Source: an optimization exercise on an open RTL-to-GDS flow (aim: small area, a short achievable clock period and few clock cycles). Production flows keep margins and buffers that such runs may drop. RTL that was checked went through simulation tests only; none was proved equivalent to the original. Some runs may be left out. An edit can pass the tests and still lose a function that they never use. Only the layout flow was run in run 12; the RTL was not checked for function there.

## flow/design.v in outline (module list and top-level ports)
// module US_CSC: 1404 lines
module US_CSC (
   input  logic            Clock,
   input  logic            Resetn,
   output logic            SRAM_we_n,
   output logic   [17:0]   SRAM_address,
   input  logic   [15:0]   SRAM_read_data,
   output logic   [15:0]   SRAM_write_data,
   input  logic            US_CSC_enable,
   output logic            US_CSC_complete
);
  // ...
==> flow/flow/run.sh <==
#!/bin/bash
# The standard ORFS layout (standard.sh: standard synthesis, the design's clock
# period and constraints), with these changes to how the layout is made:
#  - repair_timing keeps 9 ns of setup slack as margin, so it also shortens paths
#    that already meet the 13.5 ns clock (upsizing, buffering, pin swaps);
#  - 60% core utilization;
#  - clock tree from clkbuf_16 cells with sink clusters of at most 24 sinks / 60 um.
# make's output goes to standard_run.log; ORFS keeps each step's log under orfs/logs/.
bash standard.sh SETUP_SLACK_MARGIN=9 CORE_UTILIZATION=60 \
  CTS_BUF_LIST=sky130_fd_sc_hd__clkbuf_16 CTS_CLUSTER_SIZE=24 CTS_CLUSTER_DIAMETER=60 \
  finish > standard_run.log 2>&1
==> flow/standard.sh <==
#!/bin/bash
# synth_recipe.tcl (not shown) runs the flow's synth.tcl, then flattens the netlist and writes it again
# the make line also repeats each setting of config.mk as NAME=value (left out here)
make -C /OpenROAD-flow-scripts/flow DESIGN_CONFIG=/design/flow/config.mk WORK_HOME=/design/flow/orfs CLKGATE_MAP_FILE= SYNTH_SCRIPT=/design/flow/synth_recipe.tcl "${@:-finish}"
==> flow/config.mk <==
export PLATFORM = sky130hd
export DESIGN_NAME = US_CSC
export DESIGN_NICKNAME = US_CSC
export VERILOG_FILES = /design/flow/design.v
export SDC_FILE = /design/flow/constraint.sdc
export NUM_CORES = 4
export LEC_CHECK = 0
export CAP_MARGIN = 20
export CORE_MARGIN = 2
export CORE_UTILIZATION = 40
export SLEW_MARGIN = 20
==> flow/constraint.sdc <==
create_clock -name core_clock -period 13.5 [get_ports {Clock}]
set_input_delay 2.7000 -clock core_clock [delete_from_list [all_inputs] [get_ports {Clock}]]
set_output_delay 2.7000 -clock core_clock [all_outputs]
set_load 0.01 [all_outputs]
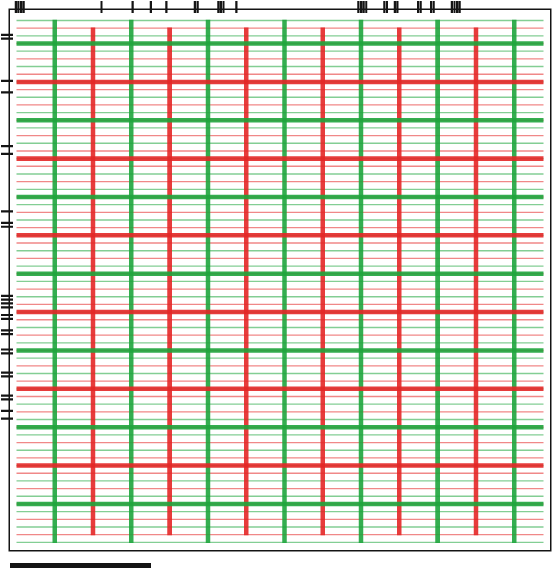
Run 1: PDN straps and rails
The bar under the picture is 50 microns long. Pins as bars on the die edge.
| colour | net |
|---|---|
| green | VSS |
| red | VDD |
met4 straps: 13
signal pins: 55
met1 rails: 69

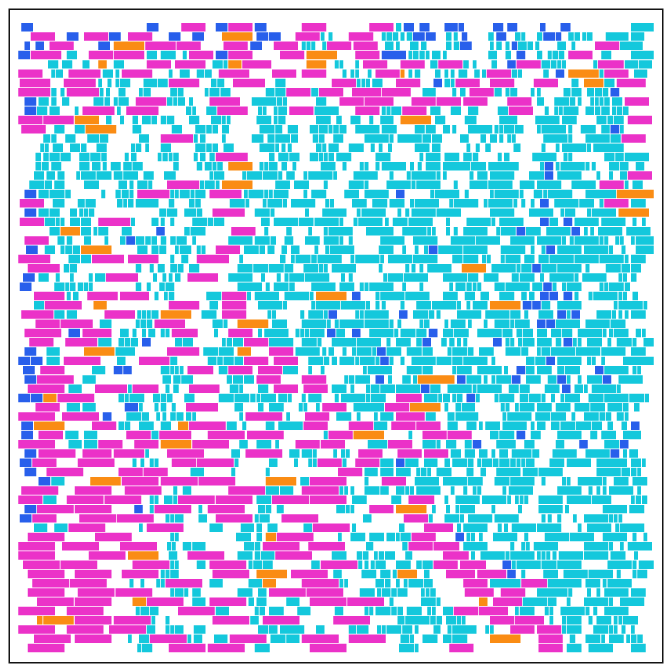
Run 1: placement by cell class
| colour | class | cells | share of their area |
|---|---|---|---|
| magenta | flops | 304 | 32% |
| orange | clock drivers and dummy loads | 46 | 4.0% |
| cyan | all other logic | 1675 | 59% |
| blue | other buffers and delay cells | 123 | 4.5% |

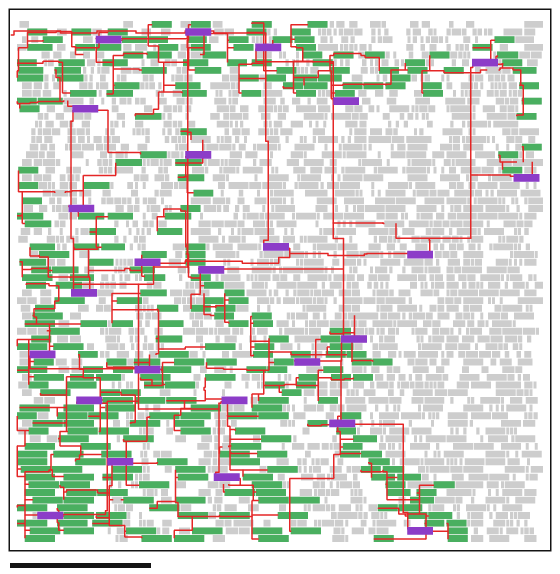
Run 1: routed clock nets over the placement
The bar under the picture is 50 microns long.
[green] flip-flops | count: 304
[red] clock wires | length: 3550 microns
[purple] cells driving clock nets | count: 25
flops lie: spread over the die

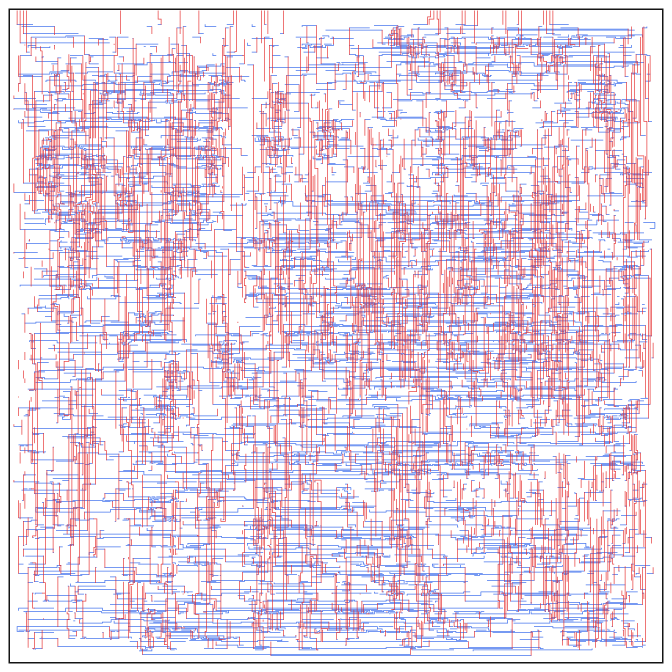
Run 1: metal layers overlaid
Two of the layers only.
| colour | layer | wire length |
|---|---|---|
| blue | met1 | 22.1 mm |
| red | met2 | 22.1 mm |

==> flow_summary.rst, run 1 <==
.. list-table::
   :header-rows: 1

   * - Metric
     - Value
   * - Layout overhead on the synthesized area
     - 13.2%
   * - Count of pins on the block boundary
     - 55
   * - Post-synthesis cell area
     - 21100 sq um
   * - GRT met3 Usage
     - 4.68%
   * - Count of hold buffers inserted by post-cts repair
     - 0
   * - First-pass GRT wire length
     - 76.3 mm
   * - DR pass1 iterations
     - 5
   * - Hold path depth
     - 0
   * - Minimum period implied by the final worst setup slack
     - 4600 ps
   * - Detailed-routed wire length on met2
     - 22.1 mm
   * - Final wirelength
     - 48.1 mm
   * - Post-CTS clock slew at the launch and capture registers of the worst setup and hold paths
     - 80 ps
   * - Final-layout worst hold slack
     - 417 ps
   * - Clock insertion delay at the later pin of the skew report
     - 590 ps
   * - Slowest stage delay, CP
     - 500 ps
   * - Routed length on met3
     - 2.85 mm
   * - Max transition margin
     - 32.2%
   * - RSZ-0062 raised after global routing
     - true
   * - Met2 demand-to-capacity share in global routing
     - 44.3%
   * - Complex-gate fraction of the synthesized area
     - 9.96%
   * - Most frequent cell after synthesis
     - inv_1
   * - Routed via count divided by cell count
     - 5.51
   * - Number of levels the H-tree was split into
     - 1
   * - Cell chosen for the clock root
     - clkbuf_16
   * - Ratio of cells with drive above 1 in the final layout
     - 13.7%
   * - Most common cell after layout, fill and taps aside
     - inv_1
   * - Family of cells with the greatest summed delay on the critical path
     - adder cells
   * - Number of cells after detailed placement
     - 2497
   * - Slowest-stage cell, CP
     - fa_1
   * - Distinct cells, synth
     - 70
   * - Clkbuf count
     - 25
   * - Final worst-path cycle share
     - 34.1%
   * - Setup slack of the worst register-to-register path
     - 8900 ps
   * - Adder and majority cell fraction of the synthesized area
     - 31.3%
   * - Logic depth of the worst setup path including buffers
     - 19
   * - Largest cell class by area
     - multi-input combinational cells
   * - Port Buffers
     - 54
   * - Multi-input combinational cell area
     - 12400 sq um
   * - Count of mapped cells out of synthesis
     - 2033
   * - Critical path arrival
     - 5120 ps
   * - Synthesis-stage register bit count
     - 304
   * - Crit start category
     - register
   * - Max Slew Vio Count
     - 0
   * - Fill cells
     - 2725
   * - Main synth FF type
     - dfxtp_1
   * - Count of non-filler cells in the finished layout
     - 2603
   * - Worst setup slack after layout
     - 8900 ps
   * - Multi-input combinational cell count
     - 1300
   * - Number of flip-flops and latches
     - 304
   * - R2R depth
     - 19
   * - FMAX
     - 217 MHz
   * - Async set or reset register ratio after synthesis
     - 15.8%
   * - Clock tree from TritonCTS
     - done
   * - Top area cells in the synthesized netlist
     - fa_1 (19%), edfxtp_1 (15%), dfxtp_1 (14%), ha_1 (13%), inv_1 (6.6%)
   * - Dominant combinational cell family by area after synthesis
     - adder cells
   * - Slew at the pin closest to its max-slew limit
     - 1020 ps
   * - Remaining Overflow, GRT
     - 0
   * - Effective utilization at floorplan
     - 61.0%
   * - Multi-input combinational area share
     - 52.0%
   * - # resized after CTS
     - 77
   * - TNS Setup
     - 0 ps
   * - Total DRC errors in the routed layout
     - 0
   * - Fin Clk Skew
     - 27.4 ps
   * - Layout clock area frac
     - 3.86%
   * - Diodes inserted
     - 0
   * - Via count of the first global-routing pass
     - 14.5k
   * - Critical-path cell list
     - ha_4 -> ha_4 -> xor2_4 -> fa_1 -> fa_1 -> inv_1 -> fa_1 -> inv_1 -> ha_1 -> and2_4 -> nor3b_1 -> a221oi_2 -> buf_4 -> a21oi_4 -> a211oi_2 -> and2b_1 -> nor2_4 -> ha_4 -> and3_4
   * - Inserted tap cell count
     - 455
   * - Register area
     - 7470 sq um
   * - Final weighted congestion in routability-driven placement
     - 0.936
   * - Final Hold Vio Count
     - 0
   * - Total placed instance area
     - 22100 sq um
   * - Post-synth top cells
     - inv_1 (372), ha_1 (214), fa_1 (195), dfxtp_1 (152), nand2_1 (144)
   * - Total via count in the routed design
     - 14.3k
   * - Top cell type by total area after synthesis
     - fa_1
   * - Floorplan die width
     - 191 microns
   * - HPWL reported at the end of detailed placement
     - 37.2 mm
   * - Data required time at the worst endpoint
     - 14020 ps
   * - Kind of critical path
     - reg2reg
   * - Synthesized Nets
     - 2461
   * - Peak fanout along the critical path
     - 3
   * - Wire length per cell after detailed routing
     - 18.5 microns
   * - Buf/Inv on CP
     - 3
   * - Post-route standard cell area excluding fillers
     - 23800 sq um
   * - Result of the run
     - complete, no violations
   * - DRT antenna net count
     - 0
   * - Yosys warnings
     - 2
   * - Setup violations, final
     - 0
Testbench counts for the RTL of run 1, summed over its fixed seeds: cycles 1,536,168.
Run 1, signal routing as the flow saved it:
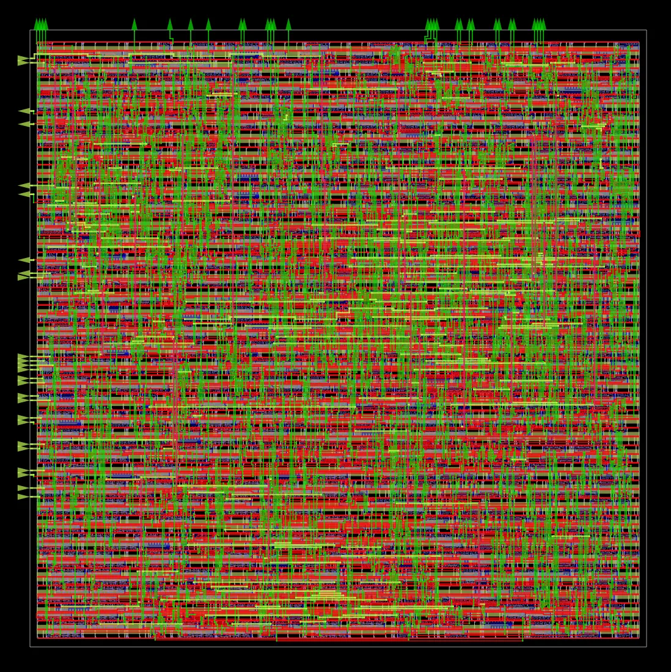

--- run 2: outline of the changes from run 1 ---
flow/design.v: 1406 -> 1571 lines; modules unchanged: 0
  US_CSC: edited, 1404 -> 1569 lines
==> flow/flow/run.sh (replaced) <==
#!/bin/bash
# Standard ORFS layout at the design's clock period and constraints; repair_timing
# is asked to keep extra setup slack so it works on the longest paths.
bash standard.sh SETUP_SLACK_MARGIN=9 CORE_UTILIZATION=60 CTS_BUF_LIST=sky130_fd_sc_hd__clkbuf_16 CTS_CLUSTER_SIZE=24 CTS_CLUSTER_DIAMETER=60 finish > standard_run.log 2>&1
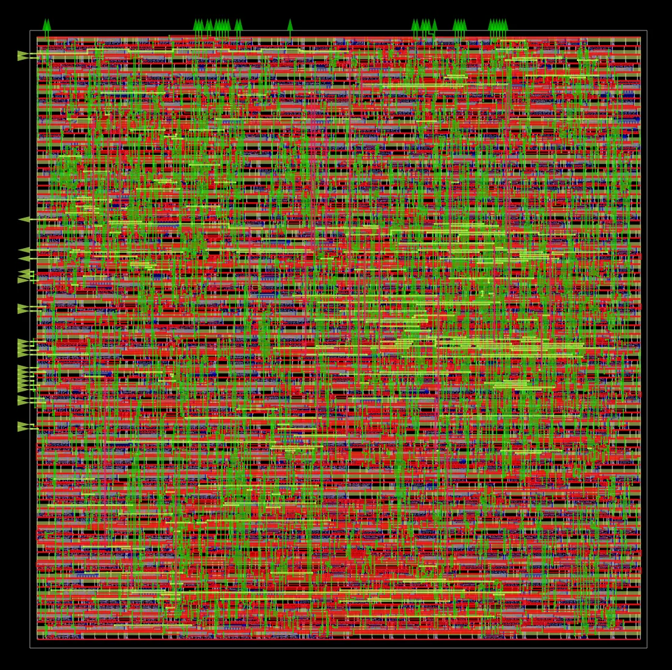
Run 2: signal routing as the flow saved it
wire length per cell after detailed routing: 18.6 microns
detailed-routed wire length on met2: 21.2 mm
met1 WL: 23.6 mm
final wirelength: 48.7 mm

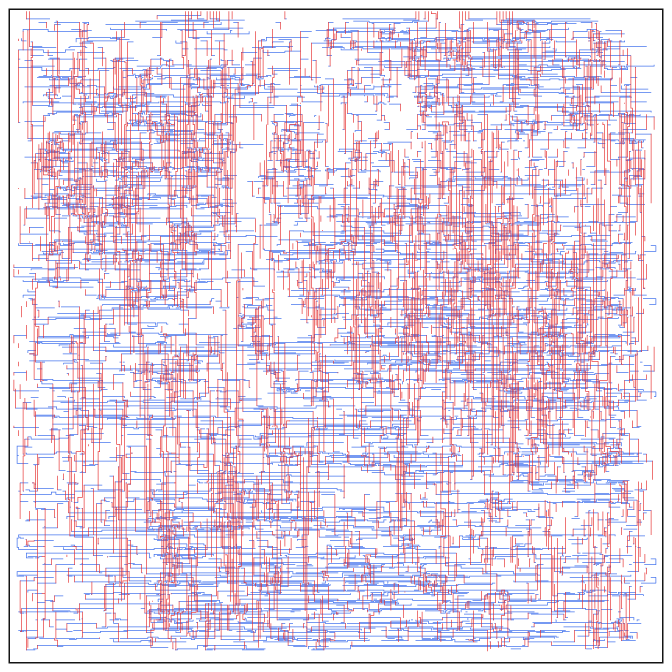
Run 2: metal layers overlaid
Two of the layers only.
| colour | layer | wire length |
|---|---|---|
| blue | met1 | 23.6 mm |
| red | met2 | 21.2 mm |

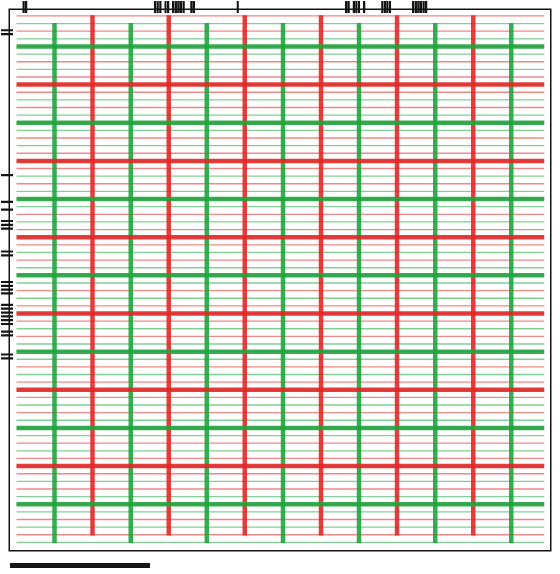
Run 2: PDN straps and rails
The bar under the picture is 50 microns long. Pins as bars on the die edge.
| colour | net |
|---|---|
| green | VSS |
| red | VDD |
rows: 69
signal pins: 55
met1 rails: 70
met4 straps: 13

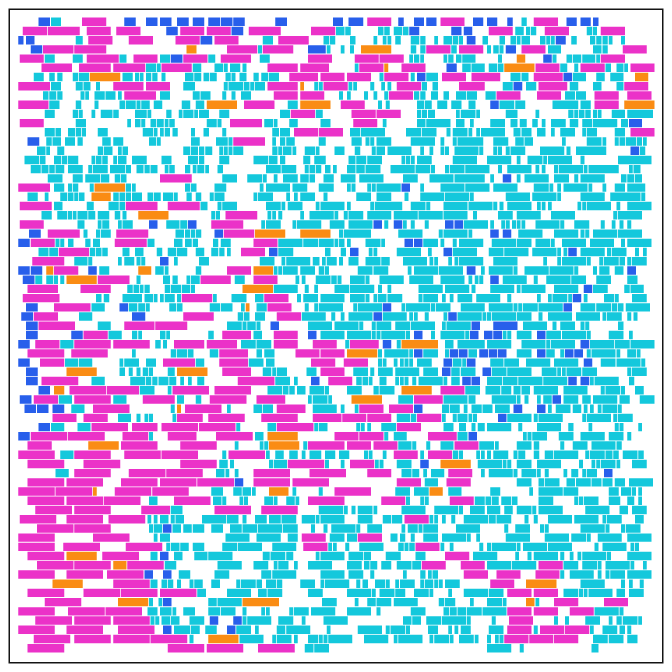
Run 2: placement by cell class
| colour | class | cells | share of their area |
|---|---|---|---|
| magenta | flops | 306 | 32% |
| orange | clock drivers and dummy loads | 45 | 3.7% |
| cyan | all other logic | 1665 | 59% |
| blue | other buffers and delay cells | 143 | 5.1% |
register share of the cell area: 31.1%
# rows: 69
Core Util, Final: 68.3%
post-route standard cell area excluding fillers: 24100 sq um
Floorplan Core Area: 35300 sq um

==> flow_summary.rst, run 2 <==
.. list-table::
   :header-rows: 1

   * - Metric
     - Value
   * - Top cell type by total area after synthesis
     - fa_1
   * - Result of the run
     - complete, no violations
   * - Top area cells in the synthesized netlist
     - fa_1 (20%), edfxtp_1 (15%), dfxtp_1 (14%), ha_1 (13%), inv_1 (7.2%)
   * - Number of cells after detailed placement
     - 2494
   * - Min-Delay Path Class
     - reg2reg
   * - Slowest stage delay, CP
     - 370 ps
   * - Clock insertion delay at the later pin of the skew report
     - 560 ps
   * - Multi-input combinational cell area
     - 12400 sq um
   * - Layout overhead on the synthesized area
     - 13.1%
   * - Routed via count divided by cell count
     - 5.43
   * - Buf/Inv on CP
     - 2
   * - Critical path arrival
     - 1850 ps
   * - Number of flip-flops and latches
     - 306
   * - Critical-path cell list
     - buf_4 -> nor2_2 -> nor3_1 -> a211oi_1 -> a21oi_1 -> dlygate4sd2_1
   * - Multi-input combinational area share
     - 51.4%
   * - Remaining Overflow, GRT
     - 0
   * - FMAX
     - 220 MHz
   * - Floorplan die width
     - 193 microns
   * - Total DRC errors in the routed layout
     - 0
   * - Async set or reset register ratio after synthesis
     - 15.7%
   * - Crit start category
     - register
   * - Multi-input combinational cell count
     - 1257
   * - Final weighted congestion in routability-driven placement
     - 0.939
   * - Layout clock area frac
     - 3.58%
   * - Register area
     - 7510 sq um
   * - Cell chosen for the clock root
     - clkbuf_16
   * - Post-synth top cells
     - inv_1 (408), ha_1 (220), fa_1 (216), dfxtp_1 (154), nor2_1 (122)
   * - Main synth FF type
     - dfxtp_1
   * - Count of hold buffers inserted by post-cts repair
     - 0
   * - Peak fanout along the critical path
     - 5
   * - # resized after CTS
     - 71
   * - First-pass GRT wire length
     - 77.3 mm
   * - Ratio of cells with drive above 1 in the final layout
     - 12.8%
   * - HPWL reported at the end of detailed placement
     - 37.7 mm
   * - Count of mapped cells out of synthesis
     - 2024
   * - R2R depth
     - 16
   * - Yosys warnings
     - 2
   * - Complex-gate fraction of the synthesized area
     - 9.32%
   * - Family of cells with the greatest summed delay on the critical path
     - buffers and inverters
   * - Port Buffers
     - 54
   * - Hold path depth
     - 0
   * - Data required time at the worst endpoint
     - 10800 ps
   * - Post-synthesis cell area
     - 21300 sq um
   * - Mean cell area of the mapped netlist
     - 10.5 sq um
   * - Slew at the pin closest to its max-slew limit
     - 908 ps
   * - Routed length on met3
     - 3.00 mm
   * - Effective utilization at floorplan
     - 60.4%
   * - Setup violations, final
     - 0
   * - Most frequent cell after synthesis
     - inv_1
   * - Synthesized Nets
     - 2479
   * - Inserted tap cell count
     - 461
   * - Kind of critical path
     - reg2out
   * - Minimum period implied by the final worst setup slack
     - 4550 ps
   * - Dominant combinational cell family by area after synthesis
     - adder cells
   * - Met2 demand-to-capacity share in global routing
     - 41.4%
   * - Max Slew Vio Count
     - 0
   * - Adder and majority cell fraction of the synthesized area
     - 33.2%
   * - Fin Clk Skew
     - 32.7 ps
   * - Fill cells
     - 2761
   * - Worst setup slack after layout
     - 8950 ps
   * - Setup slack of the worst register-to-register path
     - 9000 ps
   * - Max transition margin
     - 39.4%
   * - Final worst-path cycle share
     - 33.7%
   * - Synthesis-stage register bit count
     - 306
   * - Final-layout worst hold slack
     - 411 ps
   * - Distinct cells, synth
     - 71
   * - Count of pins on the block boundary
     - 55
   * - GRT met3 Usage
     - 4.46%
   * - Post-CTS clock slew at the launch and capture registers of the worst setup and hold paths
     - 80 ps
   * - Clkbuf count
     - 26
   * - Largest cell class by area
     - multi-input combinational cells
   * - Diodes inserted
     - 0
   * - DRT antenna net count
     - 0
   * - Number of antenna violations at the first check in global routing
     - 1
   * - Number of levels the H-tree was split into
     - 1
   * - Slowest-stage cell, CP
     - dfxtp_4
   * - DR pass1 iterations
     - 5
   * - Clock tree from TritonCTS
     - done
   * - RSZ-0062 raised after global routing
     - true
   * - Count of non-filler cells in the finished layout
     - 2620
   * - Via count of the first global-routing pass
     - 14.2k
Testbench counts for the RTL of run 2, summed over its fixed seeds: cycles 1,536,168.
Run 2, routed clock nets over the placement:
The bar under the picture is 50 microns long.
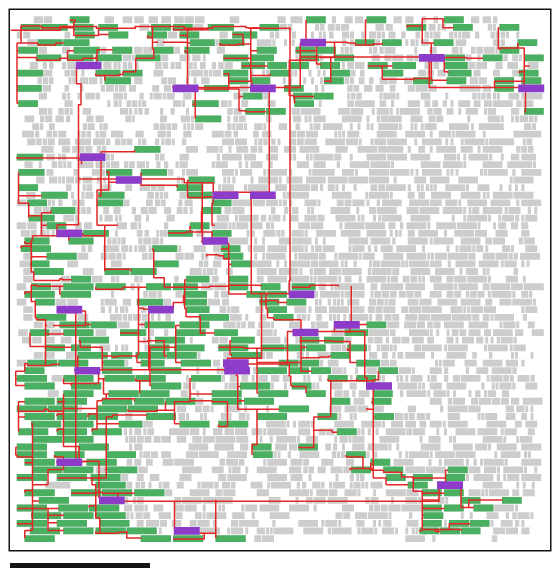

==> run 2 -> run 3 <==
==> flow/flow/run.sh (replaced) <==
#!/bin/bash
# The standard ORFS layout (standard.sh) with a larger repair_timing setup margin,
# a different core utilization and clock-tree buffers; make's output goes to
# standard_run.log, ORFS keeps each step's log under orfs/logs/.
bash standard.sh SETUP_SLACK_MARGIN=9.5 CORE_UTILIZATION=60 CTS_BUF_LIST=sky130_fd_sc_hd__clkbuf_16 CTS_CLUSTER_SIZE=24 CTS_CLUSTER_DIAMETER=60 finish > standard_run.log 2>&1
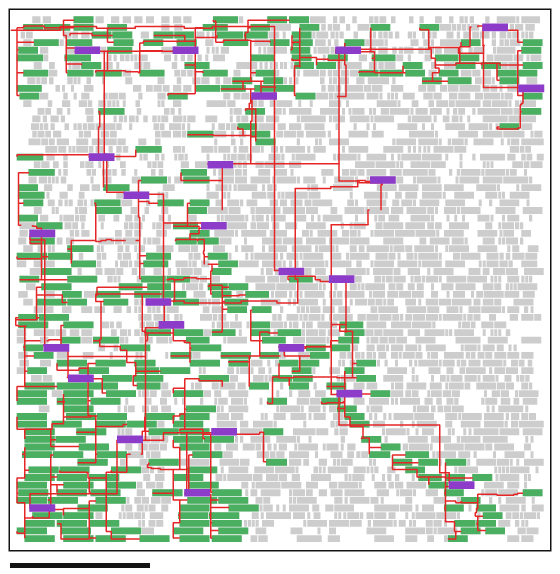
Run 3: routed clock nets over the placement
The bar under the picture is 50 microns long.
[purple] cells driving clock nets | count: 25
[red] clock wires | length: 3630 microns
[green] flip-flops | count: 306
flops lie: spread over the die
routed clock nets: 26
Fin Clk Skew: 16.0 ps
clock insertion delay at the later pin of the skew report: 580 ps

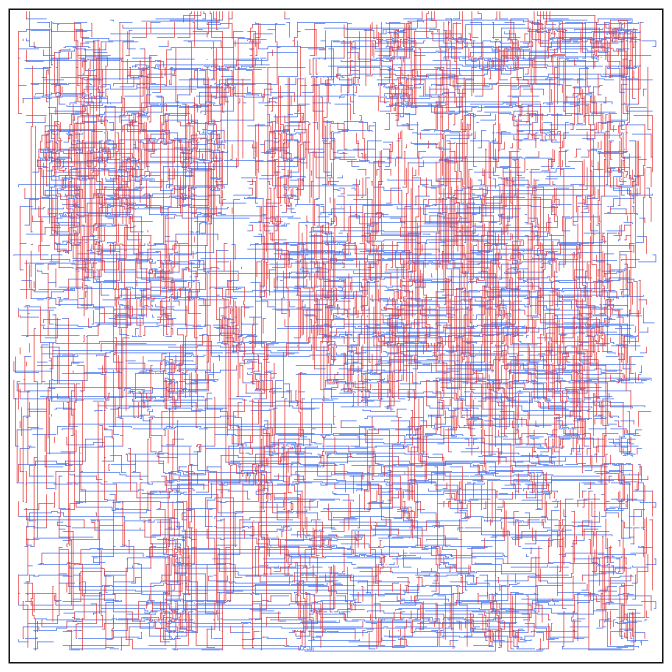
Run 3: metal layers overlaid
Two of the layers only.
| colour | layer | wire length |
|---|---|---|
| blue | met1 | 23.8 mm |
| red | met2 | 22.8 mm |

==> flow_summary.rst, run 3 <==
.. list-table::
   :header-rows: 1

   * - Metric
     - Value
   * - Number of levels the H-tree was split into
     - 1
   * - Cell chosen for the clock root
     - clkbuf_16
   * - Mean cell area of the mapped netlist
     - 10.5 sq um
   * - Routed via count divided by cell count
     - 5.45
   * - Dominant combinational cell family by area after synthesis
     - adder cells
   * - Layout overhead on the synthesized area
     - 17.9%
   * - Floorplan die width
     - 193 microns
   * - Register area
     - 7530 sq um
   * - Remaining Overflow, GRT
     - 0
   * - GRT met3 Usage
     - 5.18%
   * - HPWL reported at the end of detailed placement
     - 38.1 mm
   * - Post-CTS clock slew at the launch and capture registers of the worst setup and hold paths
     - 80 ps
   * - Register share of the cell area
     - 29.9%
   * - FMAX
     - 224 MHz
   * - Total placed instance area
     - 22400 sq um
   * - Core Util, Final
     - 71.2%
   * - Number of cells after detailed placement
     - 2494
   * - # resized after CTS
     - 249
   * - Post-route standard cell area excluding fillers
     - 25100 sq um
   * - Final worst-path cycle share
     - 33.1%
   * - Count of non-filler cells in the finished layout
     - 2667
   * - # rows
     - 69
   * - Fill cells
     - 2570
   * - Clock tree from TritonCTS
     - done
   * - Number of flip-flops and latches
     - 306
   * - Peak fanout along the critical path
     - 8
   * - Crit start category
     - register
   * - Critical-path cell list
     - nor2_1 -> or2_4 -> inv_8 -> fa_1 -> fa_1 -> inv_1 -> fa_1 -> inv_1 -> fa_1 -> inv_2 -> ha_4 -> a2111oi_4 -> a31oi_4 -> a221o_1 -> a21oi_2 -> xnor2_1
   * - Setup slack of the worst register-to-register path
     - 9040 ps
   * - Result of the run
     - complete, no violations
   * - Top area cells in the synthesized netlist
     - fa_1 (20%), edfxtp_1 (15%), dfxtp_1 (14%), ha_1 (13%), inv_1 (7.2%)
   * - Diodes inserted
     - 2
   * - Post-synth top cells
     - inv_1 (408), ha_1 (220), fa_1 (216), dfxtp_1 (154), nor2_1 (122)
   * - Final weighted congestion in routability-driven placement
     - 0.919
   * - Yosys warnings
     - 2
   * - Adder and majority cell fraction of the synthesized area
     - 33.2%
   * - Distinct cells, synth
     - 71
   * - Buf/Inv on CP
     - 4
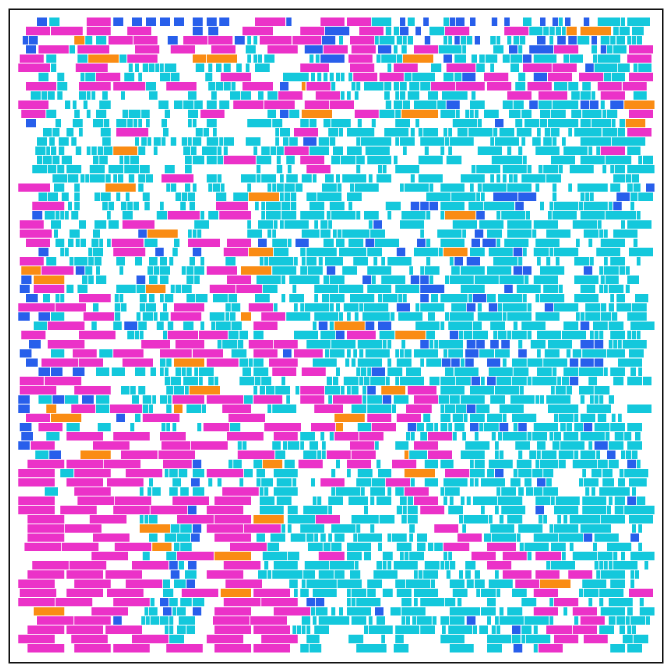
Run 3: placement by cell class
| colour | class | cells | share of their area |
|---|---|---|---|
| cyan | all other logic | 1665 | 59% |
| magenta | flops | 306 | 31% |
| blue | other buffers and delay cells | 188 | 6.5% |
| orange | clock drivers and dummy loads | 45 | 3.7% |

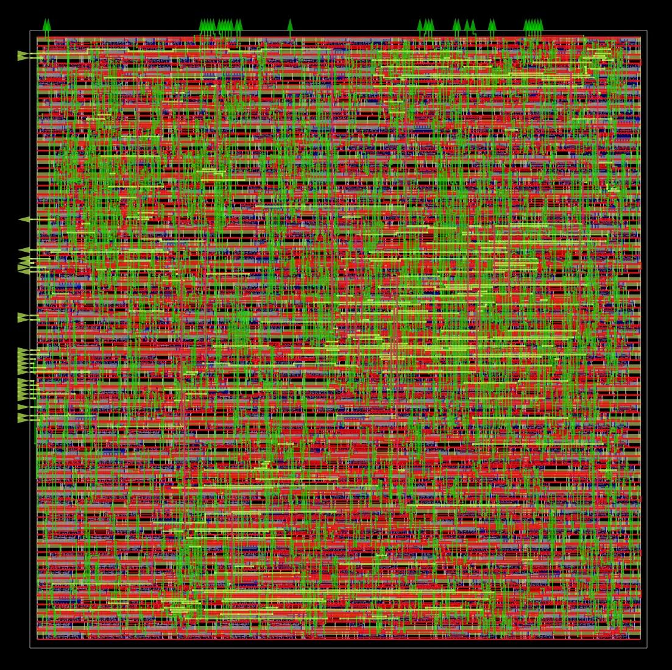
Run 3: signal routing as the flow saved it
top layer reached by signal wires: met4
total via count in the routed design: 14.5k
wire length per cell after detailed routing: 19.2 microns
routed length on met3: 3.54 mm

Run 3, PDN straps and rails:
The bar under the picture is 50 microns long. Pins as bars on the die edge.
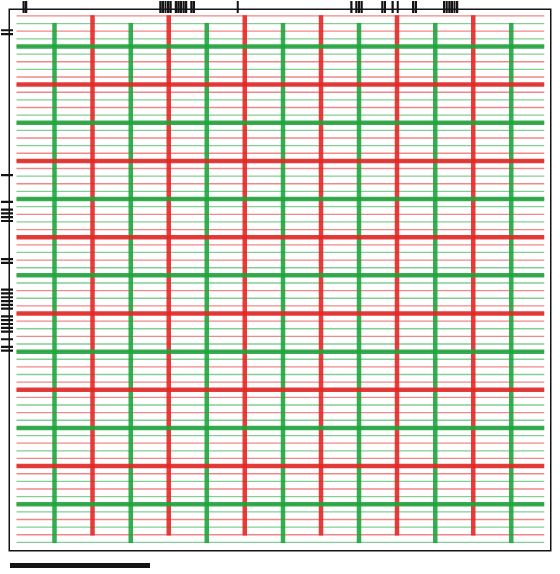

==> run 3 -> run 4 <==
==> flow/flow/run.sh (replaced) <==
#!/bin/bash
# The standard ORFS layout (standard.sh) with a larger repair_timing setup margin,
# a different core utilization and clock-tree buffers; make's output goes to
# standard_run.log, ORFS keeps each step's log under orfs/logs/.
bash standard.sh SETUP_SLACK_MARGIN=9 CORE_UTILIZATION=55 CTS_BUF_LIST=sky130_fd_sc_hd__clkbuf_16 CTS_CLUSTER_SIZE=24 CTS_CLUSTER_DIAMETER=60 finish > standard_run.log 2>&1
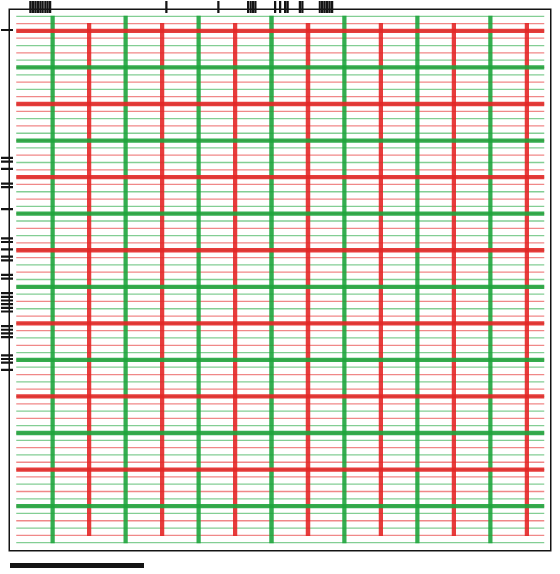
Run 4: PDN straps and rails
The bar under the picture is 50 microns long. Pins as bars on the die edge.
| colour | net |
|---|---|
| red | VDD |
| green | VSS |
met4 straps: 14
rows: 72
met1 rails: 73
met5 straps: 14
Floorplan Core Area: 38500 sq um
Chip Height: 201 microns

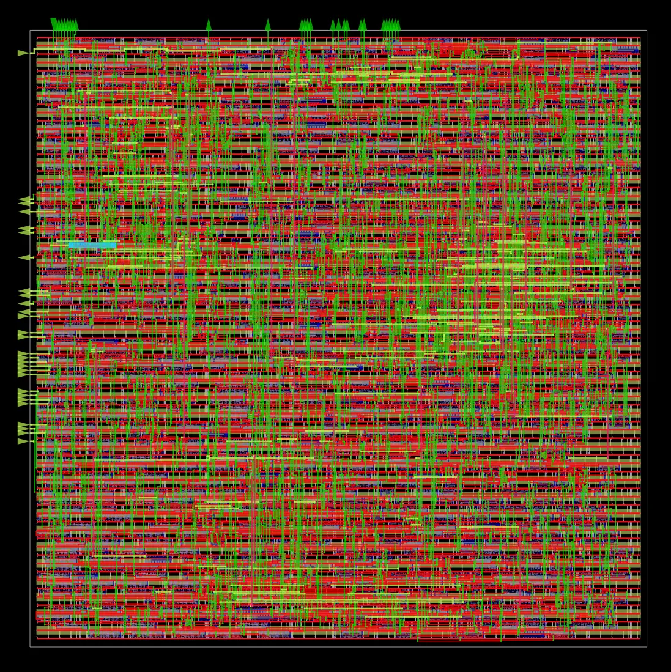
Run 4: signal routing as the flow saved it
top layer reached by signal wires: met5
wire length per cell after detailed routing: 18.7 microns
total via count in the routed design: 14.2k
met1 WL: 24.2 mm
routed length on met3: 2.65 mm

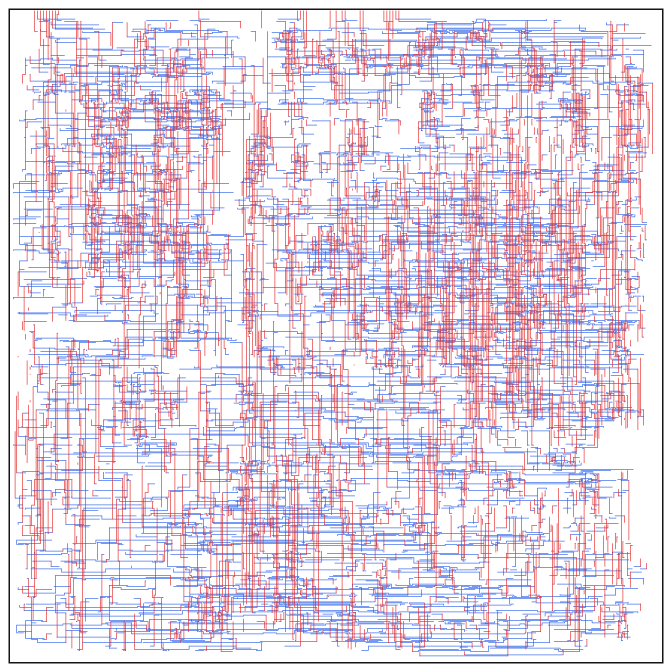
Run 4: metal layers overlaid
Two of the layers only.
| colour | layer | wire length |
|---|---|---|
| blue | met1 | 24.2 mm |
| red | met2 | 21.9 mm |

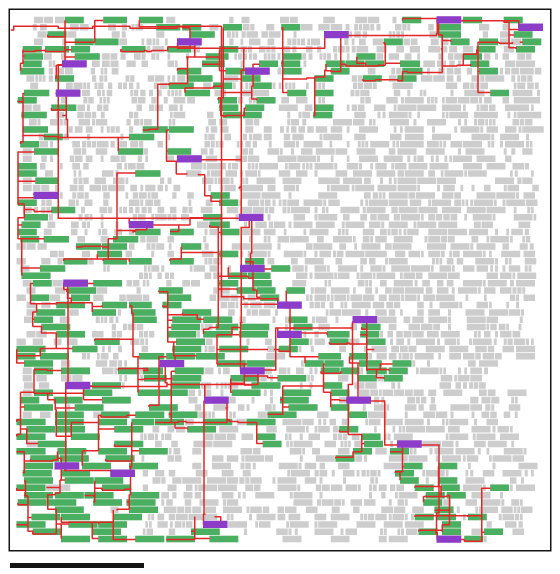
Run 4: routed clock nets over the placement
The bar under the picture is 50 microns long.
[purple] cells driving clock nets | count: 26
[green] flip-flops | count: 306
[red] clock wires | length: 3580 microns
routed clock nets: 27
clock insertion delay at the later pin of the skew report: 560 ps
Fin Clk Skew: 25.8 ps

==> flow_summary.rst, run 4 <==
.. list-table::
   :header-rows: 1

   * - Metric
     - Value
   * - Layout clock area frac
     - 3.82%
   * - Number of flip-flops and latches
     - 306
   * - Port Buffers
     - 54
   * - Count of non-filler cells in the finished layout
     - 2672
   * - Final worst-path cycle share
     - 34.9%
   * - Crit start category
     - register
   * - Buf/Inv on CP
     - 1
   * - Count of pins on the block boundary
     - 55
   * - Slowest stage delay, CP
     - 500 ps
   * - Core Util, Final
     - 63.2%
   * - Max Slew Vio Count
     - 0
   * - Number of levels the H-tree was split into
     - 1
   * - Register area
     - 7500 sq um
   * - Clkbuf count
     - 28
   * - Mean cell area of the mapped netlist
     - 10.5 sq um
   * - Post-route standard cell area excluding fillers
     - 24300 sq um
   * - Layout overhead on the synthesized area
     - 13.9%
   * - Fill cells
     - 3233
   * - GRT met3 Usage
     - 4.03%
   * - Min-Delay Path Class
     - reg2reg
   * - Inserted tap cell count
     - 518
   * - Setup slack of the worst register-to-register path
     - 8970 ps
   * - FMAX
     - 212 MHz
   * - Post-synthesis cell area
     - 21300 sq um
   * - Multi-input combinational cell area
     - 12400 sq um
   * - Post-CTS clock slew at the launch and capture registers of the worst setup and hold paths
     - 90 ps
   * - Top cell type by total area after synthesis
     - fa_1
   * - R2R depth
     - 14
   * - Async set or reset register ratio after synthesis
     - 15.7%
   * - Count of mapped cells out of synthesis
     - 2024
   * - Yosys warnings
     - 2
   * - Diodes inserted
     - 0
   * - Peak fanout along the critical path
     - 7
   * - Number of cells after detailed placement
     - 2550
   * - Multi-input combinational area share
     - 51.2%
   * - # resized after CTS
     - 57
   * - # rows
     - 72
   * - HPWL reported at the end of detailed placement
     - 38.9 mm
   * - Floorplan die width
     - 201 microns
   * - Most common cell after layout, fill and taps aside
     - inv_1
   * - Register share of the cell area
     - 30.9%
   * - Setup violations, final
     - 0
   * - Result of the run
     - complete, no violations
   * - Largest cell class by area
     - multi-input combinational cells
   * - Remaining Overflow, GRT
     - 0
   * - Logic depth of the worst setup path including buffers
     - 5
   * - Complex-gate fraction of the synthesized area
     - 9.32%
   * - Family of cells with the greatest summed delay on the critical path
     - buffers and inverters
   * - Cell chosen for the clock root
     - clkbuf_16
   * - Final weighted congestion in routability-driven placement
     - 0.954
   * - Final wirelength
     - 50.0 mm
   * - Detailed-routed wire length on met2
     - 21.9 mm
==> run 4 -> run 5 <==
==> flow/flow/run.sh (replaced) <==
#!/bin/bash
# The standard ORFS layout (standard.sh: standard synthesis, the design's clock
# period and constraints), with these changes to how the layout is made:
#  - repair_timing keeps 9 ns of setup slack as margin, so it also shortens paths
#    that already meet the 13.5 ns clock (upsizing, buffering, pin swaps);
#  - 60% core utilization;
#  - clock tree from clkbuf_16 cells with sink clusters of at most 24 sinks / 60 um.
# make's output goes to standard_run.log; ORFS keeps each step's log under orfs/logs/.
bash standard.sh SETUP_SLACK_MARGIN=9 CORE_UTILIZATION=60 \
  CTS_BUF_LIST=sky130_fd_sc_hd__clkbuf_16 CTS_CLUSTER_SIZE=24 CTS_CLUSTER_DIAMETER=60 \
  finish > standard_run.log 2>&1
==> flow_summary.rst, run 5 <==
.. list-table::
   :header-rows: 1

   * - Metric
     - Value
   * - Floorplan Core Area
     - 35300 sq um
   * - Hold path depth
     - 0
   * - DR pass1 iterations
     - 5
   * - Total DRC errors in the routed layout
     - 0
   * - Effective utilization at floorplan
     - 60.4%
   * - Logic depth of the worst setup path including buffers
     - 6
   * - Number of levels the H-tree was split into
     - 1
   * - Adder and majority cell fraction of the synthesized area
     - 33.2%
   * - Main synth FF type
     - dfxtp_1
   * - Clkbuf count
     - 26
   * - # resized after CTS
     - 71
   * - Dominant combinational cell family by area after synthesis
     - adder cells
   * - Final worst-path cycle share
     - 33.7%
   * - # rows
     - 69
   * - Multi-input combinational cell count
     - 1257
   * - Fin Clk Skew
     - 32.7 ps
   * - Count of non-filler cells in the finished layout
     - 2620
   * - Worst setup slack after layout
     - 8950 ps
   * - Count of mapped cells out of synthesis
     - 2024
   * - Register area
     - 7510 sq um
   * - Ratio of cells with drive above 1 in the final layout
     - 12.8%
   * - Layout overhead on the synthesized area
     - 13.1%
   * - Cell chosen for the clock root
     - clkbuf_16
   * - Critical-path cell list
     - buf_4 -> nor2_2 -> nor3_1 -> a211oi_1 -> a21oi_1 -> dlygate4sd2_1
   * - Inserted tap cell count
     - 461
   * - Core Util, Final
     - 68.3%
   * - Register share of the cell area
     - 31.1%
   * - TNS Setup
     - 0 ps
   * - Synthesized Nets
     - 2479
   * - Buf/Inv on CP
     - 2
   * - Number of flip-flops and latches
     - 306
   * - Wire length per cell after detailed routing
     - 18.6 microns
   * - Most frequent cell after synthesis
     - inv_1
   * - Floorplan die width
     - 193 microns
   * - Port Buffers
     - 54
   * - Final Hold Vio Count
     - 0
   * - HPWL reported at the end of detailed placement
     - 37.7 mm
   * - Data required time at the worst endpoint
     - 10800 ps
   * - Maximum number of pins on one net before global-route repair
     - 89
   * - Routed via count divided by cell count
     - 5.43
   * - Met2 demand-to-capacity share in global routing
     - 41.4%
   * - R2R depth
     - 16
   * - RSZ-0062 raised after global routing
     - true
   * - Number of antenna violations at the first check in global routing
     - 1
   * - Kind of critical path
     - reg2out
   * - Final-layout worst hold slack
     - 411 ps
   * - Diodes inserted
     - 0
   * - Met1 WL
     - 23.6 mm
   * - Result of the run
     - complete, no violations
   * - Clock insertion delay at the later pin of the skew report
     - 560 ps
   * - Most common cell after layout, fill and taps aside
     - inv_1
   * - Total via count in the routed design
     - 14.2k
   * - Yosys warnings
     - 2
   * - Chip Height
     - 193 microns
   * - First-pass GRT wire length
     - 77.3 mm
   * - Post-synth top cells
     - inv_1 (408), ha_1 (220), fa_1 (216), dfxtp_1 (154), nor2_1 (122)
   * - Post-CTS clock slew at the launch and capture registers of the worst setup and hold paths
     - 80 ps
   * - Slew at the pin closest to its max-slew limit
     - 908 ps
   * - Slowest stage delay, CP
     - 370 ps
   * - Slowest-stage cell, CP
     - dfxtp_4
   * - Family of cells with the greatest summed delay on the critical path
     - buffers and inverters
   * - Top cell type by total area after synthesis
     - fa_1
   * - Clock tree from TritonCTS
     - done
   * - FMAX
     - 220 MHz
   * - Layout clock area frac
     - 3.58%
   * - Top layer reached by signal wires
     - met4
   * - Setup slack of the worst register-to-register path
     - 9000 ps
   * - Synthesis-stage register bit count
     - 306
   * - Post-synthesis cell area
     - 21300 sq um
   * - Total placed instance area
     - 22400 sq um
   * - Minimum period implied by the final worst setup slack
     - 4550 ps
   * - Top area cells in the synthesized netlist
     - fa_1 (20%), edfxtp_1 (15%), dfxtp_1 (14%), ha_1 (13%), inv_1 (7.2%)
   * - Number of cells after detailed placement
     - 2494
   * - Setup violations, final
     - 0
   * - Via count of the first global-routing pass
     - 14.2k
   * - Complex-gate fraction of the synthesized area
     - 9.32%
==> run 5 -> run 6 <==
==> flow/flow/run.sh (replaced) <==
#!/bin/bash
# The standard ORFS layout (standard.sh: standard synthesis, the design's clock
# period and constraints), with these changes to how the layout is made:
#  - every input and output port still gets a buffer, but a plain buf_2 instead of
#    the clkdlybuf4s50_1 delay cell that buffer_ports picks by default;
#  - repair_timing keeps 9 ns of setup slack as margin, so it also shortens paths
#    that already meet the 13.5 ns clock (upsizing, buffering, pin swaps);
#  - 60% core utilization;
#  - clock tree from clkbuf_16 cells with sink clusters of at most 24 sinks / 60 um.
# make's output goes to standard_run.log; ORFS keeps each step's log under orfs/logs/.
bash standard.sh SETUP_SLACK_MARGIN=9 CORE_UTILIZATION=60 \
  "BUFFER_PORTS_ARGS=-buffer_cell sky130_fd_sc_hd__buf_2" \
  CTS_BUF_LIST=sky130_fd_sc_hd__clkbuf_16 CTS_CLUSTER_SIZE=24 CTS_CLUSTER_DIAMETER=60 \
  finish > standard_run.log 2>&1
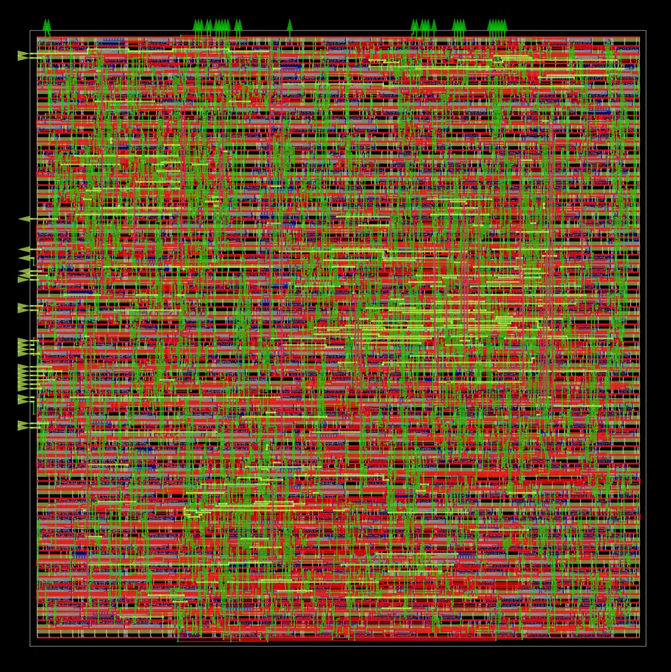
Run 6: signal routing as the flow saved it
global router's overall resource usage: 27.3%
met1 WL: 23.7 mm
final wirelength: 48.3 mm
total via count in the routed design: 14.1k
routed length on met3: 2.76 mm

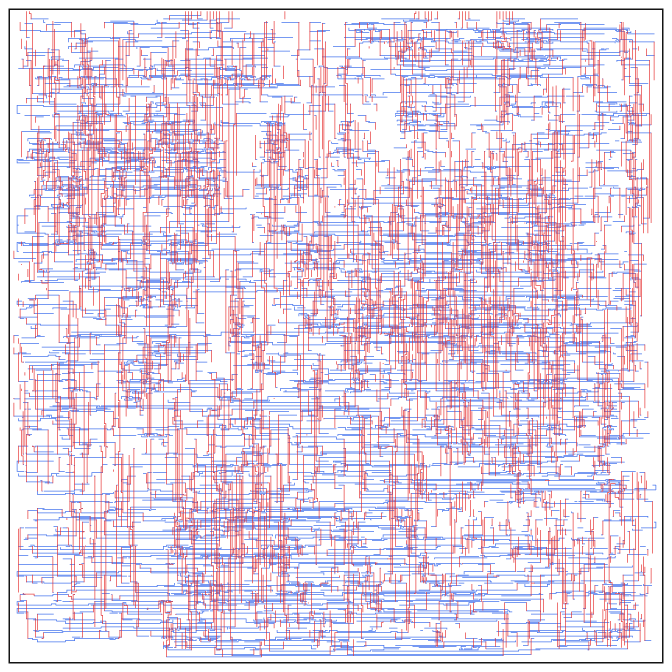
Run 6: metal layers overlaid
Two of the layers only.
| colour | layer | wire length |
|---|---|---|
| blue | met1 | 23.7 mm |
| red | met2 | 20.6 mm |

==> flow_summary.rst, run 6 <==
.. list-table::
   :header-rows: 1

   * - Metric
     - Value
   * - Result of the run
     - complete, no violations
   * - Synthesized Nets
     - 2479
   * - Buf/Inv on CP
     - 5
   * - DRT antenna net count
     - 0
   * - Critical-path cell list
     - nor2_2 -> or2_4 -> clkinvlp_4 -> fa_1 -> fa_1 -> inv_2 -> fa_1 -> inv_2 -> fa_1 -> inv_2 -> ha_4 -> a2111oi_4 -> a31oi_4 -> a221o_1 -> buf_4 -> xor2_1
   * - Clock tree from TritonCTS
     - done
   * - Max transition margin
     - 40.2%
   * - Number of flip-flops and latches
     - 306
   * - Effective utilization at floorplan
     - 60.4%
   * - Cell chosen for the clock root
     - clkbuf_16
   * - HPWL reported at the end of detailed placement
     - 37.8 mm
   * - Clock insertion delay at the later pin of the skew report
     - 560 ps
   * - Number of levels the H-tree was split into
     - 1
   * - Post-synth top cells
     - inv_1 (408), ha_1 (220), fa_1 (216), dfxtp_1 (154), nor2_1 (122)
   * - Worst setup slack after layout
     - 8980 ps
   * - Slowest-stage cell, CP
     - fa_1
   * - Count of non-filler cells in the finished layout
     - 2599
   * - Fill cells
     - 2790
   * - Multi-input combinational area share
     - 52.1%
   * - Register share of the cell area
     - 31.6%
   * - Via count of the first global-routing pass
     - 14.1k
   * - Max Slew Vio Count
     - 0
   * - Setup slack of the worst register-to-register path
     - 8980 ps
   * - Largest cell class by area
     - multi-input combinational cells
   * - Detailed-routed wire length on met2
     - 20.6 mm
   * - Total DRC errors in the routed layout
     - 0
   * - Final-layout worst hold slack
     - 413 ps
   * - Top layer reached by signal wires
     - met4
   * - Kind of critical path
     - reg2reg
   * - Number of cells after detailed placement
     - 2494
   * - Floorplan Core Area
     - 35300 sq um
   * - Post-synthesis cell area
     - 21300 sq um
   * - Diodes inserted
     - 0
   * - Hold path depth
     - 0
   * - Top cell type by total area after synthesis
     - fa_1
   * - Setup violations, final
     - 0
   * - R2R depth
     - 16
   * - Main synth FF type
     - dfxtp_1
   * - RSZ-0062 raised after global routing
     - true
   * - Clkbuf count
     - 25
   * - Critical path arrival
     - 4970 ps
   * - Multi-input combinational cell area
     - 12300 sq um
   * - Final weighted congestion in routability-driven placement
     - 0.939
   * - FMAX
     - 221 MHz
   * - Adder and majority cell fraction of the synthesized area
     - 33.2%
   * - Minimum period implied by the final worst setup slack
     - 4520 ps
   * - Floorplan die width
     - 193 microns
   * - GRT met3 Usage
     - 3.53%
   * - Register area
     - 7490 sq um
   * - Ratio of cells with drive above 1 in the final layout
     - 13.9%
   * - Mean cell area of the mapped netlist
     - 10.5 sq um
   * - Distinct cells, synth
     - 71
   * - Complex-gate fraction of the synthesized area
     - 9.32%
   * - Most common cell after layout, fill and taps aside
     - inv_1
   * - Fin Clk Skew
     - 22.9 ps
   * - Data required time at the worst endpoint
     - 13940 ps
   * - Final Hold Vio Count
     - 0
   * - # rows
     - 69
   * - Peak fanout along the critical path
     - 8
   * - Most frequent cell after synthesis
     - inv_1
   * - Slowest stage delay, CP
     - 540 ps
   * - Number of antenna violations at the first check in global routing
     - 1
   * - Multi-input combinational cell count
     - 1257
   * - Slew at the pin closest to its max-slew limit
     - 889 ps
   * - Count of pins on the block boundary
     - 55
   * - Remaining Overflow, GRT
     - 0
   * - Port Buffers
     - 54
   * - Inserted tap cell count
     - 461
   * - Yosys warnings
     - 2
   * - Post-CTS clock slew at the launch and capture registers of the worst setup and hold paths
     - 90 ps
   * - # resized after CTS
     - 38
   * - DR pass1 iterations
     - 5
   * - Count of hold buffers inserted by post-cts repair
     - 0
   * - Family of cells with the greatest summed delay on the critical path
     - adder cells
   * - Crit start category
     - register
   * - Min-Delay Path Class
     - reg2reg
   * - Routed via count divided by cell count
     - 5.41
   * - Chip Height
     - 193 microns
   * - Post-route standard cell area excluding fillers
     - 23700 sq um
   * - Maximum number of pins on one net before global-route repair
     - 89
   * - Count of mapped cells out of synthesis
     - 2024
   * - Met2 demand-to-capacity share in global routing
     - 41.5%
   * - Logic depth of the worst setup path including buffers
     - 16
   * - Wire length per cell after detailed routing
     - 18.6 microns
   * - Layout overhead on the synthesized area
     - 11.2%
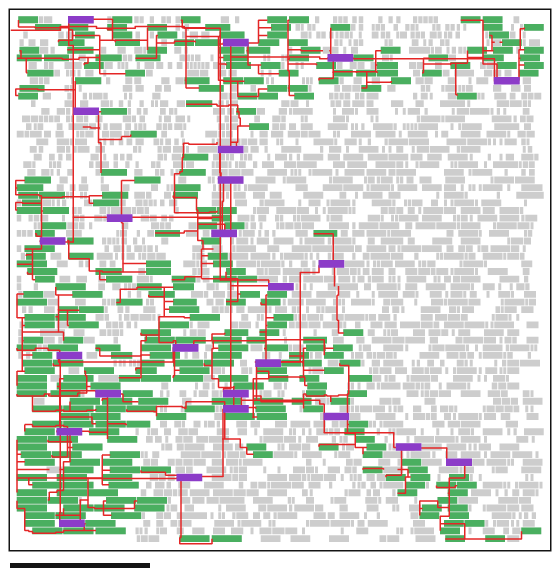
Run 6: routed clock nets over the placement
The bar under the picture is 50 microns long.
[green] flip-flops | count: 306
[red] clock wires | length: 3500 microns
[purple] cells driving clock nets | count: 24
flops lie: spread over the die
routed clock nets: 25

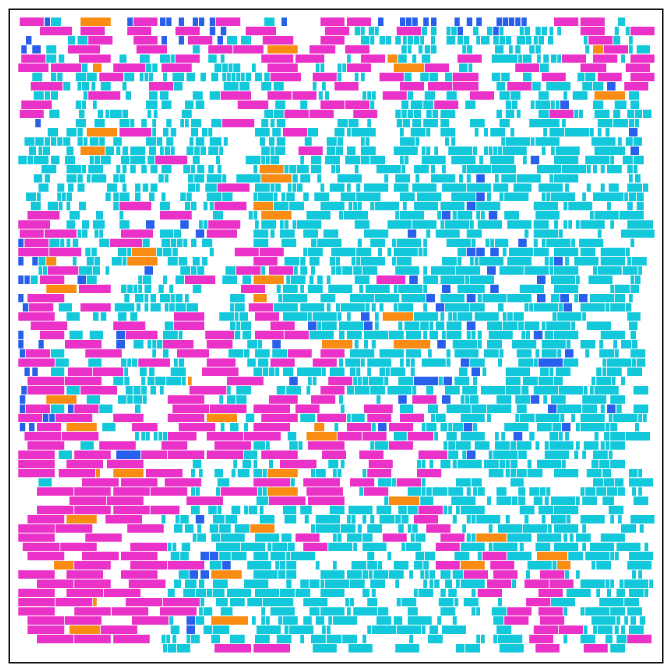
Run 6: placement by cell class
| colour | class | cells | share of their area |
|---|---|---|---|
| cyan | all other logic | 1665 | 60% |
| blue | other buffers and delay cells | 123 | 3.6% |
| magenta | flops | 306 | 32% |
| orange | clock drivers and dummy loads | 44 | 3.9% |

==> run 6 -> run 7 <==
--- a/flow/design.v
+++ b/flow/design.v
@@ -55,7 +55,7 @@
 assign rcl = rreg[10] ? 8'd0 : (rreg[9:8] != 2'd0 ? 8'hff : rreg[7:0]);
 assign gcl = greg[10] ? 8'd0 : (greg[9:8] != 2'd0 ? 8'hff : greg[7:0]);
 assign bcl = breg[10] ? 8'd0 : (breg[9:8] != 2'd0 ? 8'hff : breg[7:0]);
-assign vpc = vp[9] ? 8'd0 : (vp[8] ? 8'hff : vp[7:0]);
+assign vpc = (vp[7:0] & {8{vp[8]}}) | {8{vp[9]}};
 assign SRAM_write_data = osel1 ? {bufb, rcl} : (osel2 ? {bufg, bufb} : {rcl, gcl});
 wire dd_w1 = ta[1] ^ tf[1];
 wire dd_w2 = ta[1] & tf[1];
@@ -1510,8 +1510,8 @@
    else                          yp <= ys;
    up <= usel;
    up3 <= {2'b00, usel} + {1'b0, usel, 1'b0};
-   if (ph == 4'd3 || ph == 4'd6) vp <= fo10;
-   else                          vp <= {2'b00, sr[4]};
+   if (ph == 4'd3 || ph == 4'd6) vp <= {~fo10[9] & fo10[8], ~fo10[9] & ~fo10[8], fo10[7:0]};
+   else                          vp <= {2'b01, sr[4]};
    ys <= SRAM_read_data[7:0];    
    if (ph == 4'd1 || ph == 4'd2 || ph == 4'd4 || ph == 4'd5) begin
       for (i = 0; i < 12; i = i + 1) sr[i] <= sr[i+1];
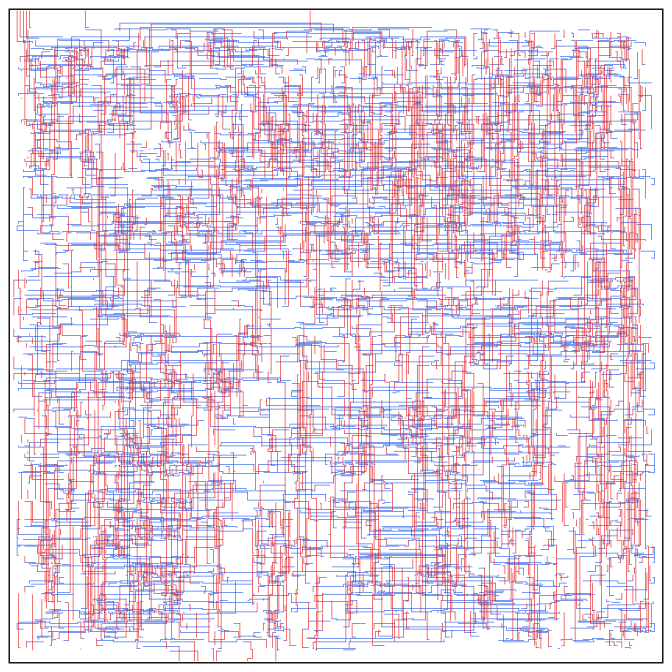
Run 7: metal layers overlaid
Two of the layers only.
| colour | layer | wire length |
|---|---|---|
| red | met2 | 21.0 mm |
| blue | met1 | 22.8 mm |
global router's overall resource usage: 27.1%
final wirelength: 47.9 mm
wire length per cell after detailed routing: 18.6 microns

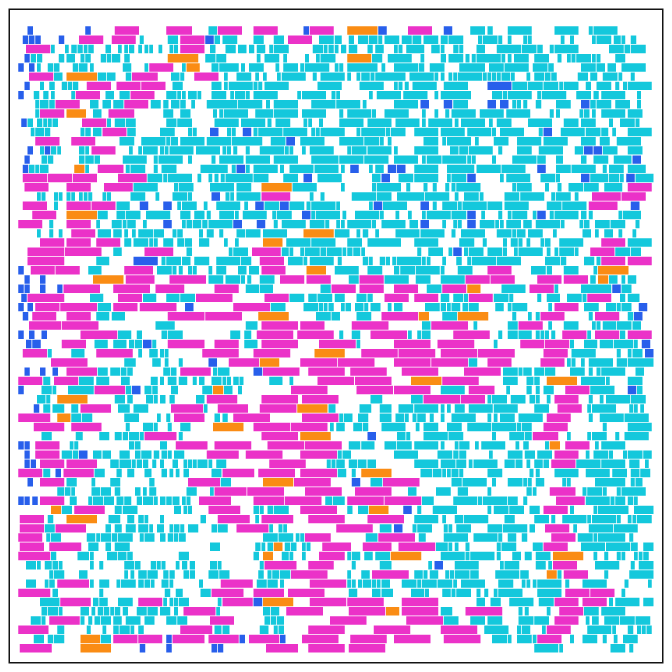
Run 7: placement by cell class
| colour | class | cells | share of their area |
|---|---|---|---|
| orange | clock drivers and dummy loads | 44 | 3.6% |
| cyan | all other logic | 1655 | 61% |
| magenta | flops | 306 | 32% |
| blue | other buffers and delay cells | 117 | 3.3% |

==> flow_summary.rst, run 7 <==
.. list-table::
   :header-rows: 1

   * - Metric
     - Value
   * - Result of the run
     - complete, no violations
   * - Distinct cells, synth
     - 68
   * - Total placed instance area
     - 22000 sq um
   * - Critical-path cell list
     - a21o_4 -> clkinvlp_4 -> fa_1 -> fa_1 -> fa_1 -> inv_1 -> fa_1 -> inv_1 -> ha_4 -> a21o_1 -> a21oi_2 -> o2111ai_2 -> a21oi_2 -> or2_4 -> o21bai_1 -> xor2_1
   * - Minimum period implied by the final worst setup slack
     - 4410 ps
   * - Multi-input combinational area share
     - 52.4%
   * - RSZ-0062 raised after global routing
     - true
   * - Cell chosen for the clock root
     - clkbuf_16
   * - Via count of the first global-routing pass
     - 14.1k
   * - Multi-input combinational cell area
     - 12400 sq um
   * - Crit start category
     - register
   * - Chip Height
     - 192 microns
   * - Routed via count divided by cell count
     - 5.42
   * - Most frequent cell after synthesis
     - inv_1
   * - Family of cells with the greatest summed delay on the critical path
     - adder cells
   * - Maximum number of pins on one net before global-route repair
     - 83
   * - Final Hold Vio Count
     - 0
   * - Post-synthesis cell area
     - 21300 sq um
   * - FMAX
     - 227 MHz
   * - First-pass GRT wire length
     - 76.4 mm
   * - Top layer reached by signal wires
     - met4
   * - Layout overhead on the synthesized area
     - 11.2%
   * - Final-layout worst hold slack
     - 416 ps
   * - Slew at the pin closest to its max-slew limit
     - 1010 ps
   * - # rows
     - 68
   * - Fill cells
     - 2750
   * - Hold path depth
     - 0
   * - Met2 demand-to-capacity share in global routing
     - 41.8%
   * - Layout clock area frac
     - 3.55%
   * - Post-synth top cells
     - inv_1 (410), ha_1 (221), fa_1 (216), dfxtp_1 (154), nand2_1 (118)
   * - Final weighted congestion in routability-driven placement
     - 0.993
   * - Post-route standard cell area excluding fillers
     - 23700 sq um
   * - Data required time at the worst endpoint
     - 13940 ps
   * - GRT met3 Usage
     - 5.20%
   * - Clock insertion delay at the later pin of the skew report
     - 560 ps
   * - Logic depth of the worst setup path including buffers
     - 16
   * - Yosys warnings
     - 2
   * - Dominant combinational cell family by area after synthesis
     - adder cells
   * - Number of levels the H-tree was split into
     - 1
   * - Top cell type by total area after synthesis
     - fa_1
   * - Top area cells in the synthesized netlist
     - fa_1 (20%), edfxtp_1 (15%), dfxtp_1 (14%), ha_1 (13%), inv_1 (7.2%)
   * - HPWL reported at the end of detailed placement
     - 37.7 mm
   * - Largest cell class by area
     - multi-input combinational cells
   * - Mean cell area of the mapped netlist
     - 10.6 sq um
   * - Setup violations, final
     - 0
   * - Number of flip-flops and latches
     - 306
   * - Number of antenna violations at the first check in global routing
     - 0
   * - Max transition margin
     - 32.5%
   * - Worst setup slack after layout
     - 9090 ps
   * - Effective utilization at floorplan
     - 61.3%
   * - Buf/Inv on CP
     - 3
   * - Core Util, Final
     - 68.2%
   * - Slowest-stage cell, CP
     - fa_1
Testbench counts for the RTL of run 7, summed over its fixed seeds: cycles 1,536,168.
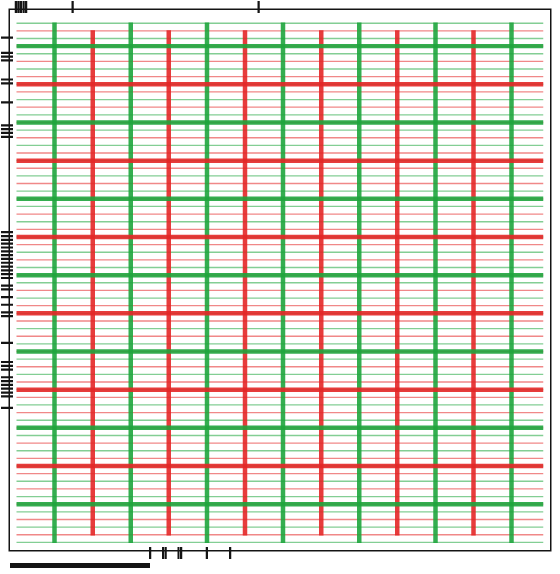
Run 7: PDN straps and rails
The bar under the picture is 50 microns long. Pins as bars on the die edge.
| colour | net |
|---|---|
| green | VSS |
| red | VDD |
met4 straps: 13
signal pins: 55

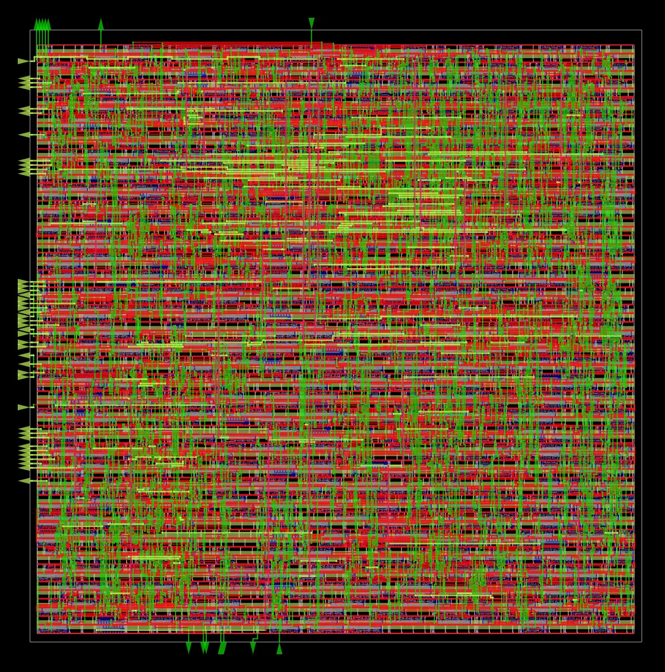
Run 7: signal routing as the flow saved it
routed length on met3: 3.04 mm
met1 WL: 22.8 mm
total via count in the routed design: 14.0k

==> run 7 -> run 8 <==
--- a/flow/flow/run.sh
+++ b/flow/flow/run.sh
@@ -8,7 +8,7 @@
 #  - 60% core utilization;
 #  - clock tree from clkbuf_16 cells with sink clusters of at most 24 sinks / 60 um.
 # make's output goes to standard_run.log; ORFS keeps each step's log under orfs/logs/.
-bash standard.sh SETUP_SLACK_MARGIN=9 CORE_UTILIZATION=60 \
+bash standard.sh SETUP_SLACK_MARGIN=9 CORE_UTILIZATION=60 GPL_TIMING_DRIVEN=1 \
   "BUFFER_PORTS_ARGS=-buffer_cell sky130_fd_sc_hd__buf_2" \
   CTS_BUF_LIST=sky130_fd_sc_hd__clkbuf_16 CTS_CLUSTER_SIZE=24 CTS_CLUSTER_DIAMETER=60 \
   finish > standard_run.log 2>&1
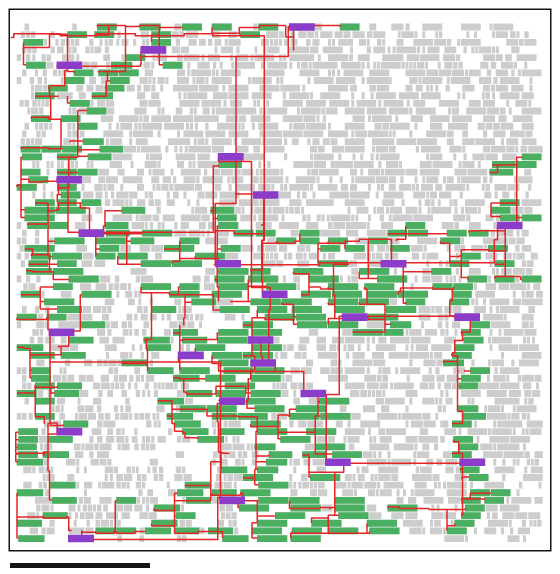
Run 8: routed clock nets over the placement
The bar under the picture is 50 microns long.
[red] clock wires | length: 3520 microns
[purple] cells driving clock nets | count: 24
[green] flip-flops | count: 306
flops lie: spread over the die
Fin Clk Skew: 15.4 ps

==> flow_summary.rst, run 8 <==
.. list-table::
   :header-rows: 1

   * - Metric
     - Value
   * - Buf/Inv on CP
     - 3
   * - Final wirelength
     - 47.9 mm
   * - Number of flip-flops and latches
     - 306
   * - Synthesized Nets
     - 2473
   * - GRT met3 Usage
     - 5.20%
   * - Maximum number of pins on one net before global-route repair
     - 83
   * - Logic depth of the worst setup path including buffers
     - 16
   * - Async set or reset register ratio after synthesis
     - 15.7%
   * - Largest cell class by area
     - multi-input combinational cells
   * - Hold path depth
     - 0
   * - Final weighted congestion in routability-driven placement
     - 0.993
   * - Met1 WL
     - 22.8 mm
   * - Critical-path cell list
     - a21o_4 -> clkinvlp_4 -> fa_1 -> fa_1 -> fa_1 -> inv_1 -> fa_1 -> inv_1 -> ha_4 -> a21o_1 -> a21oi_2 -> o2111ai_2 -> a21oi_2 -> or2_4 -> o21bai_1 -> xor2_1
   * - Slowest-stage cell, CP
     - fa_1
   * - Count of pins on the block boundary
     - 55
   * - Worst setup slack after layout
     - 9090 ps
   * - Wire length per cell after detailed routing
     - 18.6 microns
   * - Count of hold buffers inserted by post-cts repair
     - 0
   * - Multi-input combinational cell area
     - 12400 sq um
   * - Setup slack of the worst register-to-register path
     - 9090 ps
   * - Chip Height
     - 192 microns
   * - Top cell type by total area after synthesis
     - fa_1
   * - Result of the run
     - complete, no violations
   * - Floorplan Core Area
     - 34700 sq um
   * - Final Hold Vio Count
     - 0
   * - Remaining Overflow, GRT
     - 0
   * - Effective utilization at floorplan
     - 61.3%
   * - Mean cell area of the mapped netlist
     - 10.6 sq um
   * - Detailed-routed wire length on met2
     - 21.0 mm
   * - RSZ-0062 raised after global routing
     - true
   * - Adder and majority cell fraction of the synthesized area
     - 33.3%
   * - Data required time at the worst endpoint
     - 13940 ps
   * - Multi-input combinational cell count
     - 1244
   * - Floorplan die width
     - 192 microns
   * - Most frequent cell after synthesis
     - inv_1
   * - Distinct cells, synth
     - 68
   * - Final worst-path cycle share
     - 32.7%
   * - Routed length on met3
     - 3.04 mm
   * - Top area cells in the synthesized netlist
     - fa_1 (20%), edfxtp_1 (15%), dfxtp_1 (14%), ha_1 (13%), inv_1 (7.2%)
   * - Post-synthesis cell area
     - 21300 sq um
   * - Ratio of cells with drive above 1 in the final layout
     - 14.4%
   * - Count of non-filler cells in the finished layout
     - 2577
   * - Inserted tap cell count
     - 455
   * - Total DRC errors in the routed layout
     - 0
   * - Kind of critical path
     - reg2reg
   * - Met2 demand-to-capacity share in global routing
     - 41.8%
   * - Critical path arrival
     - 4850 ps
   * - DRT antenna net count
     - 0
   * - Slowest stage delay, CP
     - 580 ps
   * - Dominant combinational cell family by area after synthesis
     - adder cells
   * - Crit start category
     - register
   * - R2R depth
     - 16
   * - Core Util, Final
     - 68.2%
   * - Post-CTS clock slew at the launch and capture registers of the worst setup and hold paths
     - 90 ps
   * - Synthesis-stage register bit count
     - 306
   * - Diodes inserted
     - 0
   * - Family of cells with the greatest summed delay on the critical path
     - adder cells
   * - Routed via count divided by cell count
     - 5.42
   * - Multi-input combinational area share
     - 52.4%
   * - Register area
     - 7500 sq um
==> run 8 -> run 9 <==
--- a/flow/flow/run.sh
+++ b/flow/flow/run.sh
@@ -5,10 +5,10 @@
 #    the clkdlybuf4s50_1 delay cell that buffer_ports picks by default;
 #  - repair_timing keeps 9 ns of setup slack as margin, so it also shortens paths
 #    that already meet the 13.5 ns clock (upsizing, buffering, pin swaps);
-#  - 60% core utilization;
+#  - 65% core utilization;
 #  - clock tree from clkbuf_16 cells with sink clusters of at most 24 sinks / 60 um.
 # make's output goes to standard_run.log; ORFS keeps each step's log under orfs/logs/.
-bash standard.sh SETUP_SLACK_MARGIN=9 CORE_UTILIZATION=60 GPL_TIMING_DRIVEN=1 \
+bash standard.sh SETUP_SLACK_MARGIN=9 CORE_UTILIZATION=65 \
   "BUFFER_PORTS_ARGS=-buffer_cell sky130_fd_sc_hd__buf_2" \
   CTS_BUF_LIST=sky130_fd_sc_hd__clkbuf_16 CTS_CLUSTER_SIZE=24 CTS_CLUSTER_DIAMETER=60 \
   finish > standard_run.log 2>&1
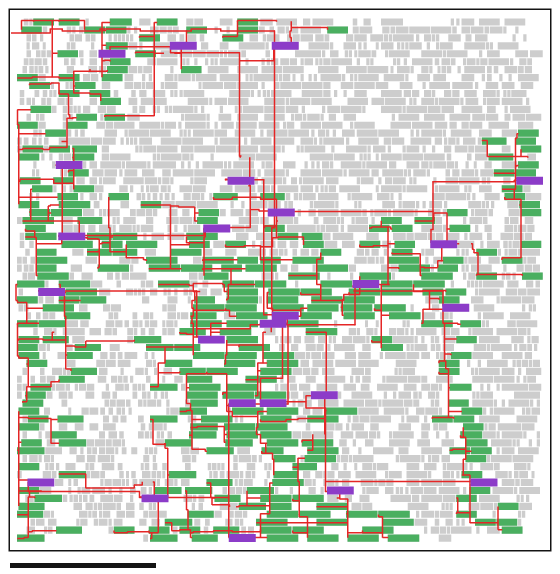
Run 9: routed clock nets over the placement
The bar under the picture is 50 microns long.
[red] clock wires | length: 3540 microns
[purple] cells driving clock nets | count: 24
[green] flip-flops | count: 306
routed clock nets: 25
flops lie: spread over the die

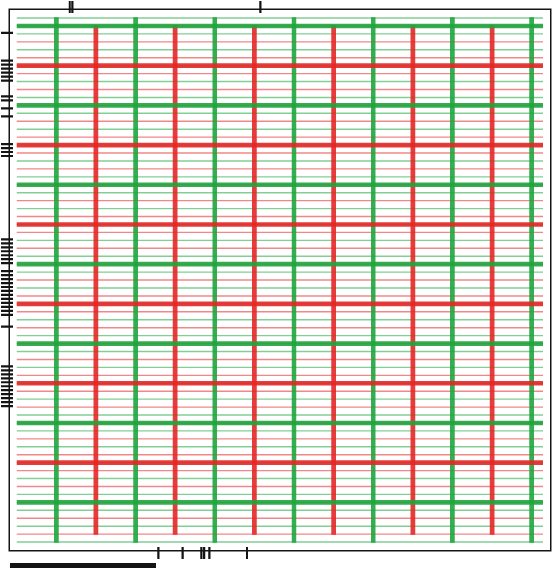
Run 9: PDN straps and rails
The bar under the picture is 50 microns long. Pins as bars on the die edge.
| colour | net |
|---|---|
| green | VSS |
| red | VDD |
met5 straps: 13
met4 straps: 13
signal pins: 55
met1 rails: 67
rows: 66
Floorplan Core Area: 32400 sq um
Chip Height: 185 microns
floorplan die width: 185 microns

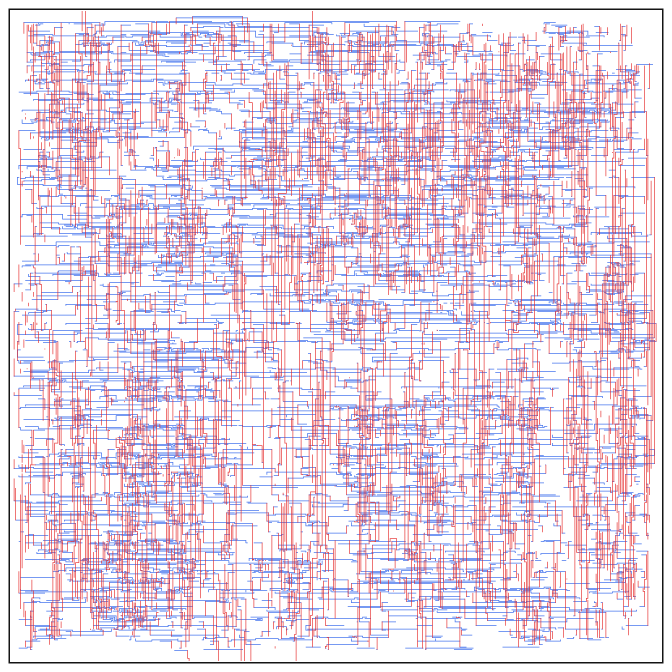
Run 9: metal layers overlaid
Two of the layers only.
| colour | layer | wire length |
|---|---|---|
| blue | met1 | 22.2 mm |
| red | met2 | 21.6 mm |
wire length per cell after detailed routing: 18.8 microns
final wirelength: 48.2 mm
global router's overall resource usage: 29.2%
total via count in the routed design: 14.1k

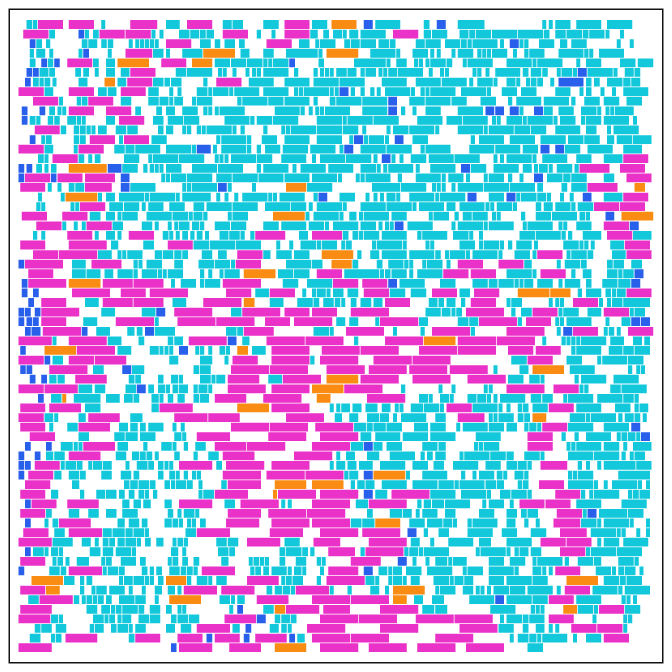
Run 9: placement by cell class
| colour | class | cells | share of their area |
|---|---|---|---|
| orange | clock drivers and dummy loads | 44 | 3.7% |
| cyan | all other logic | 1655 | 61% |
| blue | other buffers and delay cells | 110 | 3.1% |
| magenta | flops | 306 | 33% |

==> flow_summary.rst, run 9 <==
.. list-table::
   :header-rows: 1

   * - Metric
     - Value
   * - Post-synth top cells
     - inv_1 (410), ha_1 (221), fa_1 (216), dfxtp_1 (154), nand2_1 (118)
   * - Multi-input combinational cell area
     - 12300 sq um
   * - Result of the run
     - complete, no violations
   * - Critical path arrival
     - 1680 ps
   * - GRT met3 Usage
     - 6.00%
   * - Number of levels the H-tree was split into
     - 1
   * - Routed length on met3
     - 3.37 mm
   * - Slew at the pin closest to its max-slew limit
     - 1030 ps
   * - Port Buffers
     - 54
   * - Synthesized Nets
     - 2473
   * - Count of hold buffers inserted by post-cts repair
     - 0
   * - Met2 demand-to-capacity share in global routing
     - 45.1%
   * - Min-Delay Path Class
     - reg2reg
   * - Total DRC errors in the routed layout
     - 0
   * - Multi-input combinational cell count
     - 1244
   * - Async set or reset register ratio after synthesis
     - 15.7%
   * - Top area cells in the synthesized netlist
     - fa_1 (20%), edfxtp_1 (15%), dfxtp_1 (14%), ha_1 (13%), inv_1 (7.2%)
   * - Via count of the first global-routing pass
     - 14.2k
   * - Largest cell class by area
     - multi-input combinational cells
   * - RSZ-0062 raised after global routing
     - true
   * - Post-CTS clock slew at the launch and capture registers of the worst setup and hold paths
     - 90 ps
   * - DRT antenna net count
     - 0
   * - Worst setup slack after layout
     - 9120 ps
   * - Dominant combinational cell family by area after synthesis
     - adder cells
   * - # rows
     - 66
   * - Effective utilization at floorplan
     - 65.8%
   * - Family of cells with the greatest summed delay on the critical path
     - flip-flops
   * - Max Slew Vio Count
     - 0
   * - Max transition margin
     - 31.3%
   * - Hold path depth
     - 0
   * - Fin Clk Skew
     - 26.6 ps
   * - Count of mapped cells out of synthesis
     - 2017
   * - Final-layout worst hold slack
     - 409 ps
   * - Minimum period implied by the final worst setup slack
     - 4380 ps
   * - Data required time at the worst endpoint
     - 10800 ps
   * - Post-synthesis cell area
     - 21300 sq um
   * - Setup violations, final
     - 0
   * - Maximum number of pins on one net before global-route repair
     - 84
Run 9, signal routing as the flow saved it:
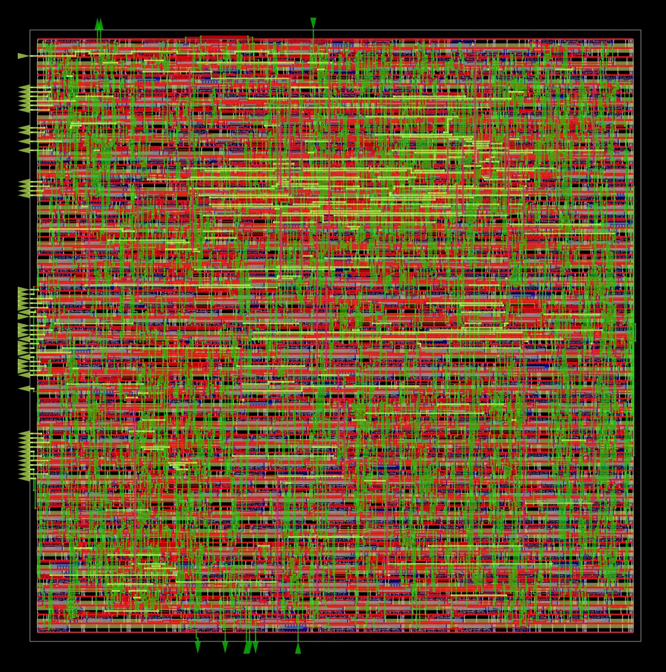

==> run 9 -> run 10 <==
==> flow/flow/run.sh (replaced) <==
#!/bin/bash
# The standard ORFS layout (standard.sh: standard synthesis, the design's clock
# period and constraints), with these changes to how the layout is made:
#  - every input and output port still gets a buffer, but a plain buf_2 instead of
#    the clkdlybuf4s50_1 delay cell that buffer_ports picks by default;
#  - repair_timing keeps 9.2 ns of setup slack as margin, so it also shortens paths
#    that already meet the 13.5 ns clock (upsizing, buffering, pin swaps);
#  - 65% core utilization;
#  - clock tree from clkbuf_16 cells with sink clusters of at most 24 sinks / 60 um.
# make's output goes to standard_run.log; ORFS keeps each step's log under orfs/logs/.
bash standard.sh SETUP_SLACK_MARGIN=9.2 CORE_UTILIZATION=65 \
  "BUFFER_PORTS_ARGS=-buffer_cell sky130_fd_sc_hd__buf_2" \
  CTS_BUF_LIST=sky130_fd_sc_hd__clkbuf_16 CTS_CLUSTER_SIZE=24 CTS_CLUSTER_DIAMETER=60 \
  finish > standard_run.log 2>&1
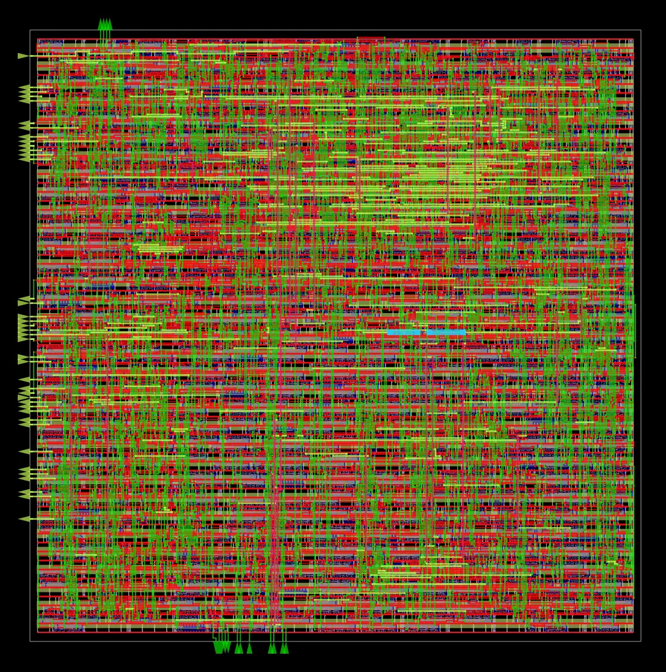
Run 10: signal routing as the flow saved it
routed length on met3: 3.86 mm
global router's overall resource usage: 30.1%
wire length per cell after detailed routing: 19.5 microns

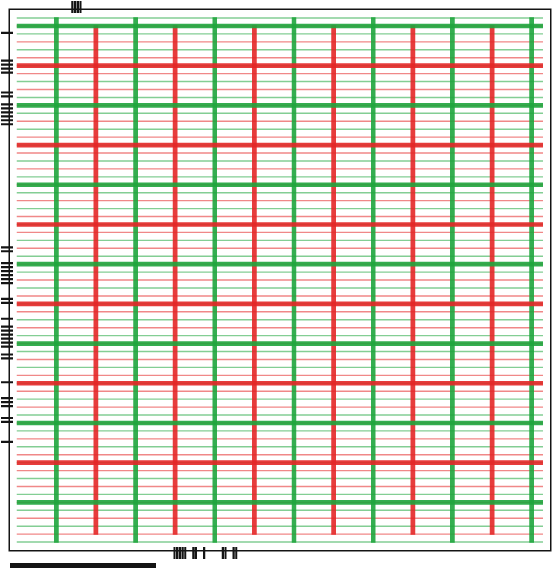
Run 10: PDN straps and rails
The bar under the picture is 50 microns long. Pins as bars on the die edge.
| colour | net |
|---|---|
| green | VSS |
| red | VDD |
met1 rails: 67
met5 straps: 13

==> flow_summary.rst, run 10 <==
.. list-table::
   :header-rows: 1

   * - Metric
     - Value
   * - Count of hold buffers inserted by post-cts repair
     - 0
   * - Layout clock area frac
     - 3.38%
   * - Number of cells after detailed placement
     - 2465
   * - Synthesized Nets
     - 2473
   * - Count of pins on the block boundary
     - 55
   * - Effective utilization at floorplan
     - 65.8%
   * - Adder and majority cell fraction of the synthesized area
     - 33.3%
   * - Total via count in the routed design
     - 14.5k
   * - Distinct cells, synth
     - 68
   * - Remaining Overflow, GRT
     - 0
   * - Critical-path cell list
     - buf_4 -> fa_1 -> fa_1 -> fa_1 -> ha_1 -> nand3_1 -> o221ai_1 -> o21ai_2 -> nand3b_1 -> a31oi_4 -> o21ai_2 -> a21o_1 -> ha_1 -> inv_2 -> nand4_1
   * - Count of mapped cells out of synthesis
     - 2017
   * - Top area cells in the synthesized netlist
     - fa_1 (20%), edfxtp_1 (15%), dfxtp_1 (14%), ha_1 (13%), inv_1 (7.2%)
   * - Family of cells with the greatest summed delay on the critical path
     - adder cells
   * - Slew at the pin closest to its max-slew limit
     - 1100 ps
   * - HPWL reported at the end of detailed placement
     - 37.5 mm
   * - Number of antenna violations at the first check in global routing
     - 2
   * - Final Hold Vio Count
     - 0
   * - Total DRC errors in the routed layout
     - 0
   * - Crit start category
     - register
   * - Inserted tap cell count
     - 442
   * - Logic depth of the worst setup path including buffers
     - 15
   * - Setup slack of the worst register-to-register path
     - 9100 ps
   * - Fill cells
     - 2233
   * - Diodes inserted
     - 0
   * - Dominant combinational cell family by area after synthesis
     - adder cells
   * - Async set or reset register ratio after synthesis
     - 15.7%
   * - Slowest-stage cell, CP
     - fa_1
   * - Port Buffers
     - 54
   * - Clock tree from TritonCTS
     - done
   * - # resized after CTS
     - 107
   * - R2R depth
     - 15
   * - GRT met3 Usage
     - 5.92%
   * - First-pass GRT wire length
     - 78.2 mm
   * - Detailed-routed wire length on met2
     - 24.1 mm
   * - Routed via count divided by cell count
     - 5.51
   * - Ratio of cells with drive above 1 in the final layout
     - 19.9%
   * - Minimum period implied by the final worst setup slack
     - 4400 ps
   * - Final weighted congestion in routability-driven placement
     - 0.934
   * - Max transition margin
     - 26.0%
   * - Slowest stage delay, CP
     - 500 ps
   * - Kind of critical path
     - reg2reg
   * - Count of non-filler cells in the finished layout
     - 2630
   * - Clock insertion delay at the later pin of the skew report
     - 570 ps
   * - Final-layout worst hold slack
     - 416 ps
   * - Result of the run
     - complete, no violations
   * - Met1 WL
     - 22.3 mm
   * - Final wirelength
     - 51.4 mm
   * - Min-Delay Path Class
     - reg2reg
   * - Clkbuf count
     - 24
   * - Synthesis-stage register bit count
     - 306
   * - Chip Height
     - 185 microns
   * - Most frequent cell after synthesis
     - inv_1
   * - Number of flip-flops and latches
     - 306
   * - Data required time at the worst endpoint
     - 13830 ps
   * - # rows
     - 66
   * - Final worst-path cycle share
     - 32.6%
   * - Register area
     - 7520 sq um
   * - Post-synth top cells
     - inv_1 (410), ha_1 (221), fa_1 (216), dfxtp_1 (154), nand2_1 (118)
   * - Via count of the first global-routing pass
     - 14.5k
   * - Multi-input combinational cell area
     - 12800 sq um
   * - Top cell type by total area after synthesis
     - fa_1
   * - Worst setup slack after layout
     - 9100 ps
   * - Most common cell after layout, fill and taps aside
     - inv_1
   * - Maximum number of pins on one net before global-route repair
     - 66
   * - Number of levels the H-tree was split into
     - 1
   * - Multi-input combinational cell count
     - 1245
   * - Peak fanout along the critical path
     - 3
   * - Main synth FF type
     - dfxtp_1
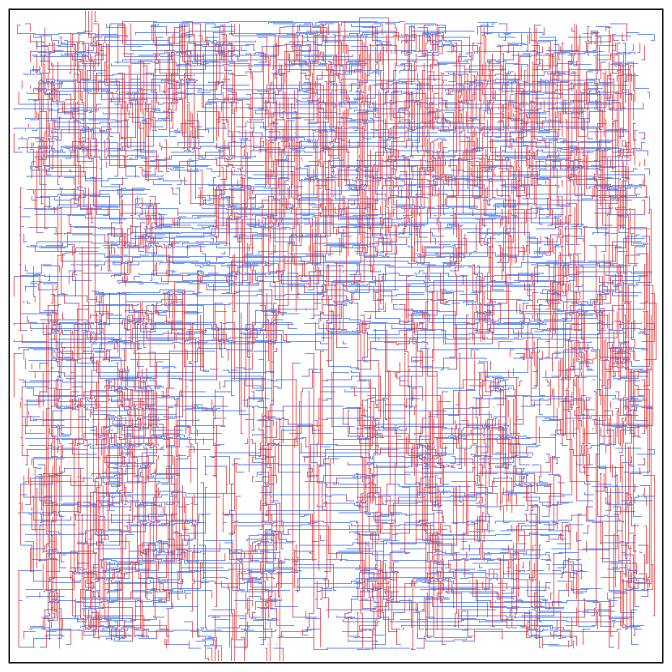
Run 10: metal layers overlaid
Two of the layers only.
| colour | layer | wire length |
|---|---|---|
| red | met2 | 24.1 mm |
| blue | met1 | 22.3 mm |

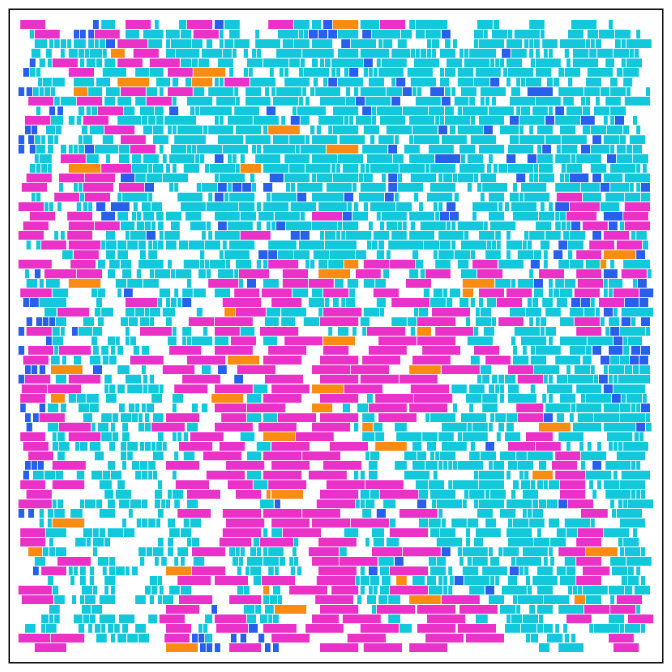
Run 10: placement by cell class
| colour | class | cells | share of their area |
|---|---|---|---|
| blue | other buffers and delay cells | 182 | 5.5% |
| orange | clock drivers and dummy loads | 44 | 3.5% |
| magenta | flops | 306 | 31% |
| cyan | all other logic | 1656 | 60% |
register share of the cell area: 30.6%
Core Util, Final: 76.0%

==> run 10 -> run 11 <==
==> flow/flow/run.sh (replaced) <==
#!/bin/bash
# The standard ORFS layout (standard.sh: standard synthesis, the design's clock
# period and constraints), with these changes to how the layout is made:
#  - every input and output port still gets a buffer, but a plain buf_2 instead of
#    the clkdlybuf4s50_1 delay cell that buffer_ports picks by default;
#  - repair_timing keeps 9 ns of setup slack as margin, so it also shortens paths
#    that already meet the 13.5 ns clock (upsizing, buffering, pin swaps);
#  - 65% core utilization;
#  - clock tree from clkbuf_16 cells with sink clusters of at most 32 sinks / 60 um.
# make's output goes to standard_run.log; ORFS keeps each step's log under orfs/logs/.
bash standard.sh SETUP_SLACK_MARGIN=9 CORE_UTILIZATION=65 \
  "BUFFER_PORTS_ARGS=-buffer_cell sky130_fd_sc_hd__buf_2" \
  CTS_BUF_LIST=sky130_fd_sc_hd__clkbuf_16 CTS_CLUSTER_SIZE=32 CTS_CLUSTER_DIAMETER=60 \
  finish > standard_run.log 2>&1
==> flow_summary.rst, run 11 <==
.. list-table::
   :header-rows: 1

   * - Metric
     - Value
   * - R2R depth
     - 16
   * - Clock tree from TritonCTS
     - done
   * - Layout clock area frac
     - 3.65%
   * - Routed length on met3
     - 3.37 mm
   * - Register area
     - 7500 sq um
   * - Register share of the cell area
     - 31.9%
   * - Met2 demand-to-capacity share in global routing
     - 45.1%
   * - Mean cell area of the mapped netlist
     - 10.6 sq um
   * - Number of levels the H-tree was split into
     - 1
   * - DR pass1 iterations
     - 5
   * - Final weighted congestion in routability-driven placement
     - 0.974
   * - Buf/Inv on CP
     - 1
   * - Critical path arrival
     - 1680 ps
   * - Main synth FF type
     - dfxtp_1
   * - Number of flip-flops and latches
     - 306
   * - Final worst-path cycle share
     - 32.5%
   * - Most frequent cell after synthesis
     - inv_1
   * - Adder and majority cell fraction of the synthesized area
     - 33.3%
   * - Setup violations, final
     - 0
   * - Port Buffers
     - 54
   * - Final Hold Vio Count
     - 0
   * - Post-route standard cell area excluding fillers
     - 23500 sq um
   * - Count of hold buffers inserted by post-cts repair
     - 0
   * - Synthesis-stage register bit count
     - 306
   * - Data required time at the worst endpoint
     - 10800 ps
   * - Maximum number of pins on one net before global-route repair
     - 84
   * - HPWL reported at the end of detailed placement
     - 37.1 mm
   * - Most common cell after layout, fill and taps aside
     - inv_1
   * - Detailed-routed wire length on met2
     - 21.6 mm
   * - FMAX
     - 228 MHz
   * - Post-synthesis cell area
     - 21300 sq um
   * - Total via count in the routed design
     - 14.1k
   * - Family of cells with the greatest summed delay on the critical path
     - flip-flops
   * - Max Slew Vio Count
     - 0
   * - Diodes inserted
     - 0
   * - Largest cell class by area
     - multi-input combinational cells
   * - Result of the run
     - complete, no violations
   * - Post-synth top cells
     - inv_1 (410), ha_1 (221), fa_1 (216), dfxtp_1 (154), nand2_1 (118)
   * - Distinct cells, synth
     - 68
   * - Count of pins on the block boundary
     - 55
   * - Slowest stage delay, CP
     - 370 ps
   * - Final wirelength
     - 48.2 mm
   * - First-pass GRT wire length
     - 76.2 mm
   * - Clock insertion delay at the later pin of the skew report
     - 570 ps
   * - Met1 WL
     - 22.2 mm
   * - Ratio of cells with drive above 1 in the final layout
     - 13.3%
==> run 11 -> run 12 <==
--- a/flow/design.v
+++ b/flow/design.v
@@ -22,6 +22,8 @@
 logic [7:0]  yp, up;        
 logic [9:0]  vp;            
 logic [7:0]  vpc;           
+logic [9:0]  vq;            
+logic [7:0]  vpn;           
 logic [9:0]  up3;           
 logic [7:0]  usel;
 logic [9:0]  ufr;           
@@ -56,6 +58,7 @@
 assign gcl = greg[10] ? 8'd0 : (greg[9:8] != 2'd0 ? 8'hff : greg[7:0]);
 assign bcl = breg[10] ? 8'd0 : (breg[9:8] != 2'd0 ? 8'hff : breg[7:0]);
 assign vpc = (vp[7:0] & {8{vp[8]}}) | {8{vp[9]}};
+assign vpn = (vq[7:0] | {8{vq[8]}}) & {8{vq[9]}};
 assign SRAM_write_data = osel1 ? {bufb, rcl} : (osel2 ? {bufg, bufb} : {rcl, gcl});
 wire dd_w1 = ta[1] ^ tf[1];
 wire dd_w2 = ta[1] & tf[1];
@@ -831,32 +834,32 @@
 wire gs_w10 = (yp[7] & yp[5]) | (yp[7] & yp[3]) | (yp[5] & yp[3]);
 wire gs_w11 = yp[0] ^ ~up3[3] ^ ~up[6];
 wire gs_w12 = (yp[0] & ~up3[3]) | (yp[0] & ~up[6]) | (~up3[3] & ~up[6]);
-wire gs_w13 = ~vpc[4] ^ ~vpc[2];
-wire gs_w14 = ~vpc[4] & ~vpc[2];
+wire gs_w13 = vpn[4] ^ vpn[2];
+wire gs_w14 = vpn[4] & vpn[2];
 wire gs_w15 = yp[6] ^ yp[4] ^ yp[1];
 wire gs_w16 = (yp[6] & yp[4]) | (yp[6] & yp[1]) | (yp[4] & yp[1]);
-wire gs_w17 = ~up3[4] ^ ~up[7] ^ ~vpc[5];
-wire gs_w18 = (~up3[4] & ~up[7]) | (~up3[4] & ~vpc[5]) | (~up[7] & ~vpc[5]);
-wire gs_w19 = ~vpc[3] ^ ~vpc[2];
-wire gs_w20 = ~vpc[3] & ~vpc[2];
+wire gs_w17 = ~up3[4] ^ ~up[7] ^ vpn[5];
+wire gs_w18 = (~up3[4] & ~up[7]) | (~up3[4] & vpn[5]) | (~up[7] & vpn[5]);
+wire gs_w19 = vpn[3] ^ vpn[2];
+wire gs_w20 = vpn[3] & vpn[2];
 wire gs_w21 = yp[7] ^ yp[5] ^ yp[2];
 wire gs_w22 = (yp[7] & yp[5]) | (yp[7] & yp[2]) | (yp[5] & yp[2]);
-wire gs_w23 = ~up3[5] ^ ~vpc[6] ^ ~vpc[4];
-wire gs_w24 = (~up3[5] & ~vpc[6]) | (~up3[5] & ~vpc[4]) | (~vpc[6] & ~vpc[4]);
-wire gs_w25 = ~vpc[3] ^ 1'b1;
-wire gs_w26 = ~vpc[3] & 1'b1;
+wire gs_w23 = ~up3[5] ^ vpn[6] ^ vpn[4];
+wire gs_w24 = (~up3[5] & vpn[6]) | (~up3[5] & vpn[4]) | (vpn[6] & vpn[4]);
+wire gs_w25 = vpn[3] ^ 1'b1;
+wire gs_w26 = vpn[3] & 1'b1;
 wire gs_w27 = yp[6] ^ yp[3] ^ ~up3[6];
 wire gs_w28 = (yp[6] & yp[3]) | (yp[6] & ~up3[6]) | (yp[3] & ~up3[6]);
-wire gs_w29 = ~vpc[7] ^ ~vpc[5];
-wire gs_w30 = ~vpc[7] & ~vpc[5];
+wire gs_w29 = vpn[7] ^ vpn[5];
+wire gs_w30 = vpn[7] & vpn[5];
 wire gs_w31 = yp[7] ^ yp[4] ^ ~up3[7];
 wire gs_w32 = (yp[7] & yp[4]) | (yp[7] & ~up3[7]) | (yp[4] & ~up3[7]);
 wire gs_w33 = ~yp[3] ^ ~up3[2];
 wire gs_w34 = ~yp[3] & ~up3[2];
-wire gs_w35 = ~yp[4] ^ ~up3[3] ^ ~vpc[6];
-wire gs_w36 = (~yp[4] & ~up3[3]) | (~yp[4] & ~vpc[6]) | (~up3[3] & ~vpc[6]);
-wire gs_w37 = ~yp[5] ^ ~up3[4] ^ ~vpc[7];
-wire gs_w38 = (~yp[5] & ~up3[4]) | (~yp[5] & ~vpc[7]) | (~up3[4] & ~vpc[7]);
+wire gs_w35 = ~yp[4] ^ ~up3[3] ^ vpn[6];
+wire gs_w36 = (~yp[4] & ~up3[3]) | (~yp[4] & vpn[6]) | (~up3[3] & vpn[6]);
+wire gs_w37 = ~yp[5] ^ ~up3[4] ^ vpn[7];
+wire gs_w38 = (~yp[5] & ~up3[4]) | (~yp[5] & vpn[7]) | (~up3[4] & vpn[7]);
 wire gs_w39 = ~yp[6] ^ ~up3[5];
 wire gs_w40 = ~yp[6] & ~up3[5];
 wire gs_w41 = ~yp[7] ^ yp[0] ^ ~up3[6];
@@ -865,26 +868,26 @@
 wire gs_w44 = yp[1] & ~up[0];
 wire gs_w45 = yp[2] ^ yp[0] ^ ~up[1];
 wire gs_w46 = (yp[2] & yp[0]) | (yp[2] & ~up[1]) | (yp[0] & ~up[1]);
-wire gs_w47 = ~up3[8] ^ ~vpc[6];
-wire gs_w48 = ~up3[8] & ~vpc[6];
+wire gs_w47 = ~up3[8] ^ vpn[6];
+wire gs_w48 = ~up3[8] & vpn[6];
 wire gs_w49 = yp[3] ^ yp[1] ^ ~up[2];
 wire gs_w50 = (yp[3] & yp[1]) | (yp[3] & ~up[2]) | (yp[1] & ~up[2]);
-wire gs_w51 = ~up3[9] ^ ~vpc[7] ^ ~vpc[0];
-wire gs_w52 = (~up3[9] & ~vpc[7]) | (~up3[9] & ~vpc[0]) | (~vpc[7] & ~vpc[0]);
+wire gs_w51 = ~up3[9] ^ vpn[7] ^ vpn[0];
+wire gs_w52 = (~up3[9] & vpn[7]) | (~up3[9] & vpn[0]) | (vpn[7] & vpn[0]);
 wire gs_w53 = yp[0] ^ ~up3[0] ^ ~up[3];
 wire gs_w54 = (yp[0] & ~up3[0]) | (yp[0] & ~up[3]) | (~up3[0] & ~up[3]);
-wire gs_w55 = ~vpc[1] ^ 1'b1 ^ gs_w1;
-wire gs_w56 = (~vpc[1] & 1'b1) | (~vpc[1] & gs_w1) | (1'b1 & gs_w1);
-wire gs_w57 = ~up3[1] ^ ~up[4] ^ ~vpc[2];
-wire gs_w58 = (~up3[1] & ~up[4]) | (~up3[1] & ~vpc[2]) | (~up[4] & ~vpc[2]);
-wire gs_w59 = ~vpc[0] ^ gs_w3 ^ gs_w2;
-wire gs_w60 = (~vpc[0] & gs_w3) | (~vpc[0] & gs_w2) | (gs_w3 & gs_w2);
-wire gs_w61 = ~vpc[3] ^ ~vpc[1] ^ ~vpc[0];
-wire gs_w62 = (~vpc[3] & ~vpc[1]) | (~vpc[3] & ~vpc[0]) | (~vpc[1] & ~vpc[0]);
+wire gs_w55 = vpn[1] ^ 1'b1 ^ gs_w1;
+wire gs_w56 = (vpn[1] & 1'b1) | (vpn[1] & gs_w1) | (1'b1 & gs_w1);
+wire gs_w57 = ~up3[1] ^ ~up[4] ^ vpn[2];
+wire gs_w58 = (~up3[1] & ~up[4]) | (~up3[1] & vpn[2]) | (~up[4] & vpn[2]);
+wire gs_w59 = vpn[0] ^ gs_w3 ^ gs_w2;
+wire gs_w60 = (vpn[0] & gs_w3) | (vpn[0] & gs_w2) | (gs_w3 & gs_w2);
+wire gs_w61 = vpn[3] ^ vpn[1] ^ vpn[0];
+wire gs_w62 = (vpn[3] & vpn[1]) | (vpn[3] & vpn[0]) | (vpn[1] & vpn[0]);
 wire gs_w63 = gs_w5 ^ gs_w7 ^ gs_w4;
 wire gs_w64 = (gs_w5 & gs_w7) | (gs_w5 & gs_w4) | (gs_w7 & gs_w4);
-wire gs_w65 = ~vpc[1] ^ gs_w9 ^ gs_w11;
-wire gs_w66 = (~vpc[1] & gs_w9) | (~vpc[1] & gs_w11) | (gs_w9 & gs_w11);
+wire gs_w65 = vpn[1] ^ gs_w9 ^ gs_w11;
+wire gs_w66 = (vpn[1] & gs_w9) | (vpn[1] & gs_w11) | (gs_w9 & gs_w11);
 wire gs_w67 = gs_w13 ^ gs_w6 ^ gs_w8;
 wire gs_w68 = (gs_w13 & gs_w6) | (gs_w13 & gs_w8) | (gs_w6 & gs_w8);
 wire gs_w69 = gs_w15 ^ gs_w17 ^ gs_w19;
@@ -895,36 +898,36 @@
 wire gs_w74 = (gs_w21 & gs_w23) | (gs_w21 & gs_w25) | (gs_w23 & gs_w25);
 wire gs_w75 = gs_w16 ^ gs_w18 ^ gs_w20;
 wire gs_w76 = (gs_w16 & gs_w18) | (gs_w16 & gs_w20) | (gs_w18 & gs_w20);
-wire gs_w77 = ~vpc[4] ^ gs_w27 ^ gs_w29;
-wire gs_w78 = (~vpc[4] & gs_w27) | (~vpc[4] & gs_w29) | (gs_w27 & gs_w29);
+wire gs_w77 = vpn[4] ^ gs_w27 ^ gs_w29;
+wire gs_w78 = (vpn[4] & gs_w27) | (vpn[4] & gs_w29) | (gs_w27 & gs_w29);
 wire gs_w79 = gs_w22 ^ gs_w24 ^ gs_w26;
 wire gs_w80 = (gs_w22 & gs_w24) | (gs_w22 & gs_w26) | (gs_w24 & gs_w26);
-wire gs_w81 = ~vpc[6] ^ ~vpc[5] ^ 1'b1;
-wire gs_w82 = (~vpc[6] & ~vpc[5]) | (~vpc[6] & 1'b1) | (~vpc[5] & 1'b1);
+wire gs_w81 = vpn[6] ^ vpn[5] ^ 1'b1;
+wire gs_w82 = (vpn[6] & vpn[5]) | (vpn[6] & 1'b1) | (vpn[5] & 1'b1);
 wire gs_w83 = gs_w31 ^ gs_w28 ^ gs_w30;
 wire gs_w84 = (gs_w31 & gs_w28) | (gs_w31 & gs_w30) | (gs_w28 & gs_w30);
-wire gs_w85 = yp[5] ^ ~up3[8] ^ ~vpc[7];
-wire gs_w86 = (yp[5] & ~up3[8]) | (yp[5] & ~vpc[7]) | (~up3[8] & ~vpc[7]);
-wire gs_w87 = ~vpc[6] ^ 1'b1 ^ gs_w32;
-wire gs_w88 = (~vpc[6] & 1'b1) | (~vpc[6] & gs_w32) | (1'b1 & gs_w32);
+wire gs_w85 = yp[5] ^ ~up3[8] ^ vpn[7];
+wire gs_w86 = (yp[5] & ~up3[8]) | (yp[5] & vpn[7]) | (~up3[8] & vpn[7]);
+wire gs_w87 = vpn[6] ^ 1'b1 ^ gs_w32;
+wire gs_w88 = (vpn[6] & 1'b1) | (vpn[6] & gs_w32) | (1'b1 & gs_w32);
 wire gs_w89 = yp[6] ^ ~up3[9];
 wire gs_w90 = yp[6] & ~up3[9];
 wire gs_w91 = ~yp[1] ^ ~up3[0];
 wire gs_w92 = ~yp[1] & ~up3[0];
 wire gs_w93 = ~yp[2] ^ ~up3[1];
 wire gs_w94 = ~yp[2] & ~up3[1];
-wire gs_w95 = ~vpc[5] ^ ~vpc[0] ^ 1'b1;
-wire gs_w96 = (~vpc[5] & ~vpc[0]) | (~vpc[5] & 1'b1) | (~vpc[0] & 1'b1);
-wire gs_w97 = ~vpc[1] ^ 1'b1 ^ gs_w35;
-wire gs_w98 = (~vpc[1] & 1'b1) | (~vpc[1] & gs_w35) | (1'b1 & gs_w35);
-wire gs_w99 = ~vpc[2] ^ 1'b1 ^ gs_w37;
-wire gs_w100 = (~vpc[2] & 1'b1) | (~vpc[2] & gs_w37) | (1'b1 & gs_w37);
-wire gs_w101 = ~vpc[3] ^ 1'b1 ^ gs_w39;
-wire gs_w102 = (~vpc[3] & 1'b1) | (~vpc[3] & gs_w39) | (1'b1 & gs_w39);
-wire gs_w103 = ~vpc[4] ^ 1'b1 ^ gs_w41;
-wire gs_w104 = (~vpc[4] & 1'b1) | (~vpc[4] & gs_w41) | (1'b1 & gs_w41);
-wire gs_w105 = ~up3[7] ^ ~vpc[5] ^ gs_w43;
-wire gs_w106 = (~up3[7] & ~vpc[5]) | (~up3[7] & gs_w43) | (~vpc[5] & gs_w43);
+wire gs_w95 = vpn[5] ^ vpn[0] ^ 1'b1;
+wire gs_w96 = (vpn[5] & vpn[0]) | (vpn[5] & 1'b1) | (vpn[0] & 1'b1);
+wire gs_w97 = vpn[1] ^ 1'b1 ^ gs_w35;
+wire gs_w98 = (vpn[1] & 1'b1) | (vpn[1] & gs_w35) | (1'b1 & gs_w35);
+wire gs_w99 = vpn[2] ^ 1'b1 ^ gs_w37;
+wire gs_w100 = (vpn[2] & 1'b1) | (vpn[2] & gs_w37) | (1'b1 & gs_w37);
+wire gs_w101 = vpn[3] ^ 1'b1 ^ gs_w39;
+wire gs_w102 = (vpn[3] & 1'b1) | (vpn[3] & gs_w39) | (1'b1 & gs_w39);
+wire gs_w103 = vpn[4] ^ 1'b1 ^ gs_w41;
+wire gs_w104 = (vpn[4] & 1'b1) | (vpn[4] & gs_w41) | (1'b1 & gs_w41);
+wire gs_w105 = ~up3[7] ^ vpn[5] ^ gs_w43;
+wire gs_w106 = (~up3[7] & vpn[5]) | (~up3[7] & gs_w43) | (vpn[5] & gs_w43);
 wire gs_w107 = 1'b1 ^ gs_w45 ^ gs_w47;
 wire gs_w108 = (1'b1 & gs_w45) | (1'b1 & gs_w47) | (gs_w45 & gs_w47);
 wire gs_w109 = gs_w49 ^ gs_w51 ^ gs_w46;
@@ -947,14 +950,14 @@
 wire gs_w126 = (gs_w81 & gs_w83) | (gs_w81 & gs_w78) | (gs_w83 & gs_w78);
 wire gs_w127 = gs_w85 ^ gs_w87 ^ gs_w82;
 wire gs_w128 = (gs_w85 & gs_w87) | (gs_w85 & gs_w82) | (gs_w87 & gs_w82);
-wire gs_w129 = ~vpc[7] ^ gs_w89 ^ gs_w86;
-wire gs_w130 = (~vpc[7] & gs_w89) | (~vpc[7] & gs_w86) | (gs_w89 & gs_w86);
-wire gs_w131 = ~yp[0] ^ ~vpc[2];
-wire gs_w132 = ~yp[0] & ~vpc[2];
-wire gs_w133 = ~vpc[3] ^ 1'b1 ^ gs_w91;
-wire gs_w134 = (~vpc[3] & 1'b1) | (~vpc[3] & gs_w91) | (1'b1 & gs_w91);
-wire gs_w135 = ~vpc[4] ^ gs_w93 ^ gs_w92;
-wire gs_w136 = (~vpc[4] & gs_w93) | (~vpc[4] & gs_w92) | (gs_w93 & gs_w92);
+wire gs_w129 = vpn[7] ^ gs_w89 ^ gs_w86;
+wire gs_w130 = (vpn[7] & gs_w89) | (vpn[7] & gs_w86) | (gs_w89 & gs_w86);
+wire gs_w131 = ~yp[0] ^ vpn[2];
+wire gs_w132 = ~yp[0] & vpn[2];
+wire gs_w133 = vpn[3] ^ 1'b1 ^ gs_w91;
+wire gs_w134 = (vpn[3] & 1'b1) | (vpn[3] & gs_w91) | (1'b1 & gs_w91);
+wire gs_w135 = vpn[4] ^ gs_w93 ^ gs_w92;
+wire gs_w136 = (vpn[4] & gs_w93) | (vpn[4] & gs_w92) | (gs_w93 & gs_w92);
 wire gs_w137 = gs_w33 ^ gs_w95 ^ gs_w94;
 wire gs_w138 = (gs_w33 & gs_w95) | (gs_w33 & gs_w94) | (gs_w95 & gs_w94);
 wire gs_w139 = gs_w34 ^ gs_w97 ^ gs_w96;
@@ -993,10 +996,10 @@
 wire gs_w172 = (gs_w88 & gs_w129) | (gs_w88 & gs_w128) | (gs_w129 & gs_w128);
 wire gs_w173 = yp[7] ^ gs_w90 ^ gs_w130;
 wire gs_w174 = (yp[7] & gs_w90) | (yp[7] & gs_w130) | (gs_w90 & gs_w130);
-wire gs_w175 = ~vpc[0] & 1'b1;
-wire gs_w176 = ~vpc[0] ^ 1'b1;
-wire gs_w177 = ~vpc[1] & 1'b0;
-wire gs_w178 = ~vpc[1] ^ 1'b0;
+wire gs_w175 = vpn[0] & 1'b1;
+wire gs_w176 = vpn[0] ^ 1'b1;
+wire gs_w177 = vpn[1] & 1'b0;
+wire gs_w178 = vpn[1] ^ 1'b0;
 wire gs_w179 = 1'b1 & gs_w131;
 wire gs_w180 = 1'b1 ^ gs_w131;
 wire gs_w181 = gs_w133 & gs_w132;
@@ -1510,8 +1513,13 @@
    else                          yp <= ys;
    up <= usel;
    up3 <= {2'b00, usel} + {1'b0, usel, 1'b0};
-   if (ph == 4'd3 || ph == 4'd6) vp <= {~fo10[9] & fo10[8], ~fo10[9] & ~fo10[8], fo10[7:0]};
-   else                          vp <= {2'b01, sr[4]};
+   if (ph == 4'd3 || ph == 4'd6) begin
+      vp <= {~fo10[9] & fo10[8], ~fo10[9] & ~fo10[8], fo10[7:0]};
+      vq <= ~{~fo10[9] & fo10[8], ~fo10[9] & ~fo10[8], fo10[7:0]};
+   end else begin
+      vp <= {2'b01, sr[4]};
+      vq <= ~{2'b01, sr[4]};
+   end
    ys <= SRAM_read_data[7:0];    
    if (ph == 4'd1 || ph == 4'd2 || ph == 4'd4 || ph == 4'd5) begin
       for (i = 0; i < 12; i = i + 1) sr[i] <= sr[i+1];
==> flow/flow/run.sh (replaced) <==
#!/bin/bash
# The standard ORFS layout (standard.sh: standard synthesis, the design's clock
# period and constraints), with these changes to how the layout is made:
#  - every input and output port still gets a buffer, but a plain buf_2 instead of
#    the clkdlybuf4s50_1 delay cell that buffer_ports picks by default;
#  - repair_timing keeps 9 ns of setup slack as margin, so it also shortens paths
#    that already meet the 13.5 ns clock (upsizing, buffering, pin swaps);
#  - 60% core utilization;
#  - clock tree from clkbuf_16 cells with sink clusters of at most 24 sinks / 60 um.
# make's output goes to standard_run.log; ORFS keeps each step's log under orfs/logs/.
bash standard.sh SETUP_SLACK_MARGIN=9 CORE_UTILIZATION=60 \
  "BUFFER_PORTS_ARGS=-buffer_cell sky130_fd_sc_hd__buf_2" \
  CTS_BUF_LIST=sky130_fd_sc_hd__clkbuf_16 CTS_CLUSTER_SIZE=24 CTS_CLUSTER_DIAMETER=60 \
  finish > standard_run.log 2>&1
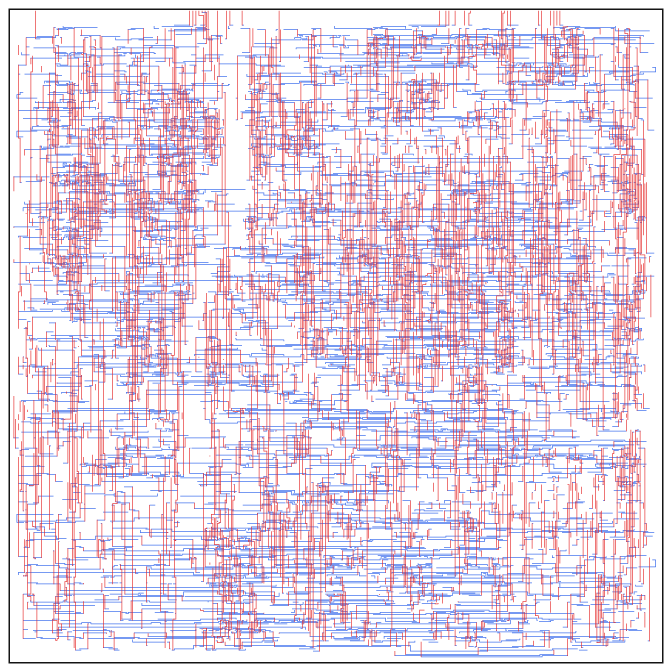
Run 12: metal layers overlaid
Two of the layers only.
| colour | layer | wire length |
|---|---|---|
| blue | met1 | 23.6 mm |
| red | met2 | 22.1 mm |
final wirelength: 49.2 mm
total via count in the routed design: 14.3k
global router's overall resource usage: 26.7%

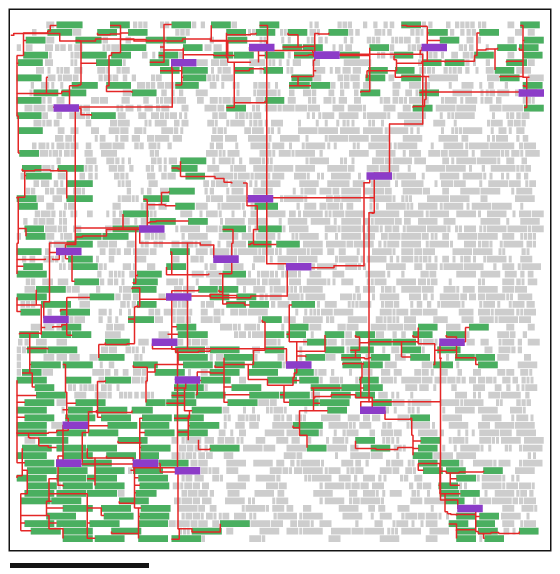
Run 12: routed clock nets over the placement
The bar under the picture is 50 microns long.
[red] clock wires | length: 3600 microns
[green] flip-flops | count: 316
[purple] cells driving clock nets | count: 24
routed clock nets: 25
flops lie: spread over the die

==> flow_summary.rst, run 12 <==
.. list-table::
   :header-rows: 1

   * - Metric
     - Value
   * - Top area cells in the synthesized netlist
     - fa_1 (20%), dfxtp_1 (15%), edfxtp_1 (14%), ha_1 (13%), inv_1 (7.1%)
   * - Family of cells with the greatest summed delay on the critical path
     - adder cells
   * - Main synth FF type
     - dfxtp_1
   * - Layout clock area frac
     - 3.59%
   * - Post-CTS clock slew at the launch and capture registers of the worst setup and hold paths
     - 90 ps
   * - Clock insertion delay at the later pin of the skew report
     - 580 ps
   * - Synthesis-stage register bit count
     - 316
   * - Yosys warnings
     - 2
   * - Kind of critical path
     - reg2reg
   * - Most frequent cell after synthesis
     - inv_1
   * - Post-synth top cells
     - inv_1 (414), ha_1 (219), fa_1 (216), dfxtp_1 (164), nand2_1 (132)
   * - DR pass1 iterations
     - 5
   * - Final weighted congestion in routability-driven placement
     - 0.903
   * - FMAX
     - 226 MHz
   * - Top layer reached by signal wires
     - met4
   * - Clock tree from TritonCTS
     - done
   * - Async set or reset register ratio after synthesis
     - 15.2%
   * - # resized after CTS
     - 49
   * - Minimum period implied by the final worst setup slack
     - 4420 ps
   * - Max transition margin
     - 34.0%
   * - Count of mapped cells out of synthesis
     - 2067
   * - Final-layout worst hold slack
     - 412 ps
   * - Min-Delay Path Class
     - reg2reg
   * - Result of the run
     - complete, no violations
   * - Count of non-filler cells in the finished layout
     - 2617
   * - Maximum number of pins on one net before global-route repair
     - 89
   * - Multi-input combinational cell area
     - 12600 sq um
   * - Count of pins on the block boundary
     - 55
   * - Via count of the first global-routing pass
     - 14.6k
   * - DRT antenna net count
     - 0
   * - Slew at the pin closest to its max-slew limit
     - 981 ps
   * - Number of flip-flops and latches
     - 316
   * - Mean cell area of the mapped netlist
     - 10.5 sq um
   * - Layout overhead on the synthesized area
     - 10.0%
   * - Multi-input combinational area share
     - 52.5%
   * - Setup slack of the worst register-to-register path
     - 9080 ps
   * - R2R depth
     - 17
   * - GRT met3 Usage
     - 4.15%
   * - Number of cells after detailed placement
     - 2529
   * - Routed via count divided by cell count
     - 5.45
   * - Distinct cells, synth
     - 80
   * - Top cell type by total area after synthesis
     - fa_1
   * - Met2 demand-to-capacity share in global routing
     - 42.7%
   * - Critical path arrival
     - 4920 ps
   * - Fill cells
     - 2819
   * - Slowest-stage cell, CP
     - fa_1
   * - Inserted tap cell count
     - 461
   * - Wire length per cell after detailed routing
     - 18.8 microns
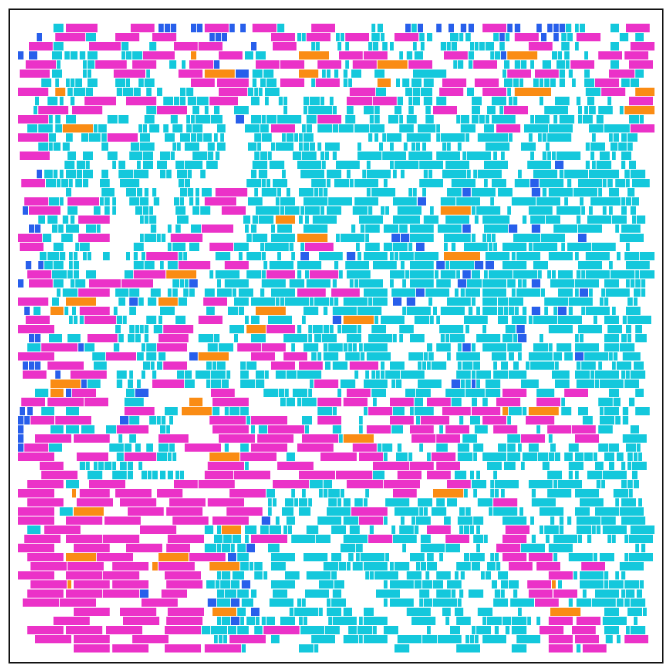
Run 12: placement by cell class
| colour | class | cells | share of their area |
|---|---|---|---|
| blue | other buffers and delay cells | 104 | 2.8% |
| magenta | flops | 316 | 33% |
| orange | clock drivers and dummy loads | 44 | 3.7% |
| cyan | all other logic | 1692 | 61% |
Core Util, Final: 67.1%
post-route standard cell area excluding fillers: 23900 sq um
Floorplan Core Area: 35700 sq um

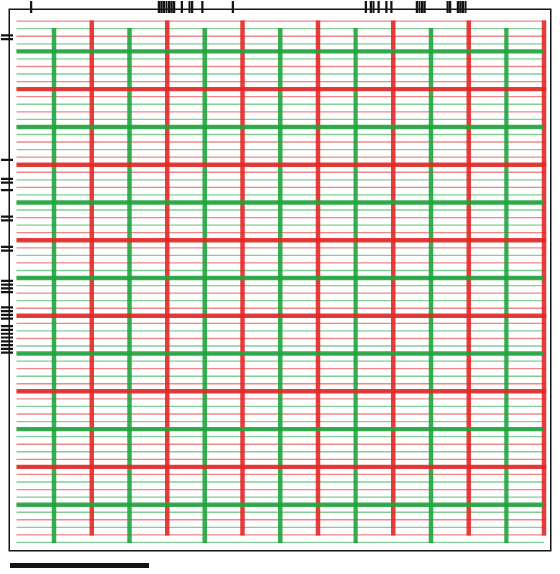
Run 12: PDN straps and rails
The bar under the picture is 50 microns long. Pins as bars on the die edge.
| colour | net |
|---|---|
| red | VDD |
| green | VSS |
met5 straps: 13
met4 straps: 14
signal pins: 55
met1 rails: 70
rows: 69
Chip Height: 194 microns
floorplan die width: 194 microns

-- static timing again, ports no longer ideal --
The results above use ideal ports. As a check the final layouts listed here were re-extracted and re-timed, cells and wires unchanged.
Step 1 assumes that a clkbuf_16 drives the clock port and a buf_2 every other input.
Step 2, shift: input delay + t, output delay - t, t = (earliest + latest rising clock arrival at the registers) / 2. This alone moves slack from input paths to output paths.
a / b / c = ideal / step 1 / step 2; a / b = the first two.
run | t, ns | setup slack, ns | worst setup path after step 2 | cell pins on the clock port's net
run 1 | 0.629 | 8.897 / 8.897 / 8.897 | register to register | 1
run 2 | 0.598 | 8.951 / 8.896 / 9.003 | register to register | 1
run 3 | 0.627 | 9.036 / 8.992 / 9.036 | register to register | 1
run 4 | 0.606 | 8.791 / 8.734 / 8.971 | register to register | 1
run 5 | 0.598 | 8.951 / 8.896 / 9.003 | register to register | 1
run 6 | 0.607 | 8.977 / 8.949 / 8.977 | register to register | 1
run 7 | 0.605 | 9.090 / 9.040 / 9.090 | register to register | 1
run 8 | 0.605 | 9.090 / 9.040 / 9.090 | register to register | 1
run 9 | 0.611 | 9.116 / 9.058 / 9.130 | register to register | 1
run 10 | 0.612 | 9.105 / 9.105 / 9.105 | register to register | 1
run 11 | 0.611 | 9.116 / 9.058 / 9.130 | register to register | 1
run 12 | 0.624 | 9.081 / 9.037 / 9.081 | register to register | 1
After both steps every run listed still meets setup and hold.
